Background: an optimization exercise with open tools, aiming at small area and a short achievable clock period. Do not read the settings as production practice.
In this exercise RTL edits were held to simulation tests only and were not proved equivalent to the original.
Some runs may be left out. An edit can pass the tests and still lose a function that they never use.

==> flow/design.v <==
module RAM(clk, rst, we, syn_addr, AER_bus, syn_weight, weight_out);
	parameter N_NEURONS=4;				 
	input we, rst, clk;					 
	input [3:0] AER_bus, syn_addr;	 
	input [10:0] syn_weight;			 
	output reg [10:0] weight_out;			 
	reg [10:0] memory [N_NEURONS-1:0];
	integer i;
	always @ (posedge clk) begin
					if (rst) begin
							weight_out <= 11'b00000000000;
							for (i=0; i<N_NEURONS; i= i+1)begin				 
								memory[i] <= 11'b00000000000;
							end
					end
					else begin
						if(we) begin
							if(syn_addr < N_NEURONS)				 
								memory[syn_addr] <= syn_weight;
						end
						else
							weight_out <= (AER_bus < N_NEURONS) ? memory[AER_bus] : 11'b00000000000;	 
					end
	end
endmodule 
module input_align(clk, rst, en, synaptic_in, out, out_next);
input en, rst, clk;
input [10:0] synaptic_in;
output reg [10:0] out;
output reg [10:0] out_next;			 
reg [10:0] intermediate;
reg [10:0] sum;
always @(*) begin
	sum = intermediate + synaptic_in;
	if(rst)
		out_next = 11'b00000000000;
	else if(en)
		out_next = sum;  
	else
		out_next = out;
end
always @ (posedge clk) begin
	out <= out_next;
	if(rst || en)
		intermediate <= 11'b00000000000;
	else
		intermediate <= sum;
end
endmodule 
module store(clk, rst, in, out);
input clk, rst;
input [31:0] in;
output integer out;
always @ (posedge clk) begin
	out <= in;
end
endmodule
module neg_store(clk, rst, in, out);
input clk, rst;
input [31:0] in;
output integer out;
always @ (posedge clk) begin
	out <= in;
end
endmodule
module u_equation(rst, clk, v, u, spike, u_out);  
parameter d = 80;
input clk, rst;
input signed [31:0] v, u;
input wire spike;
output integer u_out;
integer intermediate;
always@(*) begin
	intermediate = (((v>>>2) - u)>>>6) + u;
	if(rst)
		u_out = d;
	else begin
		if(spike) 
			u_out = intermediate+d;
		else 
			u_out = intermediate;
	end
end
endmodule
module v_equation(clk, rst, v, u, I, u_next, I_next, v_out, spike);
parameter threshold = 300;
parameter c = -650;
input signed [31:0] v, u, u_next;
input signed [10:0] I, I_next;
input rst, clk;
output integer v_out;
output reg spike;
integer base;
integer intermediate;
integer intermediate_next;
always@(*) begin
	base = ((v*v)>>>8) + (v<<<1) + (v<<<2) + 1400;
	intermediate = base - u + I;
	if(rst)
		spike = 1'b0;
	else if(intermediate > threshold) 
		spike = 1'b1;
	else 
		spike = 1'b0;
	intermediate_next = base - u_next + I_next;
	if(rst)
		v_out = c;
	else if(intermediate_next > threshold)
		v_out = c;
	else
		v_out = intermediate_next;
end
endmodule
module izhneuron_verilog(
	clk,
	rst,
	en,
	WE,
	Addr,
	AER_BUS,
	Weight,
	spike_out
);
input wire	clk;
input wire	rst;
input wire	en;
input wire	WE;
input wire	[3:0] Addr;
input wire	[3:0] AER_BUS;
input wire	[10:0] Weight;
output wire	spike_out;
wire	SYNTHESIZED_WIRE_0;
wire	[31:0] SYNTHESIZED_WIRE_9;
wire	[31:0] SYNTHESIZED_WIRE_10;
wire	[31:0] SYNTHESIZED_WIRE_3;
wire	[31:0] SYNTHESIZED_WIRE_4;
wire	[10:0] SYNTHESIZED_WIRE_5;
wire	[10:0] SYNTHESIZED_WIRE_6;
wire	[10:0] SYNTHESIZED_WIRE_7;
assign	spike_out = SYNTHESIZED_WIRE_0;
u_equation	b2v_inst(
	.rst(rst),
	.clk(clk),
	.spike(SYNTHESIZED_WIRE_0),
	.u(SYNTHESIZED_WIRE_9),
	.v(SYNTHESIZED_WIRE_10),
	.u_out(SYNTHESIZED_WIRE_3));
	defparam	b2v_inst.d = 80;
store	b2v_inst2(
	.rst(rst),
	.clk(clk),
	.in(SYNTHESIZED_WIRE_3),
	.out(SYNTHESIZED_WIRE_9));
neg_store	b2v_inst3(
	.rst(rst),
	.clk(clk),
	.in(SYNTHESIZED_WIRE_4),
	.out(SYNTHESIZED_WIRE_10));
input_align	b2v_inst4(
	.clk(clk),
	.rst(rst),
	.en(en),
	.synaptic_in(SYNTHESIZED_WIRE_5),
	.out(SYNTHESIZED_WIRE_6),
	.out_next(SYNTHESIZED_WIRE_7));
RAM	b2v_inst5(
	.clk(clk),
	.rst(rst),
	.we(WE),
	.AER_bus(AER_BUS),
	.syn_addr(Addr),
	.syn_weight(Weight),
	.weight_out(SYNTHESIZED_WIRE_5));
	defparam	b2v_inst5.N_NEURONS = 4;
v_equation	b2v_inst6(
	.clk(clk),
	.rst(rst),
	.I(SYNTHESIZED_WIRE_6),
	.u(SYNTHESIZED_WIRE_9),
	.v(SYNTHESIZED_WIRE_10),
	.u_next(SYNTHESIZED_WIRE_3),
	.I_next(SYNTHESIZED_WIRE_7),
	.spike(SYNTHESIZED_WIRE_0),
	.v_out(SYNTHESIZED_WIRE_4));
	defparam	b2v_inst6.c = -650;
	defparam	b2v_inst6.threshold = 300;
endmodule
==> flow/run.sh <==
#!/bin/bash
# synth_recipe.tcl (not shown) runs the flow's synth.tcl, then flattens the netlist and writes it again
# the make line also repeats each setting of config.mk as NAME=value (left out here)
make -C /OpenROAD-flow-scripts/flow DESIGN_CONFIG=/design/flow/config.mk WORK_HOME=/design/flow/orfs CLKGATE_MAP_FILE= SYNTH_SCRIPT=/design/flow/synth_recipe.tcl finish
==> flow/config.mk <==
export PLATFORM = sky130hd
export DESIGN_NAME = izhneuron_verilog
export DESIGN_NICKNAME = izhneuron_verilog
export VERILOG_FILES = /design/flow/design.v
export SDC_FILE = /design/flow/constraint.sdc
export NUM_CORES = 4
export LEC_CHECK = 0
export CAP_MARGIN = 20
export CORE_MARGIN = 2
export CORE_UTILIZATION = 40
export SLEW_MARGIN = 20
==> flow/constraint.sdc <==
create_clock -name core_clock -period 21.0 [get_ports {clk}]
set_input_delay 4.2000 -clock core_clock [delete_from_list [all_inputs] [get_ports {clk}]]
set_output_delay 4.2000 -clock core_clock [all_outputs]
set_load 0.01 [all_outputs]
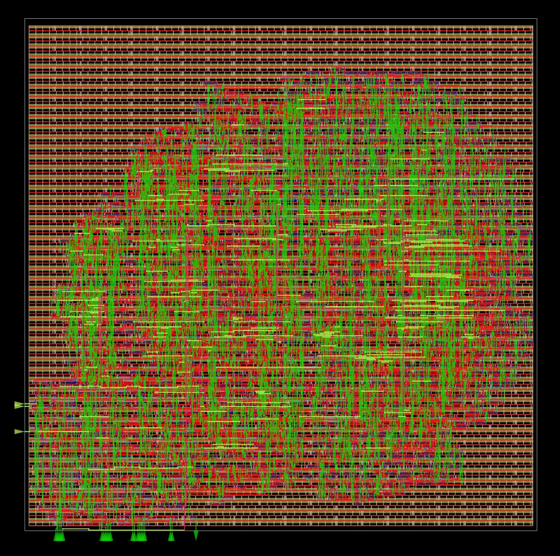
Figure 1: run 1, wires after detailed routing.
WL met3: 3120 um
highest routed layer: met4
routed vias: 21.7k
GRT Total Usage: 20.8%

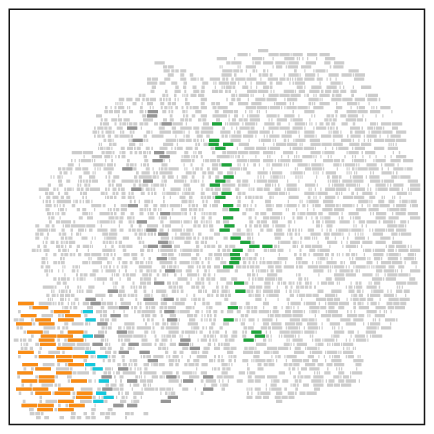
Figure 2: run 1, sequential cells grouped by signal name.
Drawn at 1.5 px/um. Other sequential cells in the stronger gray, the rest of the logic in the fainter gray.
[orange] b2v_inst5.memory | sequential cells: 44 | where: bottom left
[green] b2v_inst3.out | sequential cells: 32
[cyan] b2v_inst5.weight_out | sequential cells: 11 | where: bottom left
register area: 0.00326 mm2
post-layout util: 43.2%
register share of the cell area: 10.3%

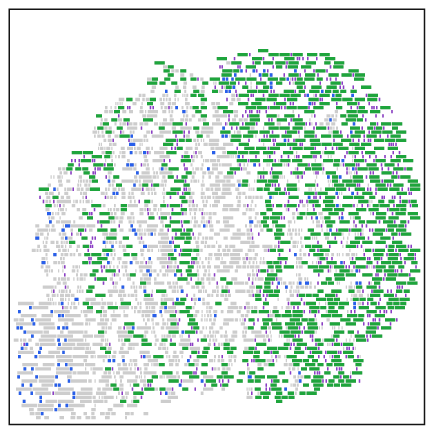
Figure 3: run 1, gate-type map.
Drawn at 1.5 px/um.
[blue] AND and OR gates | cells: 171 | most used: and2_1 | where: all over the die
[purple] inverters | cells: 650 | most used: inv_1
[green] adder and majority cells | cells: 814 | most used: fa_1
multi-input gate share of total cell area: 74.7%
commonest non-fill, non-tap cell in the layout: inv_1
Finished Layout Cells: 4180

==> run_results.csv, run 1 <==
group,metric,value,unit
outcome,status,"no timing/DRC/antenna violations",
clocking,tritoncts,"built",
grt,met3_usage,1.84,%
yosys,synth_common_cells,"inv_1 (638), fa_1 (451), ha_1 (363)",
min_path,min_path_type,"flip-flop to flip-flop",
clocking,cts_repair_resize_count,0,
critical_path,crit_fanout,12,
yosys,synth_edf_count,44,
route,drtIter0Drc,1143,
place,hpwl,64000,um
grt,grt_pass1_vias,22800,
finish,area_growth,6.71,%
critical_path,required,16.80,ns
route,firstDrtPassIters,5,
die,die_area,0.0761,mm2
grt,antenna_found_initial,0,
yosys,synth_seq_cells,141,
clocking,cts_num_sinks,141,
yosys,yosys.area_share.adder,45.9,%
timing,fin_ws,0.839,ns
yosys,synth_mux_area_share,1.39,%
yosys,synth_flop_cell,"dfxtp_1",
timing,slew_headroom,36.7,%
clocking,holdBufCountCts,0,
route,wl,76000,um
yosys,synthesis.nets,4047,
critical_path,cp_common_cell,"fa_1",
die,start_util,40.5,%
timing,holdWs,0.530,ns
place,port_buffers,23,
grt,top_usage_layer,"met2",
die,die_h,276,um
clocking,clk_pin_slew,0.08,ns
critical_path,worst_setup_path_end_kind,"output pin",
yosys,netlist_instances,3210,
yosys,async_flop_share,0,%
critical_path,max_stage_delay,0.61,ns
yosys,synthXorXnorAreaFrac,6.31,%
clocking,cts_buffers,17,
timing,post-route-period-util,96.0,%
yosys,synth.area.top_cells,"fa_1 (31%), ha_1 (15%), inv_1 (8.1%)",
route,wl_per_cell,18.2,um
timing,fin_skew,0.0104,ns
die,fp.coreArea,0.0731,mm2
critical_path,cp_slowest_cell,"a211oi_1",
grt,use_met1,29.0,%
yosys,synth_top_area_share,30.5,%
finish,fin_nets,4045,
place,dp.cells,4148,
route,drt-met1-wl,35600,um
yosys,yosysSeqAreaShare,11.0,%
yosys,synth_largest_area_cell,"fa_1",
timing,slew_violations,0,
route,wl_met2,36600,um
clocking,clockBufferDepth,2,
timing,hold_violations,0,
clocking,root_buffer,"clkbuf_16",
route,ant_nets,0,
grt,met2_usage,35.9,%
finish,antenna_cells,0,
grt,grt-ovfl-total,0,
place,placed_cell_area,0.0309,mm2
timing,rsz0062_at_grt,"no",
yosys,yosys_warnings,6,
yosys,synth_simple_gate_area_share,13.0,%
timing,fin_tns_setup,0,ns
yosys,synth.avg_cell_area,9.21,um2
place,post-place-ws,1.38,ns
grt,grt_max_degree,57,
yosys,synth-compound-area-share,13.1,%
timing,setup_violations,0,
critical_path,crit_buf_inv,6,
timing,worstMarginPinSlew,0.948,ns
flow_run,maxCapViolCount,0,
critical_path,path_delay_family,"adder cells",
critical_path,critical_path_class,"flip-flop to output pin",
clocking,clock_latency,0.46,ns
yosys,netlist_area,0.0296,mm2
finish,final_layout_size_suffix_gt1_share,5.74,%
yosys,ys_types,105,
grt,grt_pass1_wl,124000,um
finish,layout_common_cells,"inv_1 (637), fa_1 (451), ha_1 (363)",
critical_path,cp-start-kind,"flip-flop",
die,fp.dieW,276,um
place,gp_congestion,0.906,
die,num_io_pins,24,
critical_path,crit_arrival,15.96,ns
die,rows,99,
route,vias_per_cell,5.19,
route,drc,0,
clocking,cts_max_level,4,
timing,post-route-min-period,20.16,ns
clocking,post_cts_buffers,0,
yosys,synth_top_family_by_area,"adder cells",
finish,fin_area,0.0316,mm2
yosys,yosys.cell_count.top_type,"inv_1",
timing,fmaxAchievable,0.0496,GHz
-- run 1: path summary, 6_finish.rpt --
| path | cells after the start | end | startpoint | slack (ns) |
|---|---|---|---|---|
| worst max-delay path | 53 | spike_out | b2v_inst3.out[2]$_SDFF_PP1_ | 0.84 |
| worst min-delay path | 2 | b2v_inst5.weight_out[9]$_SDFFE_PP0N_ | b2v_inst5.weight_out[9]$_SDFFE_PP0N_ | 0.53 |
| worst max register to register | 69 | b2v_inst3.out[4]$_SDFF_PP1_ | b2v_inst3.out[2]$_SDFF_PP1_ | 1.30 |
| worst min register to register | 2 | b2v_inst5.weight_out[9]$_SDFFE_PP0N_ | b2v_inst5.weight_out[9]$_SDFFE_PP0N_ | 0.53 |
-- run 1: registers in the layout, indices dropped and copies added (netlist names) --
name and count:
b2v_inst5.weight_out 11, b2v_inst4.out 11, b2v_inst2.out 32, b2v_inst4.intermediate 11, b2v_inst5.memory 44, b2v_inst3.out 32
-- run 1: final cells by class --
cell class	instances	area (um2)
Tap cell	959	1200
Multi-Input combinational cell	2342	23600
Timing Repair Buffer	56	473
Clock inverter	15	191
Clock buffer	17	425
Sequential cell	141	3260
Fill cell	7285	41500
Inverter	650	2440
Figure 4. I/O nets highlighted (run 1).
Drawn at 1.5 px/um.
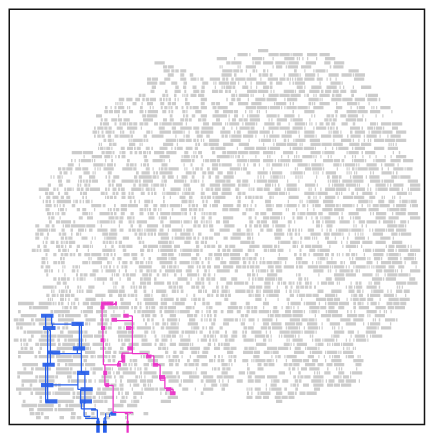

==> inputs of run 2 (changes only) <==
==> flow/design.v (replaced) <==
module izhneuron_verilog(clk, rst, en, WE, Addr, AER_BUS, Weight, spike_out);
input wire clk;
input wire rst;
input wire en;
input wire WE;
input wire [3:0] Addr;
input wire [3:0] AER_BUS;
input wire [10:0] Weight;
output wire spike_out;
reg [10:0] mem0, mem1, mem2, mem3;
reg [10:0] wout, acc, I;
reg signed [13:0] u, v;
wire [10:0] sum = acc + wout;
wire [10:0] I_next = en ? sum : I;
reg [10:0] rd;
always @(*) begin
	case (AER_BUS[1:0])
		2'd0: rd = mem0;
		2'd1: rd = mem1;
		2'd2: rd = mem2;
		default: rd = mem3;
	endcase
end
wire signed [27:0] sq = v * v;
wire signed [17:0] sqh = sq[25:8];
wire signed [17:0] B = sqh + 18'sd6 * v + 18'sd1400;
wire signed [10:0] Is = I;
wire signed [10:0] Ins = I_next;
wire signed [17:0] W = B - u + Is;
wire spk = W > 18'sd300;
assign spike_out = !rst && spk;
wire signed [13:0] u0 = u + (((v >>> 2) - u) >>> 6);
wire signed [13:0] u_next = spk ? u0 + 14'sd80 : u0;
wire signed [17:0] Wn = B - u_next + Ins;
wire signed [13:0] v_next = (Wn > 18'sd300) ? -14'sd650 : Wn[13:0];
always @(posedge clk) begin
	if (rst) begin
		mem0 <= 0; mem1 <= 0; mem2 <= 0; mem3 <= 0;
		wout <= 0; acc <= 0; I <= 0;
		u <= 14'sd80; v <= -14'sd650;
	end else begin
		if (WE && Addr[3:2] == 2'b00) begin
			case (Addr[1:0])
				2'd0: mem0 <= Weight;
				2'd1: mem1 <= Weight;
				2'd2: mem2 <= Weight;
				default: mem3 <= Weight;
			endcase
		end
		if (!WE) wout <= (AER_BUS[3:2] == 2'b00) ? rd : 11'd0;
		acc <= en ? 11'd0 : sum;
		I <= I_next;
		u <= u_next;
		v <= v_next;
	end
end
endmodule
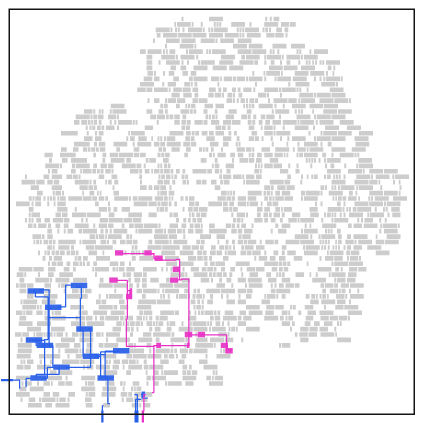
Figure 5: run 2, I/O nets highlighted.
Drawn at 2 px/um.
[magenta] en | bits: 1 | direction: input | edge: bottom | end cells: 14 | buffers: 1 | wire: 225 um
[blue] AER_BUS | bits: 4 | direction: input | edge: 3 bottom, 1 left | end cells: 12 | buffers: 4 | wire: 357 um
I/O pin count: 24
PortBufs: 23

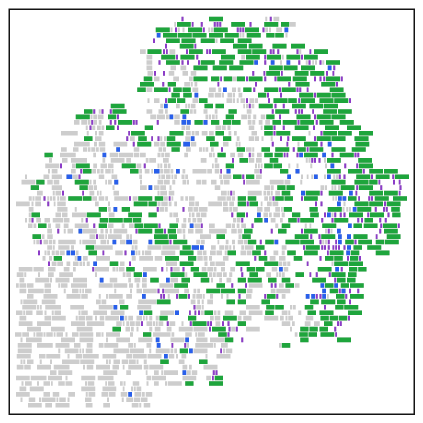
Figure 6: run 2, gate-type map.
Drawn at 2 px/um.
[green] adder and majority cells | cells: 396 | most used: fa_1
[blue] AND and OR gates | cells: 86 | most used: and2_1
[purple] inverters | cells: 294 | most used: inv_1
multi-input gate share of total cell area: 73.3%
Finished Layout Cells: 2233

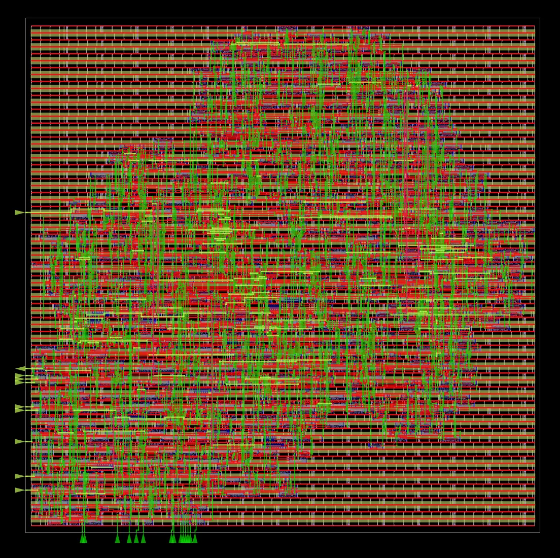
Figure 7: run 2, wires after detailed routing.
M1 wire length: 17100 um
GRT Total Usage: 18.1%
routed vias: 11.4k

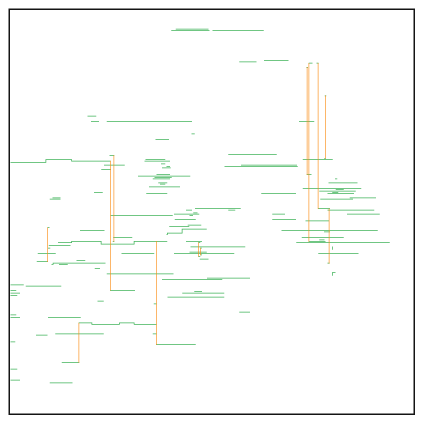
Figure 8: run 2, signal wires by layer.
Drawn at 2 px/um. Two of the layers only.
[orange] metal 4 | wire length: 480 um
[green] metal 3 | wire length: 1500 um
drt total wl: 35300 um
wire per inst: 15.8 um

==> run 2 against run 1 <==
- synthesized cell count down 47%
- global-route usage decreased by 2.7 points
- maximum frequency up 24%
- core utilization rose by 0.090 points
- critical path depth is 10 lower
- flip-flop and latch count decreased by 36
- die area down 47%
- critical path type unchanged
==> run_results.csv, run 2 <==
group,metric,value,unit
clocking,post_cts_buffers,0,
clocking,holdBufCountCts,0,
timing,fin_skew,0.0132,ns
critical_path,crit_cells,43,
clocking,cts_num_sinks,105,
yosys,netlist_area,0.0156,mm2
timing,slew_violations,0,
finish,nFillCells,3738,
critical_path,crit_fanout,17,
finish,final_common_cell,"inv_1",
finish,fin_area,0.0167,mm2
yosys,yosys_warnings,1,
min_path,min_path_type,"flip-flop to flip-flop",
timing,slew_headroom,40.3,%
yosys,synth_top_family_by_area,"adder cells",
grt,grt_pass1_wl,59500,um
min_path,hold_path.startpoint,"mem0[10]$_SDFFE_PP0P_",
route,firstDrtPassIters,5,
die,die_area,0.0407,mm2
critical_path,cp_slowest_cell,"dfxtp_1",
outcome,status,"no timing/DRC/antenna violations",
grt,met2_usage,29.8,%
yosys,synth_edf_count,0,
clocking,cts_buffers,9,
clocking,cts_max_level,3,
route,drtIter0Drc,619,
grt,grt_pass1_vias,11700,
yosys,synth-compound-area-share,12.4,%
timing,setup_violations,0,
min_path,holdPathEnd,"mem0[10]$_SDFFE_PP0P_",
finish,seq_area,0.00210,mm2
critical_path,worstReg2RegStart,"v[4]$_SDFF_PP1_",
clocking,clk_pin_slew,0.08,ns
grt,use_met1,26.0,%
critical_path,critical_path_class,"flip-flop to output pin",
timing,holdWs,0.495,ns
critical_path,reg2reg_to,"v[2]$_SDFF_PP1_",
route,met3_length,1500,um
place,placed_cell_area,0.0164,mm2
die,fp.dieW,202,um
clocking,clock_latency,0.37,ns
route,ant_nets,0,
place,gp_congestion,0.887,
timing,fin_tns_setup,0,ns
yosys,yosys.cell_count.top_type,"inv_1",
clocking,cts_repair_resize_count,0,
route,vias_per_cell,5.12,
yosys,synth_simple_gate_area_share,12.4,%
flow_run,maxCapViolCount,0,
yosys,synth.avg_cell_area,9.16,um2
grt,grt_max_degree,81,
place,post-place-ws,5.13,ns
yosys,async_flop_share,0,%
finish,area_growth,6.97,%
route,wl_met2,16300,um
critical_path,cp_common_cell,"inv_1",
timing,fin_ws,4.70,ns
yosys,ys_types,77,
finish,antenna_cells,0,
grt,top_usage_layer,"met2",
critical_path,path_delay_family,"adder cells",
finish,final_layout_size_suffix_gt1_share,4.90,%
critical_path,crit_arrival,12.10,ns
critical_path,worst_setup_path_end_kind,"output pin",
critical_path,ff2ff_path_depth,53,
yosys,yosysSeqAreaShare,13.4,%
critical_path,crit_buf_inv,9,
finish,multi_input_area,0.0123,mm2
critical_path,max_stage_delay,0.72,ns
die,rows,72,
yosys,synth_largest_area_cell,"fa_1",
grt,antenna_found_initial,0,
grt,met3_usage,1.90,%
place,dp.cells,2217,
yosys,synthXorXnorAreaFrac,6.38,%
run 2: cell type report:
type	count	share of cell area, %
Multi-Input combinational cell	1267	73.3
Tap cell	518	3.88
Inverter	294	6.60
Timing Repair Buffer	33	1.78
Clock inverter	7	0.546
Sequential cell	105	12.6
Clock buffer	9	1.35
run 2: tightest hold or removal path, delay by kind of cell, from the launching register on:
kind,cells,cell delay (ns)
DFF,1,0.33
and+or+nand+nor,1,0.07
muxes,1,0.06
run 2: worst max path at each step:
stage                         start         to  slack [ns]
global placement    v[4]$_SDFF_PP1_  spike_out        5.34
detailed placement  v[4]$_SDFF_PP1_  spike_out        5.13
CTS                 v[4]$_SDFF_PP1_  spike_out        4.71
floorplan           v[6]$_SDFF_PP1_  spike_out        6.70
finish              v[4]$_SDFF_PP1_  spike_out        4.70
global route        v[4]$_SDFF_PP1_  spike_out        4.01
Figure 9. Drive-strength map (run 2).
Drawn at 2 px/um.
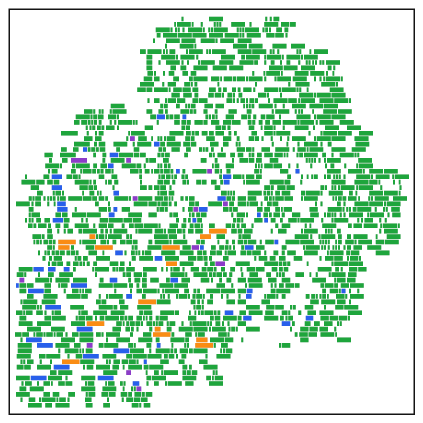

## Run 3: files that changed since run 2, shown whole
==> flow/design.v <==
module izhneuron_verilog(clk, rst, en, WE, Addr, AER_BUS, Weight, spike_out);
input wire clk;
input wire rst;
input wire en;
input wire WE;
input wire [3:0] Addr;
input wire [3:0] AER_BUS;
input wire [10:0] Weight;
output wire spike_out;
reg [10:0] mem0, mem1, mem2, mem3;
reg [3:0] valid;                  
reg [10:0] wout, acc, I;
reg [13:0] u, t;
reg [10:0] rd;
reg rv;
always @(*) begin
	case (AER_BUS[1:0])
		2'd0: begin rd = mem0; rv = valid[0]; end
		2'd1: begin rd = mem1; rv = valid[1]; end
		2'd2: begin rd = mem2; rv = valid[2]; end
		default: begin rd = mem3; rv = valid[3]; end
	endcase
end
wire rsel = rv && (AER_BUS[3:2] == 2'b00);
wire [10:0] sum = acc + wout;
wire [10:0] I_next = en ? sum : I;
wire [13:0] dv = {{2{t[13]}}, t[13:2]} - 14'd192 - u;      
wire [13:0] u0 = u + {{6{dv[13]}}, dv[13:6]};
wire [13:0] G = {{3{I[10]}}, I} - u - 14'd1205;
wire [13:0] H = 14'd0 - 14'd136 - 14'd1024 - u0;
wire [10:0] In = {~I_next[10], I_next[9:0]};               
wire c0 = t[0] ^ t[13];
wire c1 = t[1] ^ t[13];
wire c2 = t[2] ^ t[13];
wire c3 = t[3] ^ t[13];
wire c4 = t[4] ^ t[13];
wire c5 = t[5] ^ t[13];
wire c6 = t[6] ^ t[13];
wire c7 = t[7] ^ t[13];
wire c8 = t[8] ^ t[13];
wire c9 = t[9] ^ t[13];
wire c10 = t[10] ^ t[13];
wire nq = t[13] & ~t[0];
wire m1 = t[13] & c1;
wire m2 = t[13] & c2;
wire m3 = t[13] & c3;
wire m4 = t[13] & c4;
wire m5 = t[13] & c5;
wire m6 = t[13] & c6;
wire m7 = t[13] & c7;
wire m8 = t[13] & c8;
wire m9 = t[13] & c9;
wire m10 = t[13] & c10;
wire p0_1 = c0 & c1;
wire p0_2 = c0 & c2;
wire p0_3 = c0 & c3;
wire p0_4 = c0 & c4;
wire p0_5 = c0 & c5;
wire p0_6 = c0 & c6;
wire p0_7 = c0 & c7;
wire p0_8 = c0 & c8;
wire p0_9 = c0 & c9;
wire p0_10 = c0 & c10;
wire p1_2 = c1 & c2;
wire p1_3 = c1 & c3;
wire p1_4 = c1 & c4;
wire p1_5 = c1 & c5;
wire p1_6 = c1 & c6;
wire p1_7 = c1 & c7;
wire p1_8 = c1 & c8;
wire p1_9 = c1 & c9;
wire p1_10 = c1 & c10;
wire p2_3 = c2 & c3;
wire p2_4 = c2 & c4;
wire p2_5 = c2 & c5;
wire p2_6 = c2 & c6;
wire p2_7 = c2 & c7;
wire p2_8 = c2 & c8;
wire p2_9 = c2 & c9;
wire p2_10 = c2 & c10;
wire p3_4 = c3 & c4;
wire p3_5 = c3 & c5;
wire p3_6 = c3 & c6;
wire p3_7 = c3 & c7;
wire p3_8 = c3 & c8;
wire p3_9 = c3 & c9;
wire p3_10 = c3 & c10;
wire p4_5 = c4 & c5;
wire p4_6 = c4 & c6;
wire p4_7 = c4 & c7;
wire p4_8 = c4 & c8;
wire p4_9 = c4 & c9;
wire p4_10 = c4 & c10;
wire p5_6 = c5 & c6;
wire p5_7 = c5 & c7;
wire p5_8 = c5 & c8;
wire p5_9 = c5 & c9;
wire p5_10 = c5 & c10;
wire p6_7 = c6 & c7;
wire p6_8 = c6 & c8;
wire p6_9 = c6 & c9;
wire p6_10 = c6 & c10;
wire p7_8 = c7 & c8;
wire p7_9 = c7 & c9;
wire p7_10 = c7 & c10;
wire p8_9 = c8 & c9;
wire p8_10 = c8 & c10;
wire p9_10 = c9 & c10;
wire qs0 = c1 ^ m1 ^ nq;
wire qc0 = (c1 & m1) | (c1 & nq) | (m1 & nq);
wire qs1 = m2 ^ p0_2 ^ qc0;
wire qc1 = (m2 & p0_2) | (m2 & qc0) | (p0_2 & qc0);
wire qs2 = c2 ^ m3 ^ p0_3;
wire qc2 = (c2 & m3) | (c2 & p0_3) | (m3 & p0_3);
wire qs3 = p1_2 ^ qs2 ^ qc1;
wire qc3 = (p1_2 & qs2) | (p1_2 & qc1) | (qs2 & qc1);
wire qs4 = m4 ^ p0_4 ^ p1_3;
wire qc4 = (m4 & p0_4) | (m4 & p1_3) | (p0_4 & p1_3);
wire qs5 = qc2 ^ qs4 ^ qc3;
wire qc5 = (qc2 & qs4) | (qc2 & qc3) | (qs4 & qc3);
wire qs6 = c3 ^ m5 ^ p0_5;
wire qc6 = (c3 & m5) | (c3 & p0_5) | (m5 & p0_5);
wire qs7 = p1_4 ^ p2_3 ^ qc4;
wire qc7 = (p1_4 & p2_3) | (p1_4 & qc4) | (p2_3 & qc4);
wire qs8 = qs6 ^ qs7 ^ qc5;
wire qc8 = (qs6 & qs7) | (qs6 & qc5) | (qs7 & qc5);
wire qs9 = m6 ^ p0_6 ^ p1_5;
wire qc9 = (m6 & p0_6) | (m6 & p1_5) | (p0_6 & p1_5);
wire qs10 = p2_4 ^ qc6 ^ qs9;
wire qc10 = (p2_4 & qc6) | (p2_4 & qs9) | (qc6 & qs9);
wire qs11 = qc7 ^ qs10 ^ qc8;
wire qc11 = (qc7 & qs10) | (qc7 & qc8) | (qs10 & qc8);
wire qs12 = c4 ^ m7 ^ p0_7;
wire qc12 = (c4 & m7) | (c4 & p0_7) | (m7 & p0_7);
wire qs13 = p1_6 ^ p2_5 ^ p3_4;
wire qc13 = (p1_6 & p2_5) | (p1_6 & p3_4) | (p2_5 & p3_4);
wire qs14 = qc9 ^ qs12 ^ qs13;
wire qc14 = (qc9 & qs12) | (qc9 & qs13) | (qs12 & qs13);
wire qs15 = qc10 ^ qs14 ^ qc11;
wire qc15 = (qc10 & qs14) | (qc10 & qc11) | (qs14 & qc11);
wire qs16 = m8 ^ p0_8 ^ p1_7;
wire qc16 = (m8 & p0_8) | (m8 & p1_7) | (p0_8 & p1_7);
wire qs17 = p2_6 ^ p3_5 ^ qc12;
wire qc17 = (p2_6 & p3_5) | (p2_6 & qc12) | (p3_5 & qc12);
wire qs18 = qc13 ^ qs16 ^ qc14;
wire qc18 = (qc13 & qs16) | (qc13 & qc14) | (qs16 & qc14);
wire qs19 = qs17 ^ qs18 ^ qc15;
wire qc19 = (qs17 & qs18) | (qs17 & qc15) | (qs18 & qc15);
wire qs20 = c5 ^ m9 ^ p0_9;
wire qc20 = (c5 & m9) | (c5 & p0_9) | (m9 & p0_9);
wire qs21 = p1_8 ^ p2_7 ^ p3_6;
wire qc21 = (p1_8 & p2_7) | (p1_8 & p3_6) | (p2_7 & p3_6);
wire qs22 = p4_5 ^ qc16 ^ qs20;
wire qc22 = (p4_5 & qc16) | (p4_5 & qs20) | (qc16 & qs20);
wire qs23 = qs21 ^ qc17 ^ qs22;
wire qc23 = (qs21 & qc17) | (qs21 & qs22) | (qc17 & qs22);
wire qs24 = qc18 ^ qs23 ^ qc19;
wire qc24 = (qc18 & qs23) | (qc18 & qc19) | (qs23 & qc19);
wire qs25 = m10 ^ p0_10 ^ p1_9;
wire qc25 = (m10 & p0_10) | (m10 & p1_9) | (p0_10 & p1_9);
wire qs26 = p2_8 ^ p3_7 ^ p4_6;
wire qc26 = (p2_8 & p3_7) | (p2_8 & p4_6) | (p3_7 & p4_6);
wire qs27 = qc20 ^ qc21 ^ qs25;
wire qc27 = (qc20 & qc21) | (qc20 & qs25) | (qc21 & qs25);
wire qs28 = qs26 ^ qc22 ^ qs27;
wire qc28 = (qs26 & qc22) | (qs26 & qs27) | (qc22 & qs27);
wire qs29 = qc23 ^ qs28 ^ qc24;
wire qc29 = (qc23 & qs28) | (qc23 & qc24) | (qs28 & qc24);
wire qs30 = c6 ^ p1_10 ^ p2_9;
wire qc30 = (c6 & p1_10) | (c6 & p2_9) | (p1_10 & p2_9);
wire qs31 = p3_8 ^ p4_7 ^ p5_6;
wire qc31 = (p3_8 & p4_7) | (p3_8 & p5_6) | (p4_7 & p5_6);
wire qs32 = qc25 ^ qc26 ^ qs30;
wire qc32 = (qc25 & qc26) | (qc25 & qs30) | (qc26 & qs30);
wire qs33 = qs31 ^ qc27 ^ qs32;
wire qc33 = (qs31 & qc27) | (qs31 & qs32) | (qc27 & qs32);
wire qs34 = qc28 ^ qs33 ^ qc29;
wire qc34 = (qc28 & qs33) | (qc28 & qc29) | (qs33 & qc29);
wire qs35 = p2_10 ^ p3_9 ^ p4_8;
wire qc35 = (p2_10 & p3_9) | (p2_10 & p4_8) | (p3_9 & p4_8);
wire qs36 = p5_7 ^ qc30 ^ qc31;
wire qc36 = (p5_7 & qc30) | (p5_7 & qc31) | (qc30 & qc31);
wire qs37 = qs35 ^ qc32 ^ qs36;
wire qc37 = (qs35 & qc32) | (qs35 & qs36) | (qc32 & qs36);
wire qs38 = qc33 ^ qs37 ^ qc34;
wire qc38 = (qc33 & qs37) | (qc33 & qc34) | (qs37 & qc34);
wire qs39 = c7 ^ p3_10 ^ p4_9;
wire qc39 = (c7 & p3_10) | (c7 & p4_9) | (p3_10 & p4_9);
wire qs40 = p5_8 ^ p6_7 ^ qc35;
wire qc40 = (p5_8 & p6_7) | (p5_8 & qc35) | (p6_7 & qc35);
wire qs41 = qs39 ^ qc36 ^ qs40;
wire qc41 = (qs39 & qc36) | (qs39 & qs40) | (qc36 & qs40);
wire qs42 = qc37 ^ qs41 ^ qc38;
wire qc42 = (qc37 & qs41) | (qc37 & qc38) | (qs41 & qc38);
wire qs43 = p4_10 ^ p5_9 ^ p6_8;
wire qc43 = (p4_10 & p5_9) | (p4_10 & p6_8) | (p5_9 & p6_8);
wire qs44 = qc39 ^ qs43 ^ qc40;
wire qc44 = (qc39 & qs43) | (qc39 & qc40) | (qs43 & qc40);
wire qs45 = qs44 ^ qc41 ^ qc42;
wire qc45 = (qs44 & qc41) | (qs44 & qc42) | (qc41 & qc42);
wire qs46 = c8 ^ p5_10 ^ p6_9;
wire qc46 = (c8 & p5_10) | (c8 & p6_9) | (p5_10 & p6_9);
wire qs47 = p7_8 ^ qc43 ^ qs46;
wire qc47 = (p7_8 & qc43) | (p7_8 & qs46) | (qc43 & qs46);
wire qs48 = qs47 ^ qc44 ^ qc45;
wire qc48 = (qs47 & qc44) | (qs47 & qc45) | (qc44 & qc45);
wire qs49 = p6_10 ^ p7_9 ^ qc46;
wire qc49 = (p6_10 & p7_9) | (p6_10 & qc46) | (p7_9 & qc46);
wire qs50 = qc47 ^ qs49 ^ qc48;
wire qc50 = (qc47 & qs49) | (qc47 & qc48) | (qs49 & qc48);
wire qs51 = c9 ^ p7_10 ^ p8_9;
wire qc51 = (c9 & p7_10) | (c9 & p8_9) | (p7_10 & p8_9);
wire qs52 = qs51 ^ qc49 ^ qc50;
wire qc52 = (qs51 & qc49) | (qs51 & qc50) | (qc49 & qc50);
wire qs53 = p8_10 ^ qc51 ^ qc52;
wire qc53 = (p8_10 & qc51) | (p8_10 & qc52) | (qc51 & qc52);
wire qs54 = c10 ^ p9_10 ^ qc53;
wire qc54 = (c10 & p9_10) | (c10 & qc53) | (p9_10 & qc53);
wire [21:0] sqa = {qc54, qs54, qs53, qs52, qs50, qs48, qs45, qs42, qs38, qs34, qs29, qs24, qs19, qs15, qs11, qs8, qs5, qs3, qs1, p0_1, 1'b0, t[0]};
wire [21:0] sqb = {1'b0, 1'b0, 1'b0, 1'b0, 1'b0, 1'b0, 1'b0, 1'b0, 1'b0, 1'b0, 1'b0, 1'b0, 1'b0, 1'b0, 1'b0, 1'b0, 1'b0, 1'b0, 1'b0, qs0, 1'b0, 1'b0};
wire [8:0] sqlo = sqa[7:0] + sqb[7:0];
wire lc8 = sqlo[8];
wire gs55 = G[0] ^ lc8 ^ qs15;
wire gc55 = (G[0] & lc8) | (G[0] & qs15) | (lc8 & qs15);
wire gs56 = G[1] ^ gc55 ^ qs19;
wire gc56 = (G[1] & gc55) | (G[1] & qs19) | (gc55 & qs19);
wire gs57 = G[2] ^ gc56 ^ qs24;
wire gc57 = (G[2] & gc56) | (G[2] & qs24) | (gc56 & qs24);
wire gs58 = G[3] ^ gc57 ^ qs29;
wire gc58 = (G[3] & gc57) | (G[3] & qs29) | (gc57 & qs29);
wire gs59 = G[4] ^ gc58 ^ qs34;
wire gc59 = (G[4] & gc58) | (G[4] & qs34) | (gc58 & qs34);
wire gs60 = G[5] ^ gc59 ^ qs38;
wire gc60 = (G[5] & gc59) | (G[5] & qs38) | (gc59 & qs38);
wire gs61 = G[6] ^ gc60 ^ qs42;
wire gc61 = (G[6] & gc60) | (G[6] & qs42) | (gc60 & qs42);
wire gs62 = G[7] ^ gc61 ^ qs45;
wire gc62 = (G[7] & gc61) | (G[7] & qs45) | (gc61 & qs45);
wire gs63 = G[8] ^ gc62 ^ qs48;
wire gc63 = (G[8] & gc62) | (G[8] & qs48) | (gc62 & qs48);
wire gs64 = G[9] ^ gc63 ^ qs50;
wire gc64 = (G[9] & gc63) | (G[9] & qs50) | (gc63 & qs50);
wire gs65 = G[10] ^ gc64 ^ qs52;
wire gc65 = (G[10] & gc64) | (G[10] & qs52) | (gc64 & qs52);
wire gs66 = G[11] ^ gc65 ^ qs53;
wire gc66 = (G[11] & gc65) | (G[11] & qs53) | (gc65 & qs53);
wire gs67 = G[12] ^ gc66 ^ qs54;
wire gc67 = (G[12] & gc66) | (G[12] & qs54) | (gc66 & qs54);
wire gs68 = G[13] ^ qc54 ^ gc67;
wire gc68 = (G[13] & qc54) | (G[13] & gc67) | (qc54 & gc67);
wire [13:0] wsa = {gs68, gs67, gs66, gs65, gs64, gs63, gs62, gs61, gs60, gs59, gs58, gs57, gs56, gs55};
wire [13:0] wsb = {1'b0, 1'b0, 1'b0, 1'b0, 1'b0, 1'b0, 1'b0, 1'b0, 1'b0, 1'b0, 1'b0, 1'b0, 1'b0, 1'b0};
wire hs69 = H[0] ^ lc8 ^ qs15;
wire hc69 = (H[0] & lc8) | (H[0] & qs15) | (lc8 & qs15);
wire hs70 = H[1] ^ hc69 ^ qs19;
wire hc70 = (H[1] & hc69) | (H[1] & qs19) | (hc69 & qs19);
wire hs71 = H[2] ^ In[2] ^ hc70;
wire hc71 = (H[2] & In[2]) | (H[2] & hc70) | (In[2] & hc70);
wire hs72 = H[3] ^ In[3] ^ hc71;
wire hc72 = (H[3] & In[3]) | (H[3] & hc71) | (In[3] & hc71);
wire hs73 = H[4] ^ In[4] ^ hc72;
wire hc73 = (H[4] & In[4]) | (H[4] & hc72) | (In[4] & hc72);
wire hs74 = H[5] ^ In[5] ^ hc73;
wire hc74 = (H[5] & In[5]) | (H[5] & hc73) | (In[5] & hc73);
wire hs75 = H[6] ^ In[6] ^ hc74;
wire hc75 = (H[6] & In[6]) | (H[6] & hc74) | (In[6] & hc74);
wire hs76 = H[7] ^ In[7] ^ hc75;
wire hc76 = (H[7] & In[7]) | (H[7] & hc75) | (In[7] & hc75);
wire hs77 = H[8] ^ In[8] ^ hc76;
wire hc77 = (H[8] & In[8]) | (H[8] & hc76) | (In[8] & hc76);
wire hs78 = H[9] ^ In[9] ^ hc77;
wire hc78 = (H[9] & In[9]) | (H[9] & hc77) | (In[9] & hc77);
wire hs79 = H[10] ^ In[10] ^ hc78;
wire hc79 = (H[10] & In[10]) | (H[10] & hc78) | (In[10] & hc78);
wire hs80 = H[11] ^ hc79 ^ qs53;
wire hc80 = (H[11] & hc79) | (H[11] & qs53) | (hc79 & qs53);
wire hs81 = H[12] ^ hc80 ^ qs54;
wire hc81 = (H[12] & hc80) | (H[12] & qs54) | (hc80 & qs54);
wire hs82 = H[13] ^ qc54 ^ hc81;
wire hc82 = (H[13] & qc54) | (H[13] & hc81) | (qc54 & hc81);
wire [13:0] wya = {hs82, hs81, hs80, qs52, qs50, qs48, qs45, qs42, qs38, qs34, qs29, qs24, In[1], hs69};
wire [13:0] wyb = {1'b0, 1'b0, 1'b0, hs79, hs78, hs77, hs76, hs75, hs74, hs73, hs72, hs71, hs70, In[0]};
wire [13:0] ws = wsa + wsb;            
wire [13:0] y0 = wya + wyb;            
wire signed [13:0] ts = t;
wire f = ts < -14'sd1285;               
wire spk = f | ~ws[13];
assign spike_out = ~rst & spk;
wire [13:0] y1 = y0 - 14'd80;
wire g0 = ~y0[13] & (y0[12:0] > 13'd1068);
wire g1 = ~y0[13] & (y0[12:0] > 13'd1148);
wire [13:0] u_next = spk ? u0 + 14'd80 : u0;
wire [13:0] t_next = (f | (spk ? g1 : g0)) ? 14'd118 : (spk ? y1 : y0);
always @(posedge clk) begin
	if (WE && Addr[3:2] == 2'b00) begin
		case (Addr[1:0])
			2'd0: mem0 <= Weight;
			2'd1: mem1 <= Weight;
			2'd2: mem2 <= Weight;
			default: mem3 <= Weight;
		endcase
	end
	if (rst) begin
		valid <= 4'b0000;
		wout <= 11'd0; acc <= 11'd0; I <= 11'd0;
		u <= 14'd80; t <= 14'd118;
	end else begin
		if (WE && Addr[3:2] == 2'b00) valid[Addr[1:0]] <= 1'b1;
		if (!WE) wout <= rsel ? rd : 11'd0;
		acc <= en ? 11'd0 : sum;
		I <= I_next;
		u <= u_next;
		t <= t_next;
	end
end
endmodule
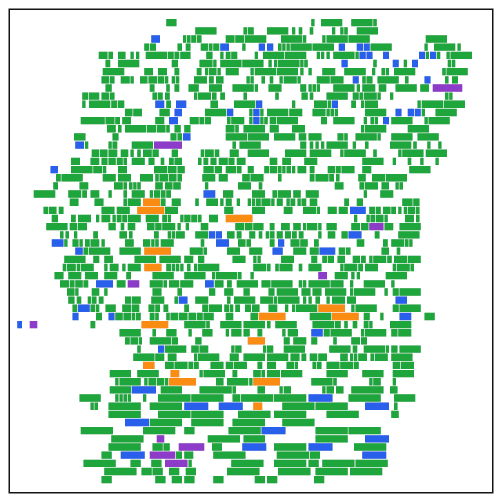
Figure 10: run 3, drive-strength map.
Drawn at 3 px/um.
[purple] _3 and _4 cells | cells: 10 | share: 0.96%
[blue] _2 cells | cells: 67 | share: 6.4% | most used: or2_2
[orange] _6 and larger | cells: 15 | share: 1.4% | most used: clkbuf_16
[green] _0 and _1 cells | cells: 953 | share: 91% | most used: inv_1
Area growth syn-to-layout: 8.70%
Final Instance Area: 0.0107 mm2
Non-clock buffers: 25
Final WS setup: 6.86 ns

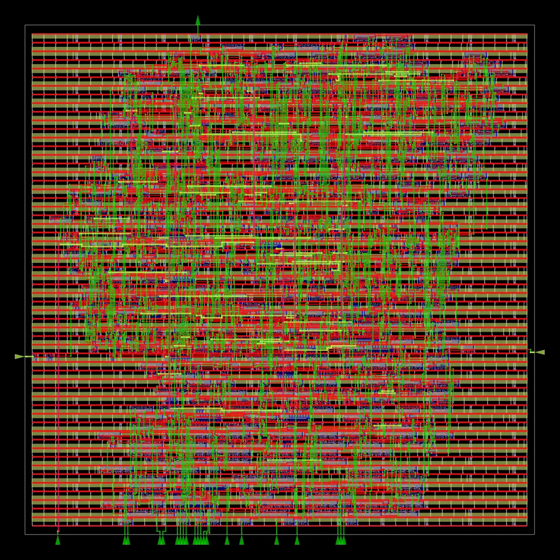
Figure 11: run 3, wires after detailed routing.
WL met3: 872 um
M1 wire length: 10800 um
drt total wl: 22400 um

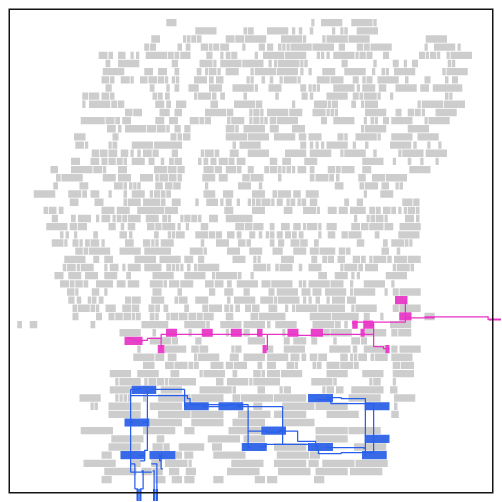
Figure 12: run 3, I/O nets highlighted.
Drawn at 3 px/um.
[blue] AER_BUS | bits: 4 | direction: input | edge: bottom | end cells: 13 | buffers: 4 | wire: 376 um
[magenta] en | bits: 1 | direction: input | edge: right | end cells: 18 | buffers: 1 | wire: 168 um

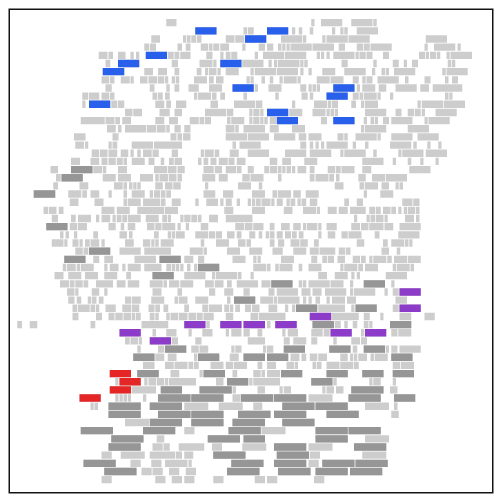
Figure 13: run 3, sequential cells grouped by signal name.
Drawn at 3 px/um. Other sequential cells in the stronger gray, the rest of the logic in the fainter gray.
[blue] t | sequential cells: 14 | where: top middle
[purple] I | sequential cells: 11
[red] valid | sequential cells: 4 | where: bottom left
not colored: 80
register share of the cell area: 24.6%
register area: 0.00262 mm2
post-layout util: 44.1%

==> run 3 against run 2 <==
- register-to-register slack better by 5.2 ns
- count of clock-buffer cells in the layout unchanged
- worst setup slack better by 2.2 ns
- cell count down 39%
- clock skew up 0.0066 ns
- non-clock buffer count down 8
- still clean on timing, DRC and antenna
- cell area down 36%
- critical path type unchanged
- critical path depth down 12
==> run_results.csv, run 3 <==
group,metric,value,unit
critical_path,critical_path_class,"flip-flop to output pin",
timing,setup_violations,0,
grt,grt.total_usage,18.4,%
route,firstDrtPassIters,5,
route,vias,7143,
min_path,min_path_type,"flip-flop to flip-flop",
critical_path,crit_buf_inv,6,
route,routed.top_layer,"met4",
yosys,synthesis.nets,1213,
grt,grt-ovfl-total,0,
place,gp_congestion,0.863,
finish,reg.largest.list,"t x14, u x14",
critical_path,setup.worst_path.start,"t[13]$_SDFF_PP0_",
finish,fin_nets,1222,
yosys,synth_edf_count,44,
critical_path,crit_arrival,9.94,ns
timing,rsz0062_at_grt,"no",
die,rows,57,
critical_path,ff2ff_path_depth,37,
die,die_h,161,um
clocking,clk_pin_slew,0.09,ns
finish,multi_input_area,0.00655,mm2
min_path,hold_depth,2,
timing,holdWs,0.480,ns
timing,slew_violations,0,
critical_path,crit_path_end,"spike_out",
grt,grt_pass1_wl,37600,um
grt,grt_max_degree,48,
clocking,cts_repair_resize_count,0,
die,fp.dieW,161,um
grt,use_met1,26.0,%
yosys,ys_types,86,
clocking,cts_max_level,3,
yosys,yosys.cell_count.top_type,"inv_1",
finish,layout_common_cells,"inv_1 (143), nor2_1 (101), ha_1 (90)",
outcome,status,"no timing/DRC/antenna violations",
critical_path,max_stage_delay,0.78,ns
timing,fmaxAchievable,0.0707,GHz
route,wl_per_cell,16.4,um
place,post-place-ws,7.20,ns
yosys,synth.avg_cell_area,9.52,um2
clocking,cts_num_sinks,109,
critical_path,crit_fanout,17,
critical_path,cp-start-kind,"flip-flop",
route,drc,0,
timing,post-route-period-util,67.4,%
route,wl_met2,10200,um
critical_path,reg2reg_to,"t[5]$_SDFF_PP1_",
yosys,synth_seq_cells,109,
clocking,root_buffer,"clkbuf_16",
timing,worstMarginPinSlew,0.892,ns
min_path,hold_path.startpoint,"valid[1]$_SDFFE_PP0P_",
clocking,clockBufferDepth,2,
yosys,synth_largest_area_cell,"fa_1",
yosys,netlist_area,0.00981,mm2
place,dp.cells,1353,
route,vias_per_cell,5.22,
yosys,synth_common_cells,"inv_1 (143), nor2_1 (101), ha_1 (90)",
clocking,tritoncts,"built",
grt,top_usage_layer,"met2",
finish,nFillCells,2334,
die,fp.coreArea,0.0242,mm2
critical_path,worstReg2RegStart,"t[13]$_SDFF_PP0_",
critical_path,reg2reg_setup_slack,10.73,ns
yosys,synth.area.top_cells,"fa_1 (14%), edfxtp_1 (13%), dfxtp_1 (13%)",
grt,met2_usage,29.9,%
finish,final_common_cell,"inv_1",
min_path,holdPathEnd,"valid[1]$_SDFFE_PP0P_",
place,hpwl,18000,um
critical_path,required,16.80,ns
critical_path,path_delay_family,"adder cells",
grt,grt_pass1_vias,7151,
finish,antenna_cells,0,
place,placed_cell_area,0.0103,mm2
timing,hold_violations,0,
clocking,holdBufCountCts,0,
timing,fin_tns_setup,0,ns
place,port_buffers,23,
finish,final_layout_size_suffix_gt1_share,8.80,%
grt,antenna_found_initial,0,
critical_path,cp_slowest_cell,"dfxtp_1",
timing,post-route-min-period,14.14,ns
finish,final_cells,1369,
yosys,yosysSeqAreaShare,26.7,%
clocking,clock_latency,0.36,ns
timing,fin_skew,0.0198,ns
yosys,async_flop_share,0,%
critical_path,worst_setup_path_end_kind,"output pin",
route,drtIter0Drc,548,
yosys,synth_top_area_share,14.1,%
grt,met3_usage,2.27,%
route,ant_nets,0,
clocking,post_cts_buffers,0,
timing,slew_headroom,40.3,%
critical_path,crit_cells,31,
die,start_util,40.6,%
yosys,synth_flop_cell,"dfxtp_1",
critical_path,cp_common_cell,"fa_1",
yosys,yosys_warnings,1,
flow_run,maxCapViolCount,0,
clocking,cts_buffers,9,
die,num_io_pins,24,
yosys,netlist_instances,1031,
die,die_area,0.0258,mm2
==> run 3: cell types whose count changed in the layout (fill, tap and decap cells not counted), sizes merged, moves of 22 or more <==
cell,before,now
xnor2,75,39
nor2,160,102
inv,297,147
mux2i,57,9
a21oi,71,49
fa,202,69
dfxtp,105,65
ha,194,90
edfxtp,0,44
o21ai,54,28
or2,10,32
and2,56,15
nand2,78,37
==> run 3: cells by family after synthesis <==
group | after synthesis | synth area share (%)
adder cells (fa/ha/maj) | 161 | 25.8
flip-flops | 109 | 26.7
XOR/XNOR | 67 | 6.12
AO/OA/AOI/OAI | 190 | 13.7
AND/OR/NAND/NOR | 308 | 16.4
buffers and inverters | 170 | 6.99
multiplexers | 26 | 4.25
==> run 3: cell type report <==
| class | count | area share [%] |
|---|---|---|
| multi-input combinational | 752 | 61.4 |
| sequential | 109 | 24.6 |
| inverter | 143 | 5.03 |
| clock buffer | 9 | 2.11 |
| timing repair buffer | 25 | 2.25 |
| tap | 324 | 3.80 |
| clock inverter | 7 | 0.809 |
Figure 14. Gate-type map (run 3).
Drawn at 3 px/um.
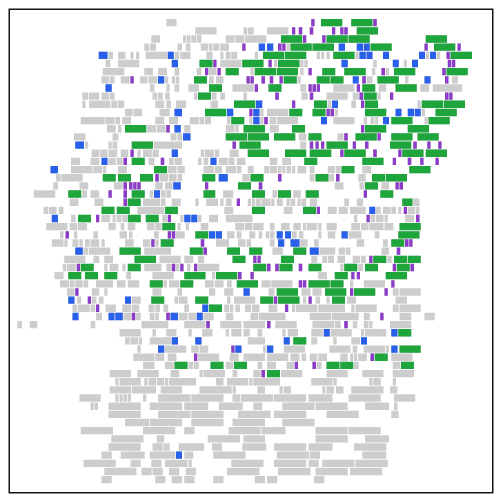

## Run 4: files that changed since run 3, shown whole
==> flow/design.v <==
module izhneuron_verilog(clk, rst, en, WE, Addr, AER_BUS, Weight, spike_out);
input wire clk;
input wire rst;
input wire en;
input wire WE;
input wire [3:0] Addr;
input wire [3:0] AER_BUS;
input wire [10:0] Weight;
output wire spike_out;
reg [10:0] mem0, mem1, mem2, mem3;
reg [3:0] valid;                  
reg [10:0] wout, acc, I;
reg [13:0] u, t;
reg [10:0] rd;
reg rv;
always @(*) begin
	case (AER_BUS[1:0])
		2'd0: begin rd = mem0; rv = valid[0]; end
		2'd1: begin rd = mem1; rv = valid[1]; end
		2'd2: begin rd = mem2; rv = valid[2]; end
		default: begin rd = mem3; rv = valid[3]; end
	endcase
end
wire rsel = rv && (AER_BUS[3:2] == 2'b00);
wire [10:0] sum = acc + wout;
wire [10:0] I_next = en ? sum : I;
wire [13:0] dv = {{2{t[13]}}, t[13:2]} - 14'd192 - u;      
wire [13:0] u0 = u + {{6{dv[13]}}, dv[13:6]};
wire [13:0] G = {{3{I[10]}}, I} - u - 14'd1205;
wire [13:0] H = 14'd0 - 14'd136 - 14'd1024 - u0;
wire [10:0] In = {~I_next[10], I_next[9:0]};               
wire c0 = t[0] ^ t[13];
wire c1 = t[1] ^ t[13];
wire c2 = t[2] ^ t[13];
wire c3 = t[3] ^ t[13];
wire c4 = t[4] ^ t[13];
wire c5 = t[5] ^ t[13];
wire c6 = t[6] ^ t[13];
wire c7 = t[7] ^ t[13];
wire c8 = t[8] ^ t[13];
wire c9 = t[9] ^ t[13];
wire c10 = t[10] ^ t[13];
wire nq = t[13] & ~t[0];
wire m1 = t[13] & c1;
wire m2 = t[13] & c2;
wire m3 = t[13] & c3;
wire m4 = t[13] & c4;
wire m5 = t[13] & c5;
wire m6 = t[13] & c6;
wire m7 = t[13] & c7;
wire m8 = t[13] & c8;
wire m9 = t[13] & c9;
wire m10 = t[13] & c10;
wire p0_1 = c0 & c1;
wire p0_2 = c0 & c2;
wire p0_3 = c0 & c3;
wire p0_4 = c0 & c4;
wire p0_5 = c0 & c5;
wire p0_6 = c0 & c6;
wire p0_7 = c0 & c7;
wire p0_8 = c0 & c8;
wire p0_9 = c0 & c9;
wire p0_10 = c0 & c10;
wire p1_2 = c1 & c2;
wire p1_3 = c1 & c3;
wire p1_4 = c1 & c4;
wire p1_5 = c1 & c5;
wire p1_6 = c1 & c6;
wire p1_7 = c1 & c7;
wire p1_8 = c1 & c8;
wire p1_9 = c1 & c9;
wire p1_10 = c1 & c10;
wire p2_3 = c2 & c3;
wire p2_4 = c2 & c4;
wire p2_5 = c2 & c5;
wire p2_6 = c2 & c6;
wire p2_7 = c2 & c7;
wire p2_8 = c2 & c8;
wire p2_9 = c2 & c9;
wire p2_10 = c2 & c10;
wire p3_4 = c3 & c4;
wire p3_5 = c3 & c5;
wire p3_6 = c3 & c6;
wire p3_7 = c3 & c7;
wire p3_8 = c3 & c8;
wire p3_9 = c3 & c9;
wire p3_10 = c3 & c10;
wire p4_5 = c4 & c5;
wire p4_6 = c4 & c6;
wire p4_7 = c4 & c7;
wire p4_8 = c4 & c8;
wire p4_9 = c4 & c9;
wire p4_10 = c4 & c10;
wire p5_6 = c5 & c6;
wire p5_7 = c5 & c7;
wire p5_8 = c5 & c8;
wire p5_9 = c5 & c9;
wire p5_10 = c5 & c10;
wire p6_7 = c6 & c7;
wire p6_8 = c6 & c8;
wire p6_9 = c6 & c9;
wire p6_10 = c6 & c10;
wire p7_8 = c7 & c8;
wire p7_9 = c7 & c9;
wire p7_10 = c7 & c10;
wire p8_9 = c8 & c9;
wire p8_10 = c8 & c10;
wire p9_10 = c9 & c10;
wire s1 = c5 ^ m9;
wire k2 = c5 & m9;
wire s3 = m10 ^ p0_10;
wire k4 = m10 & p0_10;
wire s5 = c6 ^ p1_10;
wire k6 = c6 & p1_10;
wire s7 = c3 ^ m5;
wire k8 = c3 & m5;
wire s9 = m6 ^ p0_6;
wire k10 = m6 & p0_6;
wire s11 = c4 ^ m7 ^ p0_7;
wire k12 = (c4 & m7) | (c4 & p0_7) | (m7 & p0_7);
wire s13 = p1_6 ^ p2_5;
wire k14 = p1_6 & p2_5;
wire s15 = m8 ^ p0_8 ^ p1_7;
wire k16 = (m8 & p0_8) | (m8 & p1_7) | (p0_8 & p1_7);
wire s17 = p2_6 ^ p3_5;
wire k18 = p2_6 & p3_5;
wire s19 = p0_9 ^ p1_8 ^ p2_7;
wire k20 = (p0_9 & p1_8) | (p0_9 & p2_7) | (p1_8 & p2_7);
wire s21 = p3_6 ^ p4_5 ^ s1;
wire k22 = (p3_6 & p4_5) | (p3_6 & s1) | (p4_5 & s1);
wire s23 = p1_9 ^ p2_8 ^ p3_7;
wire k24 = (p1_9 & p2_8) | (p1_9 & p3_7) | (p2_8 & p3_7);
wire s25 = p4_6 ^ k2 ^ s3;
wire k26 = (p4_6 & k2) | (p4_6 & s3) | (k2 & s3);
wire s27 = p2_9 ^ p3_8 ^ p4_7;
wire k28 = (p2_9 & p3_8) | (p2_9 & p4_7) | (p3_8 & p4_7);
wire s29 = p5_6 ^ k4 ^ s5;
wire k30 = (p5_6 & k4) | (p5_6 & s5) | (k4 & s5);
wire s31 = p2_10 ^ p3_9 ^ p4_8;
wire k32 = (p2_10 & p3_9) | (p2_10 & p4_8) | (p3_9 & p4_8);
wire s33 = p5_7 ^ k6;
wire k34 = p5_7 & k6;
wire s35 = c7 ^ p3_10 ^ p4_9;
wire k36 = (c7 & p3_10) | (c7 & p4_9) | (p3_10 & p4_9);
wire s37 = p5_8 ^ p6_7;
wire k38 = p5_8 & p6_7;
wire s39 = p4_10 ^ p5_9;
wire k40 = p4_10 & p5_9;
wire s41 = c8 ^ p5_10;
wire k42 = c8 & p5_10;
wire s43 = c1 ^ m1;
wire k44 = c1 & m1;
wire s45 = c2 ^ m3;
wire k46 = c2 & m3;
wire s47 = m4 ^ p0_4;
wire k48 = m4 & p0_4;
wire s49 = p0_5 ^ p1_4 ^ p2_3;
wire k50 = (p0_5 & p1_4) | (p0_5 & p2_3) | (p1_4 & p2_3);
wire s51 = p1_5 ^ p2_4 ^ k8;
wire k52 = (p1_5 & p2_4) | (p1_5 & k8) | (p2_4 & k8);
wire s53 = p3_4 ^ k10 ^ s13;
wire k54 = (p3_4 & k10) | (p3_4 & s13) | (k10 & s13);
wire s55 = k14 ^ s17 ^ k12;
wire k56 = (k14 & s17) | (k14 & k12) | (s17 & k12);
wire s57 = k18 ^ k16 ^ s19;
wire k58 = (k18 & k16) | (k18 & s19) | (k16 & s19);
wire s59 = k20 ^ s23 ^ k22;
wire k60 = (k20 & s23) | (k20 & k22) | (s23 & k22);
wire s61 = k24 ^ s27 ^ k26;
wire k62 = (k24 & s27) | (k24 & k26) | (s27 & k26);
wire s63 = k28 ^ s31 ^ s33;
wire k64 = (k28 & s31) | (k28 & s33) | (s31 & s33);
wire s65 = s37 ^ k32 ^ s35;
wire k66 = (s37 & k32) | (s37 & s35) | (k32 & s35);
wire s67 = p6_8 ^ k38 ^ s39;
wire k68 = (p6_8 & k38) | (p6_8 & s39) | (k38 & s39);
wire s69 = p6_9 ^ p7_8 ^ k40;
wire k70 = (p6_9 & p7_8) | (p6_9 & k40) | (p7_8 & k40);
wire s71 = p6_10 ^ p7_9;
wire k72 = p6_10 & p7_9;
wire s73 = c9 ^ p7_10;
wire k74 = c9 & p7_10;
wire s75 = nq ^ p0_1;
wire k76 = nq & p0_1;
wire s77 = m2 ^ p0_2 ^ k44;
wire k78 = (m2 & p0_2) | (m2 & k44) | (p0_2 & k44);
wire s79 = p0_3 ^ p1_2 ^ s45;
wire k80 = (p0_3 & p1_2) | (p0_3 & s45) | (p1_2 & s45);
wire s81 = p1_3 ^ k46 ^ s47;
wire k82 = (p1_3 & k46) | (p1_3 & s47) | (k46 & s47);
wire s83 = k48 ^ s7 ^ s49;
wire k84 = (k48 & s7) | (k48 & s49) | (s7 & s49);
wire s85 = s9 ^ k50 ^ s51;
wire k86 = (s9 & k50) | (s9 & s51) | (k50 & s51);
wire s87 = s11 ^ k52 ^ s53;
wire k88 = (s11 & k52) | (s11 & s53) | (k52 & s53);
wire s89 = s15 ^ k54 ^ s55;
wire k90 = (s15 & k54) | (s15 & s55) | (k54 & s55);
wire s91 = s21 ^ k56 ^ s57;
wire k92 = (s21 & k56) | (s21 & s57) | (k56 & s57);
wire s93 = s25 ^ k58 ^ s59;
wire k94 = (s25 & k58) | (s25 & s59) | (k58 & s59);
wire s95 = s29 ^ k60 ^ s61;
wire k96 = (s29 & k60) | (s29 & s61) | (k60 & s61);
wire s97 = k30 ^ s63 ^ k62;
wire k98 = (k30 & s63) | (k30 & k62) | (s63 & k62);
wire s99 = k34 ^ s65 ^ k64;
wire k100 = (k34 & s65) | (k34 & k64) | (s65 & k64);
wire s101 = k36 ^ s67 ^ k66;
wire k102 = (k36 & s67) | (k36 & k66) | (s67 & k66);
wire s103 = s41 ^ k68 ^ s69;
wire k104 = (s41 & k68) | (s41 & s69) | (k68 & s69);
wire s105 = k42 ^ s71 ^ k70;
wire k106 = (k42 & s71) | (k42 & k70) | (s71 & k70);
wire s107 = p8_9 ^ k72 ^ s73;
wire k108 = (p8_9 & k72) | (p8_9 & s73) | (k72 & s73);
wire s109 = p8_10 ^ k74;
wire k110 = p8_10 & k74;
wire s111 = c10 ^ p9_10;
wire k112 = c10 & p9_10;
wire g113 = t[0] & 1'b0;
wire p114 = t[0] | 1'b0;
wire g115 = 1'b0 & 1'b0;
wire p116 = 1'b0 | 1'b0;
wire g117 = s43 & s75;
wire p118 = s43 | s75;
wire g119 = k76 & s77;
wire p120 = k76 | s77;
wire g121 = k78 & s79;
wire p122 = k78 | s79;
wire g123 = k80 & s81;
wire p124 = k80 | s81;
wire g125 = k82 & s83;
wire p126 = k82 | s83;
wire g127 = k84 & s85;
wire p128 = k84 | s85;
wire G129 = g115 | (p116 & g113);
wire P130 = p116 & p114;
wire G131 = g119 | (p120 & g117);
wire P132 = p120 & p118;
wire G133 = g123 | (p124 & g121);
wire P134 = p124 & p122;
wire G135 = g127 | (p128 & g125);
wire P136 = p128 & p126;
wire G137 = g117 | (p118 & G129);
wire P138 = p118 & P130;
wire G139 = G131 | (P132 & G129);
wire P140 = P132 & P130;
wire G141 = g125 | (p126 & G133);
wire P142 = p126 & P134;
wire G143 = G135 | (P136 & G133);
wire P144 = P136 & P134;
wire G145 = g121 | (p122 & G139);
wire P146 = p122 & P140;
wire G147 = G133 | (P134 & G139);
wire P148 = P134 & P140;
wire G149 = G141 | (P142 & G139);
wire P150 = P142 & P140;
wire G151 = G143 | (P144 & G139);
wire P152 = P144 & P140;
wire lc8 = G151;
wire s153 = G[0] ^ k86;
wire k154 = G[0] & k86;
wire s155 = G[1] ^ k88;
wire k156 = G[1] & k88;
wire s157 = G[2] ^ k90;
wire k158 = G[2] & k90;
wire s159 = G[3] ^ k92;
wire k160 = G[3] & k92;
wire s161 = G[4] ^ k94;
wire k162 = G[4] & k94;
wire s163 = G[5] ^ k96;
wire k164 = G[5] & k96;
wire s165 = G[6] ^ s99;
wire k166 = G[6] & s99;
wire s167 = G[7] ^ s101;
wire k168 = G[7] & s101;
wire s169 = G[8] ^ s103;
wire k170 = G[8] & s103;
wire s171 = G[9] ^ k104;
wire k172 = G[9] & k104;
wire s173 = s107 ^ G[10];
wire k174 = s107 & G[10];
wire s175 = s109 ^ k108;
wire k176 = s109 & k108;
wire s177 = s111 ^ k110;
wire k178 = s111 & k110;
wire s179 = s87 ^ s153;
wire k180 = s87 & s153;
wire s181 = s89 ^ k154 ^ s155;
wire k182 = (s89 & k154) | (s89 & s155) | (k154 & s155);
wire s183 = s91 ^ k156 ^ s157;
wire k184 = (s91 & k156) | (s91 & s157) | (k156 & s157);
wire s185 = k158 ^ s159 ^ s93;
wire k186 = (k158 & s159) | (k158 & s93) | (s159 & s93);
wire s187 = k160 ^ s95 ^ s161;
wire k188 = (k160 & s95) | (k160 & s161) | (s95 & s161);
wire s189 = s97 ^ k162 ^ s163;
wire k190 = (s97 & k162) | (s97 & s163) | (k162 & s163);
wire s191 = k98 ^ s165 ^ k164;
wire k192 = (k98 & s165) | (k98 & k164) | (s165 & k164);
wire s193 = k100 ^ s167 ^ k166;
wire k194 = (k100 & s167) | (k100 & k166) | (s167 & k166);
wire s195 = k102 ^ s169 ^ k168;
wire k196 = (k102 & s169) | (k102 & k168) | (s169 & k168);
wire s197 = s105 ^ s171 ^ k170;
wire k198 = (s105 & s171) | (s105 & k170) | (s171 & k170);
wire s199 = k106 ^ s173 ^ k172;
wire k200 = (k106 & s173) | (k106 & k172) | (s173 & k172);
wire s201 = G[11] ^ s175 ^ k174;
wire k202 = (G[11] & s175) | (G[11] & k174) | (s175 & k174);
wire s203 = G[12] ^ s177 ^ k176;
wire k204 = (G[12] & s177) | (G[12] & k176) | (s177 & k176);
wire s205 = k112 ^ G[13] ^ k178;
wire k206 = (k112 & G[13]) | (k112 & k178) | (G[13] & k178);
wire g207 = s179 & lc8;
wire x209 = s179 ^ lc8;
wire g210 = k180 & s181;
wire x212 = k180 ^ s181;
wire g213 = k182 & s183;
wire x215 = k182 ^ s183;
wire g216 = k184 & s185;
wire x218 = k184 ^ s185;
wire g219 = k186 & s187;
wire x221 = k186 ^ s187;
wire g222 = k188 & s189;
wire x224 = k188 ^ s189;
wire g225 = k190 & s191;
wire x227 = k190 ^ s191;
wire g228 = s193 & k192;
wire x230 = s193 ^ k192;
wire g231 = s195 & k194;
wire x233 = s195 ^ k194;
wire g234 = s197 & k196;
wire x236 = s197 ^ k196;
wire g237 = k198 & s199;
wire x239 = k198 ^ s199;
wire g240 = s201 & k200;
wire x242 = s201 ^ k200;
wire g243 = s203 & k202;
wire x245 = s203 ^ k202;
wire g246 = s205 & k204;
wire x248 = s205 ^ k204;
wire G249 = g210 | (x212 & g207);
wire P250 = x212 & x209;
wire G251 = g216 | (x218 & g213);
wire P252 = x218 & x215;
wire G253 = g222 | (x224 & g219);
wire P254 = x224 & x221;
wire G255 = g228 | (x230 & g225);
wire P256 = x230 & x227;
wire G257 = g234 | (x236 & g231);
wire P258 = x236 & x233;
wire G259 = g240 | (x242 & g237);
wire P260 = x242 & x239;
wire G261 = g213 | (x215 & G249);
wire P262 = x215 & P250;
wire G263 = G251 | (P252 & G249);
wire P264 = P252 & P250;
wire G265 = g225 | (x227 & G253);
wire P266 = x227 & P254;
wire G267 = G255 | (P256 & G253);
wire P268 = P256 & P254;
wire G269 = g237 | (x239 & G257);
wire P270 = x239 & P258;
wire G271 = G259 | (P260 & G257);
wire P272 = P260 & P258;
wire G273 = g219 | (x221 & G263);
wire P274 = x221 & P264;
wire G275 = G253 | (P254 & G263);
wire P276 = P254 & P264;
wire G277 = G265 | (P266 & G263);
wire P278 = P266 & P264;
wire G279 = G267 | (P268 & G263);
wire P280 = P268 & P264;
wire G281 = g243 | (x245 & G271);
wire P282 = x245 & P272;
wire G283 = g231 | (x233 & G279);
wire P284 = x233 & P280;
wire G285 = G257 | (P258 & G279);
wire P286 = P258 & P280;
wire G287 = G269 | (P270 & G279);
wire P288 = P270 & P280;
wire G289 = G271 | (P272 & G279);
wire P290 = P272 & P280;
wire G291 = G281 | (P282 & G279);
wire P292 = P282 & P280;
wire wsn = x248 ^ G291;
wire s293 = k86 ^ s87;
wire k294 = k86 & s87;
wire s295 = k88 ^ s89;
wire k296 = k88 & s89;
wire s297 = k90 ^ s91;
wire k298 = k90 & s91;
wire s299 = k92 ^ s93;
wire k300 = k92 & s93;
wire s301 = k94 ^ s95;
wire k302 = k94 & s95;
wire s303 = k96 ^ s97;
wire k304 = k96 & s97;
wire s305 = s99 ^ k98;
wire k306 = s99 & k98;
wire s307 = s101 ^ k100;
wire k308 = s101 & k100;
wire s309 = s103 ^ k102;
wire k310 = s103 & k102;
wire s311 = k104 ^ s105;
wire k312 = k104 & s105;
wire s313 = s107 ^ k106;
wire k314 = s107 & k106;
wire s315 = s293 ^ H[0];
wire k316 = s293 & H[0];
wire s317 = k294 ^ s295 ^ H[1];
wire k318 = (k294 & s295) | (k294 & H[1]) | (s295 & H[1]);
wire s319 = k296 ^ s297 ^ H[2];
wire k320 = (k296 & s297) | (k296 & H[2]) | (s297 & H[2]);
wire s321 = k298 ^ H[3] ^ s299;
wire k322 = (k298 & H[3]) | (k298 & s299) | (H[3] & s299);
wire s323 = H[4] ^ k300 ^ s301;
wire k324 = (H[4] & k300) | (H[4] & s301) | (k300 & s301);
wire s325 = H[5] ^ s303 ^ k302;
wire k326 = (H[5] & s303) | (H[5] & k302) | (s303 & k302);
wire s327 = H[6] ^ s305 ^ k304;
wire k328 = (H[6] & s305) | (H[6] & k304) | (s305 & k304);
wire s329 = s307 ^ H[7] ^ k306;
wire k330 = (s307 & H[7]) | (s307 & k306) | (H[7] & k306);
wire s331 = s309 ^ k308 ^ H[8];
wire k332 = (s309 & k308) | (s309 & H[8]) | (k308 & H[8]);
wire s333 = s311 ^ k310 ^ H[9];
wire k334 = (s311 & k310) | (s311 & H[9]) | (k310 & H[9]);
wire s335 = s313 ^ k312 ^ H[10];
wire k336 = (s313 & k312) | (s313 & H[10]) | (k312 & H[10]);
wire s337 = s109 ^ k108 ^ k314;
wire k338 = (s109 & k108) | (s109 & k314) | (k108 & k314);
wire s339 = s111 ^ k110;
wire k340 = s111 & k110;
wire s341 = s315 ^ lc8;
wire k342 = s315 & lc8;
wire s343 = k316 ^ s317 ^ In[1];
wire k344 = (k316 & s317) | (k316 & In[1]) | (s317 & In[1]);
wire s345 = k318 ^ s319 ^ In[2];
wire k346 = (k318 & s319) | (k318 & In[2]) | (s319 & In[2]);
wire s347 = k320 ^ s321 ^ In[3];
wire k348 = (k320 & s321) | (k320 & In[3]) | (s321 & In[3]);
wire s349 = k322 ^ s323 ^ In[4];
wire k350 = (k322 & s323) | (k322 & In[4]) | (s323 & In[4]);
wire s351 = k324 ^ s325 ^ In[5];
wire k352 = (k324 & s325) | (k324 & In[5]) | (s325 & In[5]);
wire s353 = s327 ^ k326 ^ In[6];
wire k354 = (s327 & k326) | (s327 & In[6]) | (k326 & In[6]);
wire s355 = k328 ^ s329 ^ In[7];
wire k356 = (k328 & s329) | (k328 & In[7]) | (s329 & In[7]);
wire s357 = k330 ^ s331 ^ In[8];
wire k358 = (k330 & s331) | (k330 & In[8]) | (s331 & In[8]);
wire s359 = k332 ^ s333 ^ In[9];
wire k360 = (k332 & s333) | (k332 & In[9]) | (s333 & In[9]);
wire s361 = k334 ^ s335 ^ In[10];
wire k362 = (k334 & s335) | (k334 & In[10]) | (s335 & In[10]);
wire s363 = H[11] ^ s337 ^ k336;
wire k364 = (H[11] & s337) | (H[11] & k336) | (s337 & k336);
wire s365 = s339 ^ H[12] ^ k338;
wire k366 = (s339 & H[12]) | (s339 & k338) | (H[12] & k338);
wire s367 = k112 ^ k340 ^ H[13];
wire k368 = (k112 & k340) | (k112 & H[13]) | (k340 & H[13]);
wire g369 = s341 & In[0];
wire x371 = s341 ^ In[0];
wire g372 = k342 & s343;
wire x374 = k342 ^ s343;
wire g375 = k344 & s345;
wire x377 = k344 ^ s345;
wire g378 = k346 & s347;
wire x380 = k346 ^ s347;
wire g381 = k348 & s349;
wire x383 = k348 ^ s349;
wire g384 = k350 & s351;
wire x386 = k350 ^ s351;
wire g387 = k352 & s353;
wire x389 = k352 ^ s353;
wire g390 = k354 & s355;
wire x392 = k354 ^ s355;
wire g393 = k356 & s357;
wire x395 = k356 ^ s357;
wire g396 = k358 & s359;
wire x398 = k358 ^ s359;
wire g399 = k360 & s361;
wire x401 = k360 ^ s361;
wire g402 = s363 & k362;
wire x404 = s363 ^ k362;
wire g405 = s365 & k364;
wire x407 = s365 ^ k364;
wire g408 = k366 & s367;
wire x410 = k366 ^ s367;
wire G411 = g372 | (x374 & g369);
wire P412 = x374 & x371;
wire G413 = g378 | (x380 & g375);
wire P414 = x380 & x377;
wire G415 = g384 | (x386 & g381);
wire P416 = x386 & x383;
wire G417 = g390 | (x392 & g387);
wire P418 = x392 & x389;
wire G419 = g396 | (x398 & g393);
wire P420 = x398 & x395;
wire G421 = g402 | (x404 & g399);
wire P422 = x404 & x401;
wire G423 = g408 | (x410 & g405);
wire P424 = x410 & x407;
wire G425 = g375 | (x377 & G411);
wire P426 = x377 & P412;
wire G427 = G413 | (P414 & G411);
wire P428 = P414 & P412;
wire G429 = g387 | (x389 & G415);
wire P430 = x389 & P416;
wire G431 = G417 | (P418 & G415);
wire P432 = P418 & P416;
wire G433 = g399 | (x401 & G419);
wire P434 = x401 & P420;
wire G435 = G421 | (P422 & G419);
wire P436 = P422 & P420;
wire G437 = g381 | (x383 & G427);
wire P438 = x383 & P428;
wire G439 = G415 | (P416 & G427);
wire P440 = P416 & P428;
wire G441 = G429 | (P430 & G427);
wire P442 = P430 & P428;
wire G443 = G431 | (P432 & G427);
wire P444 = P432 & P428;
wire G445 = g405 | (x407 & G435);
wire P446 = x407 & P436;
wire G447 = G423 | (P424 & G435);
wire P448 = P424 & P436;
wire G449 = g393 | (x395 & G443);
wire P450 = x395 & P444;
wire G451 = G419 | (P420 & G443);
wire P452 = P420 & P444;
wire G453 = G433 | (P434 & G443);
wire P454 = P434 & P444;
wire G455 = G435 | (P436 & G443);
wire P456 = P436 & P444;
wire G457 = G445 | (P446 & G443);
wire P458 = P446 & P444;
wire G459 = G447 | (P448 & G443);
wire P460 = P448 & P444;
wire [13:0] y0;
assign y0[0] = x371 ^ 1'b0;
assign y0[1] = x374 ^ g369;
assign y0[2] = x377 ^ G411;
assign y0[3] = x380 ^ G425;
assign y0[4] = x383 ^ G427;
assign y0[5] = x386 ^ G437;
assign y0[6] = x389 ^ G439;
assign y0[7] = x392 ^ G441;
assign y0[8] = x395 ^ G443;
assign y0[9] = x398 ^ G449;
assign y0[10] = x401 ^ G451;
assign y0[11] = x404 ^ G453;
assign y0[12] = x407 ^ G455;
assign y0[13] = x410 ^ G457;
wire signed [13:0] ts = t;
wire f = ts < -14'sd1285;               
wire spk = f | ~wsn;
assign spike_out = ~rst & spk;
wire [13:0] y1 = y0 - 14'd80;
wire g0 = ~y0[13] & (y0[12:0] > 13'd1068);
wire g1 = ~y0[13] & (y0[12:0] > 13'd1148);
wire [13:0] u_next = spk ? u0 + 14'd80 : u0;
wire [13:0] t_next = (f | (spk ? g1 : g0)) ? 14'd118 : (spk ? y1 : y0);
always @(posedge clk) begin
	if (WE && Addr[3:2] == 2'b00) begin
		case (Addr[1:0])
			2'd0: mem0 <= Weight;
			2'd1: mem1 <= Weight;
			2'd2: mem2 <= Weight;
			default: mem3 <= Weight;
		endcase
	end
	if (rst) begin
		valid <= 4'b0000;
		wout <= 11'd0; acc <= 11'd0; I <= 11'd0;
		u <= 14'd80; t <= 14'd118;
	end else begin
		if (WE && Addr[3:2] == 2'b00) valid[Addr[1:0]] <= 1'b1;
		if (!WE) wout <= rsel ? rd : 11'd0;
		acc <= en ? 11'd0 : sum;
		I <= I_next;
		u <= u_next;
		t <= t_next;
	end
end
endmodule
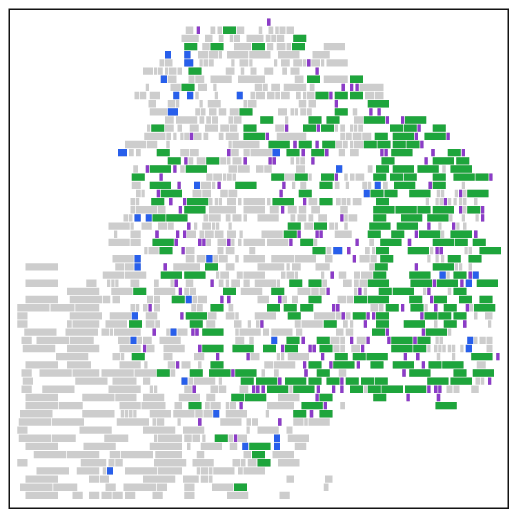
Figure 15: run 4, gate-type map.
Drawn at 3 px/um.
[green] adder and majority cells | cells: 228 | most used: ha_1
[purple] inverters | cells: 163 | most used: inv_1
[blue] AND and OR gates | cells: 36 | most used: and2_1 | where: all over the die
Finished Layout Cells: 1429
multi-input gate share of total cell area: 63.1%

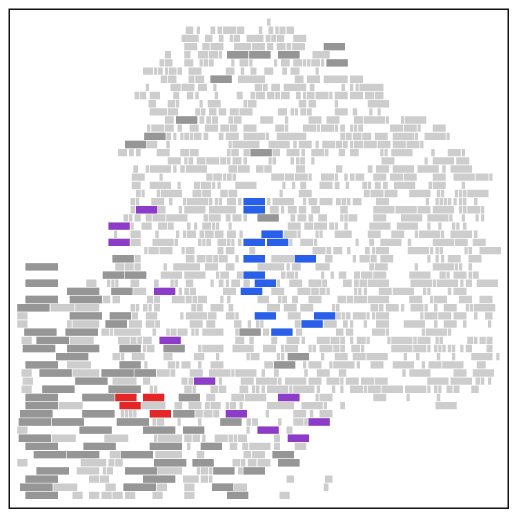
Figure 16: run 4, sequential cells grouped by signal name.
Drawn at 3 px/um. Other sequential cells in the stronger gray, the rest of the logic in the fainter gray.
[blue] t | sequential cells: 14 | where: middle
[purple] I | sequential cells: 11
[red] valid | sequential cells: 4 | where: bottom left
post-layout util: 43.9%
register share of the cell area: 23.1%

==> run 4 against run 3 <==
- wire length grew 4.9%
- synthesized area grew 6.8%
- via count grew 3.1%
==> run_results.csv, run 4 <==
group,metric,value,unit
outcome,status,"no timing/DRC/antenna violations",
route,drc,0,
finish,layout_common_cells,"inv_1 (163), ha_1 (149), nor2_1 (133)",
critical_path,reg2reg_setup_slack,12.32,ns
yosys,synth.area.top_cells,"ha_1 (18%), fa_1 (15%), edfxtp_1 (13%)",
clocking,clock_latency,0.36,ns
grt,grt_max_degree,45,
timing,fin_ws,10.28,ns
grt,grt.total_usage,18.0,%
critical_path,path_delay_family,"adder cells",
timing,slew_violations,0,
critical_path,cp_common_cell,"fa_1",
critical_path,crit_fanout,19,
timing,post-route-min-period,10.72,ns
timing,setup_violations,0,
critical_path,cp_slowest_cell,"dfxtp_1",
finish,nFillCells,2430,
route,drtIter0Drc,395,
critical_path,reg2reg_to,"t[5]$_SDFF_PP1_",
timing,worstMarginPinSlew,1.01,ns
yosys,synth_common_cells,"inv_1 (163), ha_1 (149), nor2_1 (133)",
finish,final_common_cell,"inv_1",
route,routed.top_layer,"met4",
critical_path,crit_path_end,"spike_out",
critical_path,crit_buf_inv,3,
finish,clkbuf_count,9,
place,post-place-ws,10.74,ns
finish,multi_input_area,0.00717,mm2
timing,fmaxAchievable,0.0933,GHz
finish,area_growth,8.52,%
timing,rsz0062_at_grt,"no",
clocking,holdBufCountCts,0,
critical_path,critical_path_class,"flip-flop to output pin",
clocking,tritoncts,"built",
grt,grt_pass1_wl,39500,um
clocking,clockBufferDepth,2,
place,hpwl,19900,um
place,gp_congestion,0.877,
clocking,root_buffer,"clkbuf_16",
finish,final-clk-cell-share,2.56,%
yosys,ys_types,75,
yosys,synth_largest_area_cell,"ha_1",
yosys,synth_top_area_share,17.8,%
grt,grt-ovfl-total,0,
clocking,cts_max_level,3,
die,num_io_pins,24,
route,ant_nets,0,
clocking,cts_num_sinks,109,
timing,post-route-period-util,51.1,%
clocking,cts_buffers,9,
critical_path,ff2ff_path_depth,34,
finish,n_all_inverters,163,
route,vias_per_cell,5.15,
yosys,synth_flop_cell,"dfxtp_1",
yosys,yosys.cell_count.top_type,"inv_1",
min_path,hold_depth,2,
place,port_buffers,23,
clocking,cts_repair_resize_count,0,
place,dp.cells,1413,
finish,final_layout_size_suffix_gt1_share,5.94,%
min_path,min_path_type,"flip-flop to flip-flop",
critical_path,required,16.80,ns
critical_path,max_stage_delay,0.68,ns
die,die_area,0.0275,mm2
finish,nFlopsAndLatches,109,
finish,fin_area,0.0114,mm2
die,fp.dieW,166,um
grt,use_met1,25.1,%
finish,multi_input_gates,779,
timing,fin_tns_setup,0,ns
finish,largest_class,"multi-input combinational cells",
finish,antenna_cells,0,
yosys,synth_seq_cells,109,
finish,fin_nets,1340,
min_path,hold_path.startpoint,"valid[1]$_SDFFE_PP0P_",
yosys,synth.avg_cell_area,9.73,um2
critical_path,crit_cells,18,
timing,fin_skew,0.0105,ns
route,vias,7363,
finish,buf_share,2.24,%
clocking,post_cts_buffers,0,
grt,grt_pass1_vias,7521,
place,placed_cell_area,0.0111,mm2
flow_run,maxCapViolCount,0,
yosys,synth_edf_count,44,
clocking,clk_pin_slew,0.07,ns
die,fp.coreArea,0.0259,mm2
finish,seq_area,0.00262,mm2
timing,holdWs,0.473,ns
finish,reg.largest.list,"t x14, u x14",
finish,non_clock_buffer_count,27,
timing,slew_headroom,32.7,%
yosys,synthesis.nets,1328,
critical_path,crit_arrival,6.52,ns
route,drt-met1-wl,11300,um
grt,antenna_found_initial,0,
critical_path,setup.worst_path.start,"t[13]$_SDFF_PP0_",
grt,top_usage_layer,"met2",
critical_path,worstReg2RegStart,"u[6]$_SDFF_PP1_",
route,wl_met2,11100,um
die,rows,59,
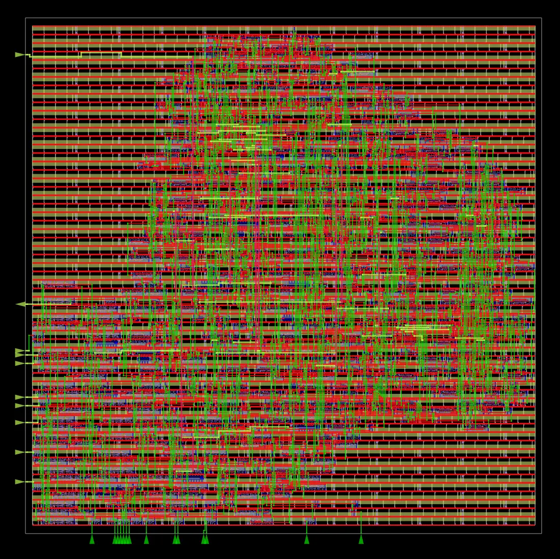
Figure 17: run 4, wires after detailed routing.
WL met3: 616 um
drt total wl: 23500 um
wire per inst: 16.4 um

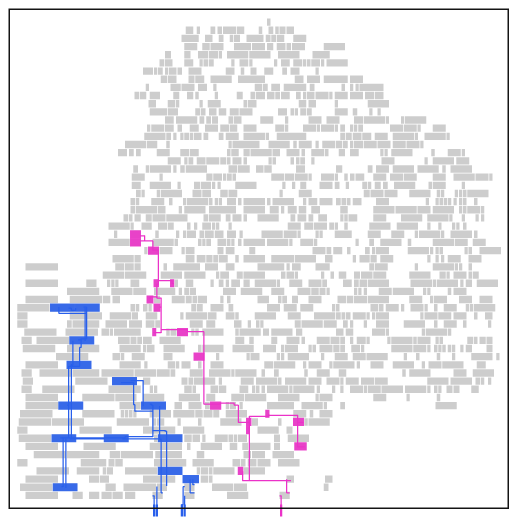
Figure 18: run 4, I/O nets highlighted.
Drawn at 3 px/um.
[blue] AER_BUS | bits: 4 | direction: input | edge: bottom | end cells: 13 | buffers: 4 | wire: 326 um
[magenta] en | bits: 1 | direction: input | edge: bottom | end cells: 17 | buffers: 2 | wire: 196 um

-- run 4: cell types whose count changed after synthesis, sizes merged, moves of 9 or more --
cell / delta
a21oi: -9
and3: -11
fa: +10
ha: +59
inv: +20
nor2: +31
or2: -24
xnor2: +9
-- run 4: logic make-up (layout without fill, tap and decap cells) --
| family | after synthesis | in the layout | synth area share, % |
|---|---|---|---|
| DFF | 109 | 109 | 25.0 |
| and+or+nand+nor | 296 | 296 | 13.7 |
| xor gates and xnor gates | 78 | 78 | 7.15 |
| buffers and inverters | 189 | 206 | 6.88 |
| muxes | 26 | 26 | 3.96 |
| adders and majority gates | 228 | 228 | 32.9 |
| AOI/OAI and AO/OA | 151 | 151 | 10.5 |
-- run 4: worst register-to-register path: cells and delay by family (launching register included) --
kind / cells / cell delay, ns
adder cells (fa/ha/maj): 7 / 2.69
AO/OA/AOI/OAI: 11 / 2.54
AND/OR/NAND/NOR: 9 / 2.06
XOR/XNOR: 3 / 0.57
flip-flops: 1 / 0.47
buffers and inverters: 4 / 0.24

what the ideal ports hide:
In the flow no input, the clock included, has a driving cell. The finished layouts below were timed again as built, in two steps.
Step 1: set_driving_cell puts a clkbuf_16 on clk and a buf_2 on each other input, an assumption about the parent block.
Step 2 also shifts input and output timing later by t, the mid clock arrival at the registers, as if the neighbouring blocks saw the same clock.
Three values: ideal, step 1, step 2; two values: the first two.
run | t (ns) | setup slack, ns | hold WS [ns]
run 1 | 0.504 | 0.839 / 0.790 / 1.294 | 0.530 / 0.530 / 0.530
run 2 | 0.407 | 4.699 / 4.652 / 5.060 | 0.495 / 0.495 / 0.495
run 3 | 0.401 | 6.856 / 6.810 / 7.211 | 0.480 / 0.480 / 0.480
run 4 | 0.396 | 10.279 / 10.237 / 10.633 | 0.473 / 0.473 / 0.473
After both steps every run listed still meets setup and hold.
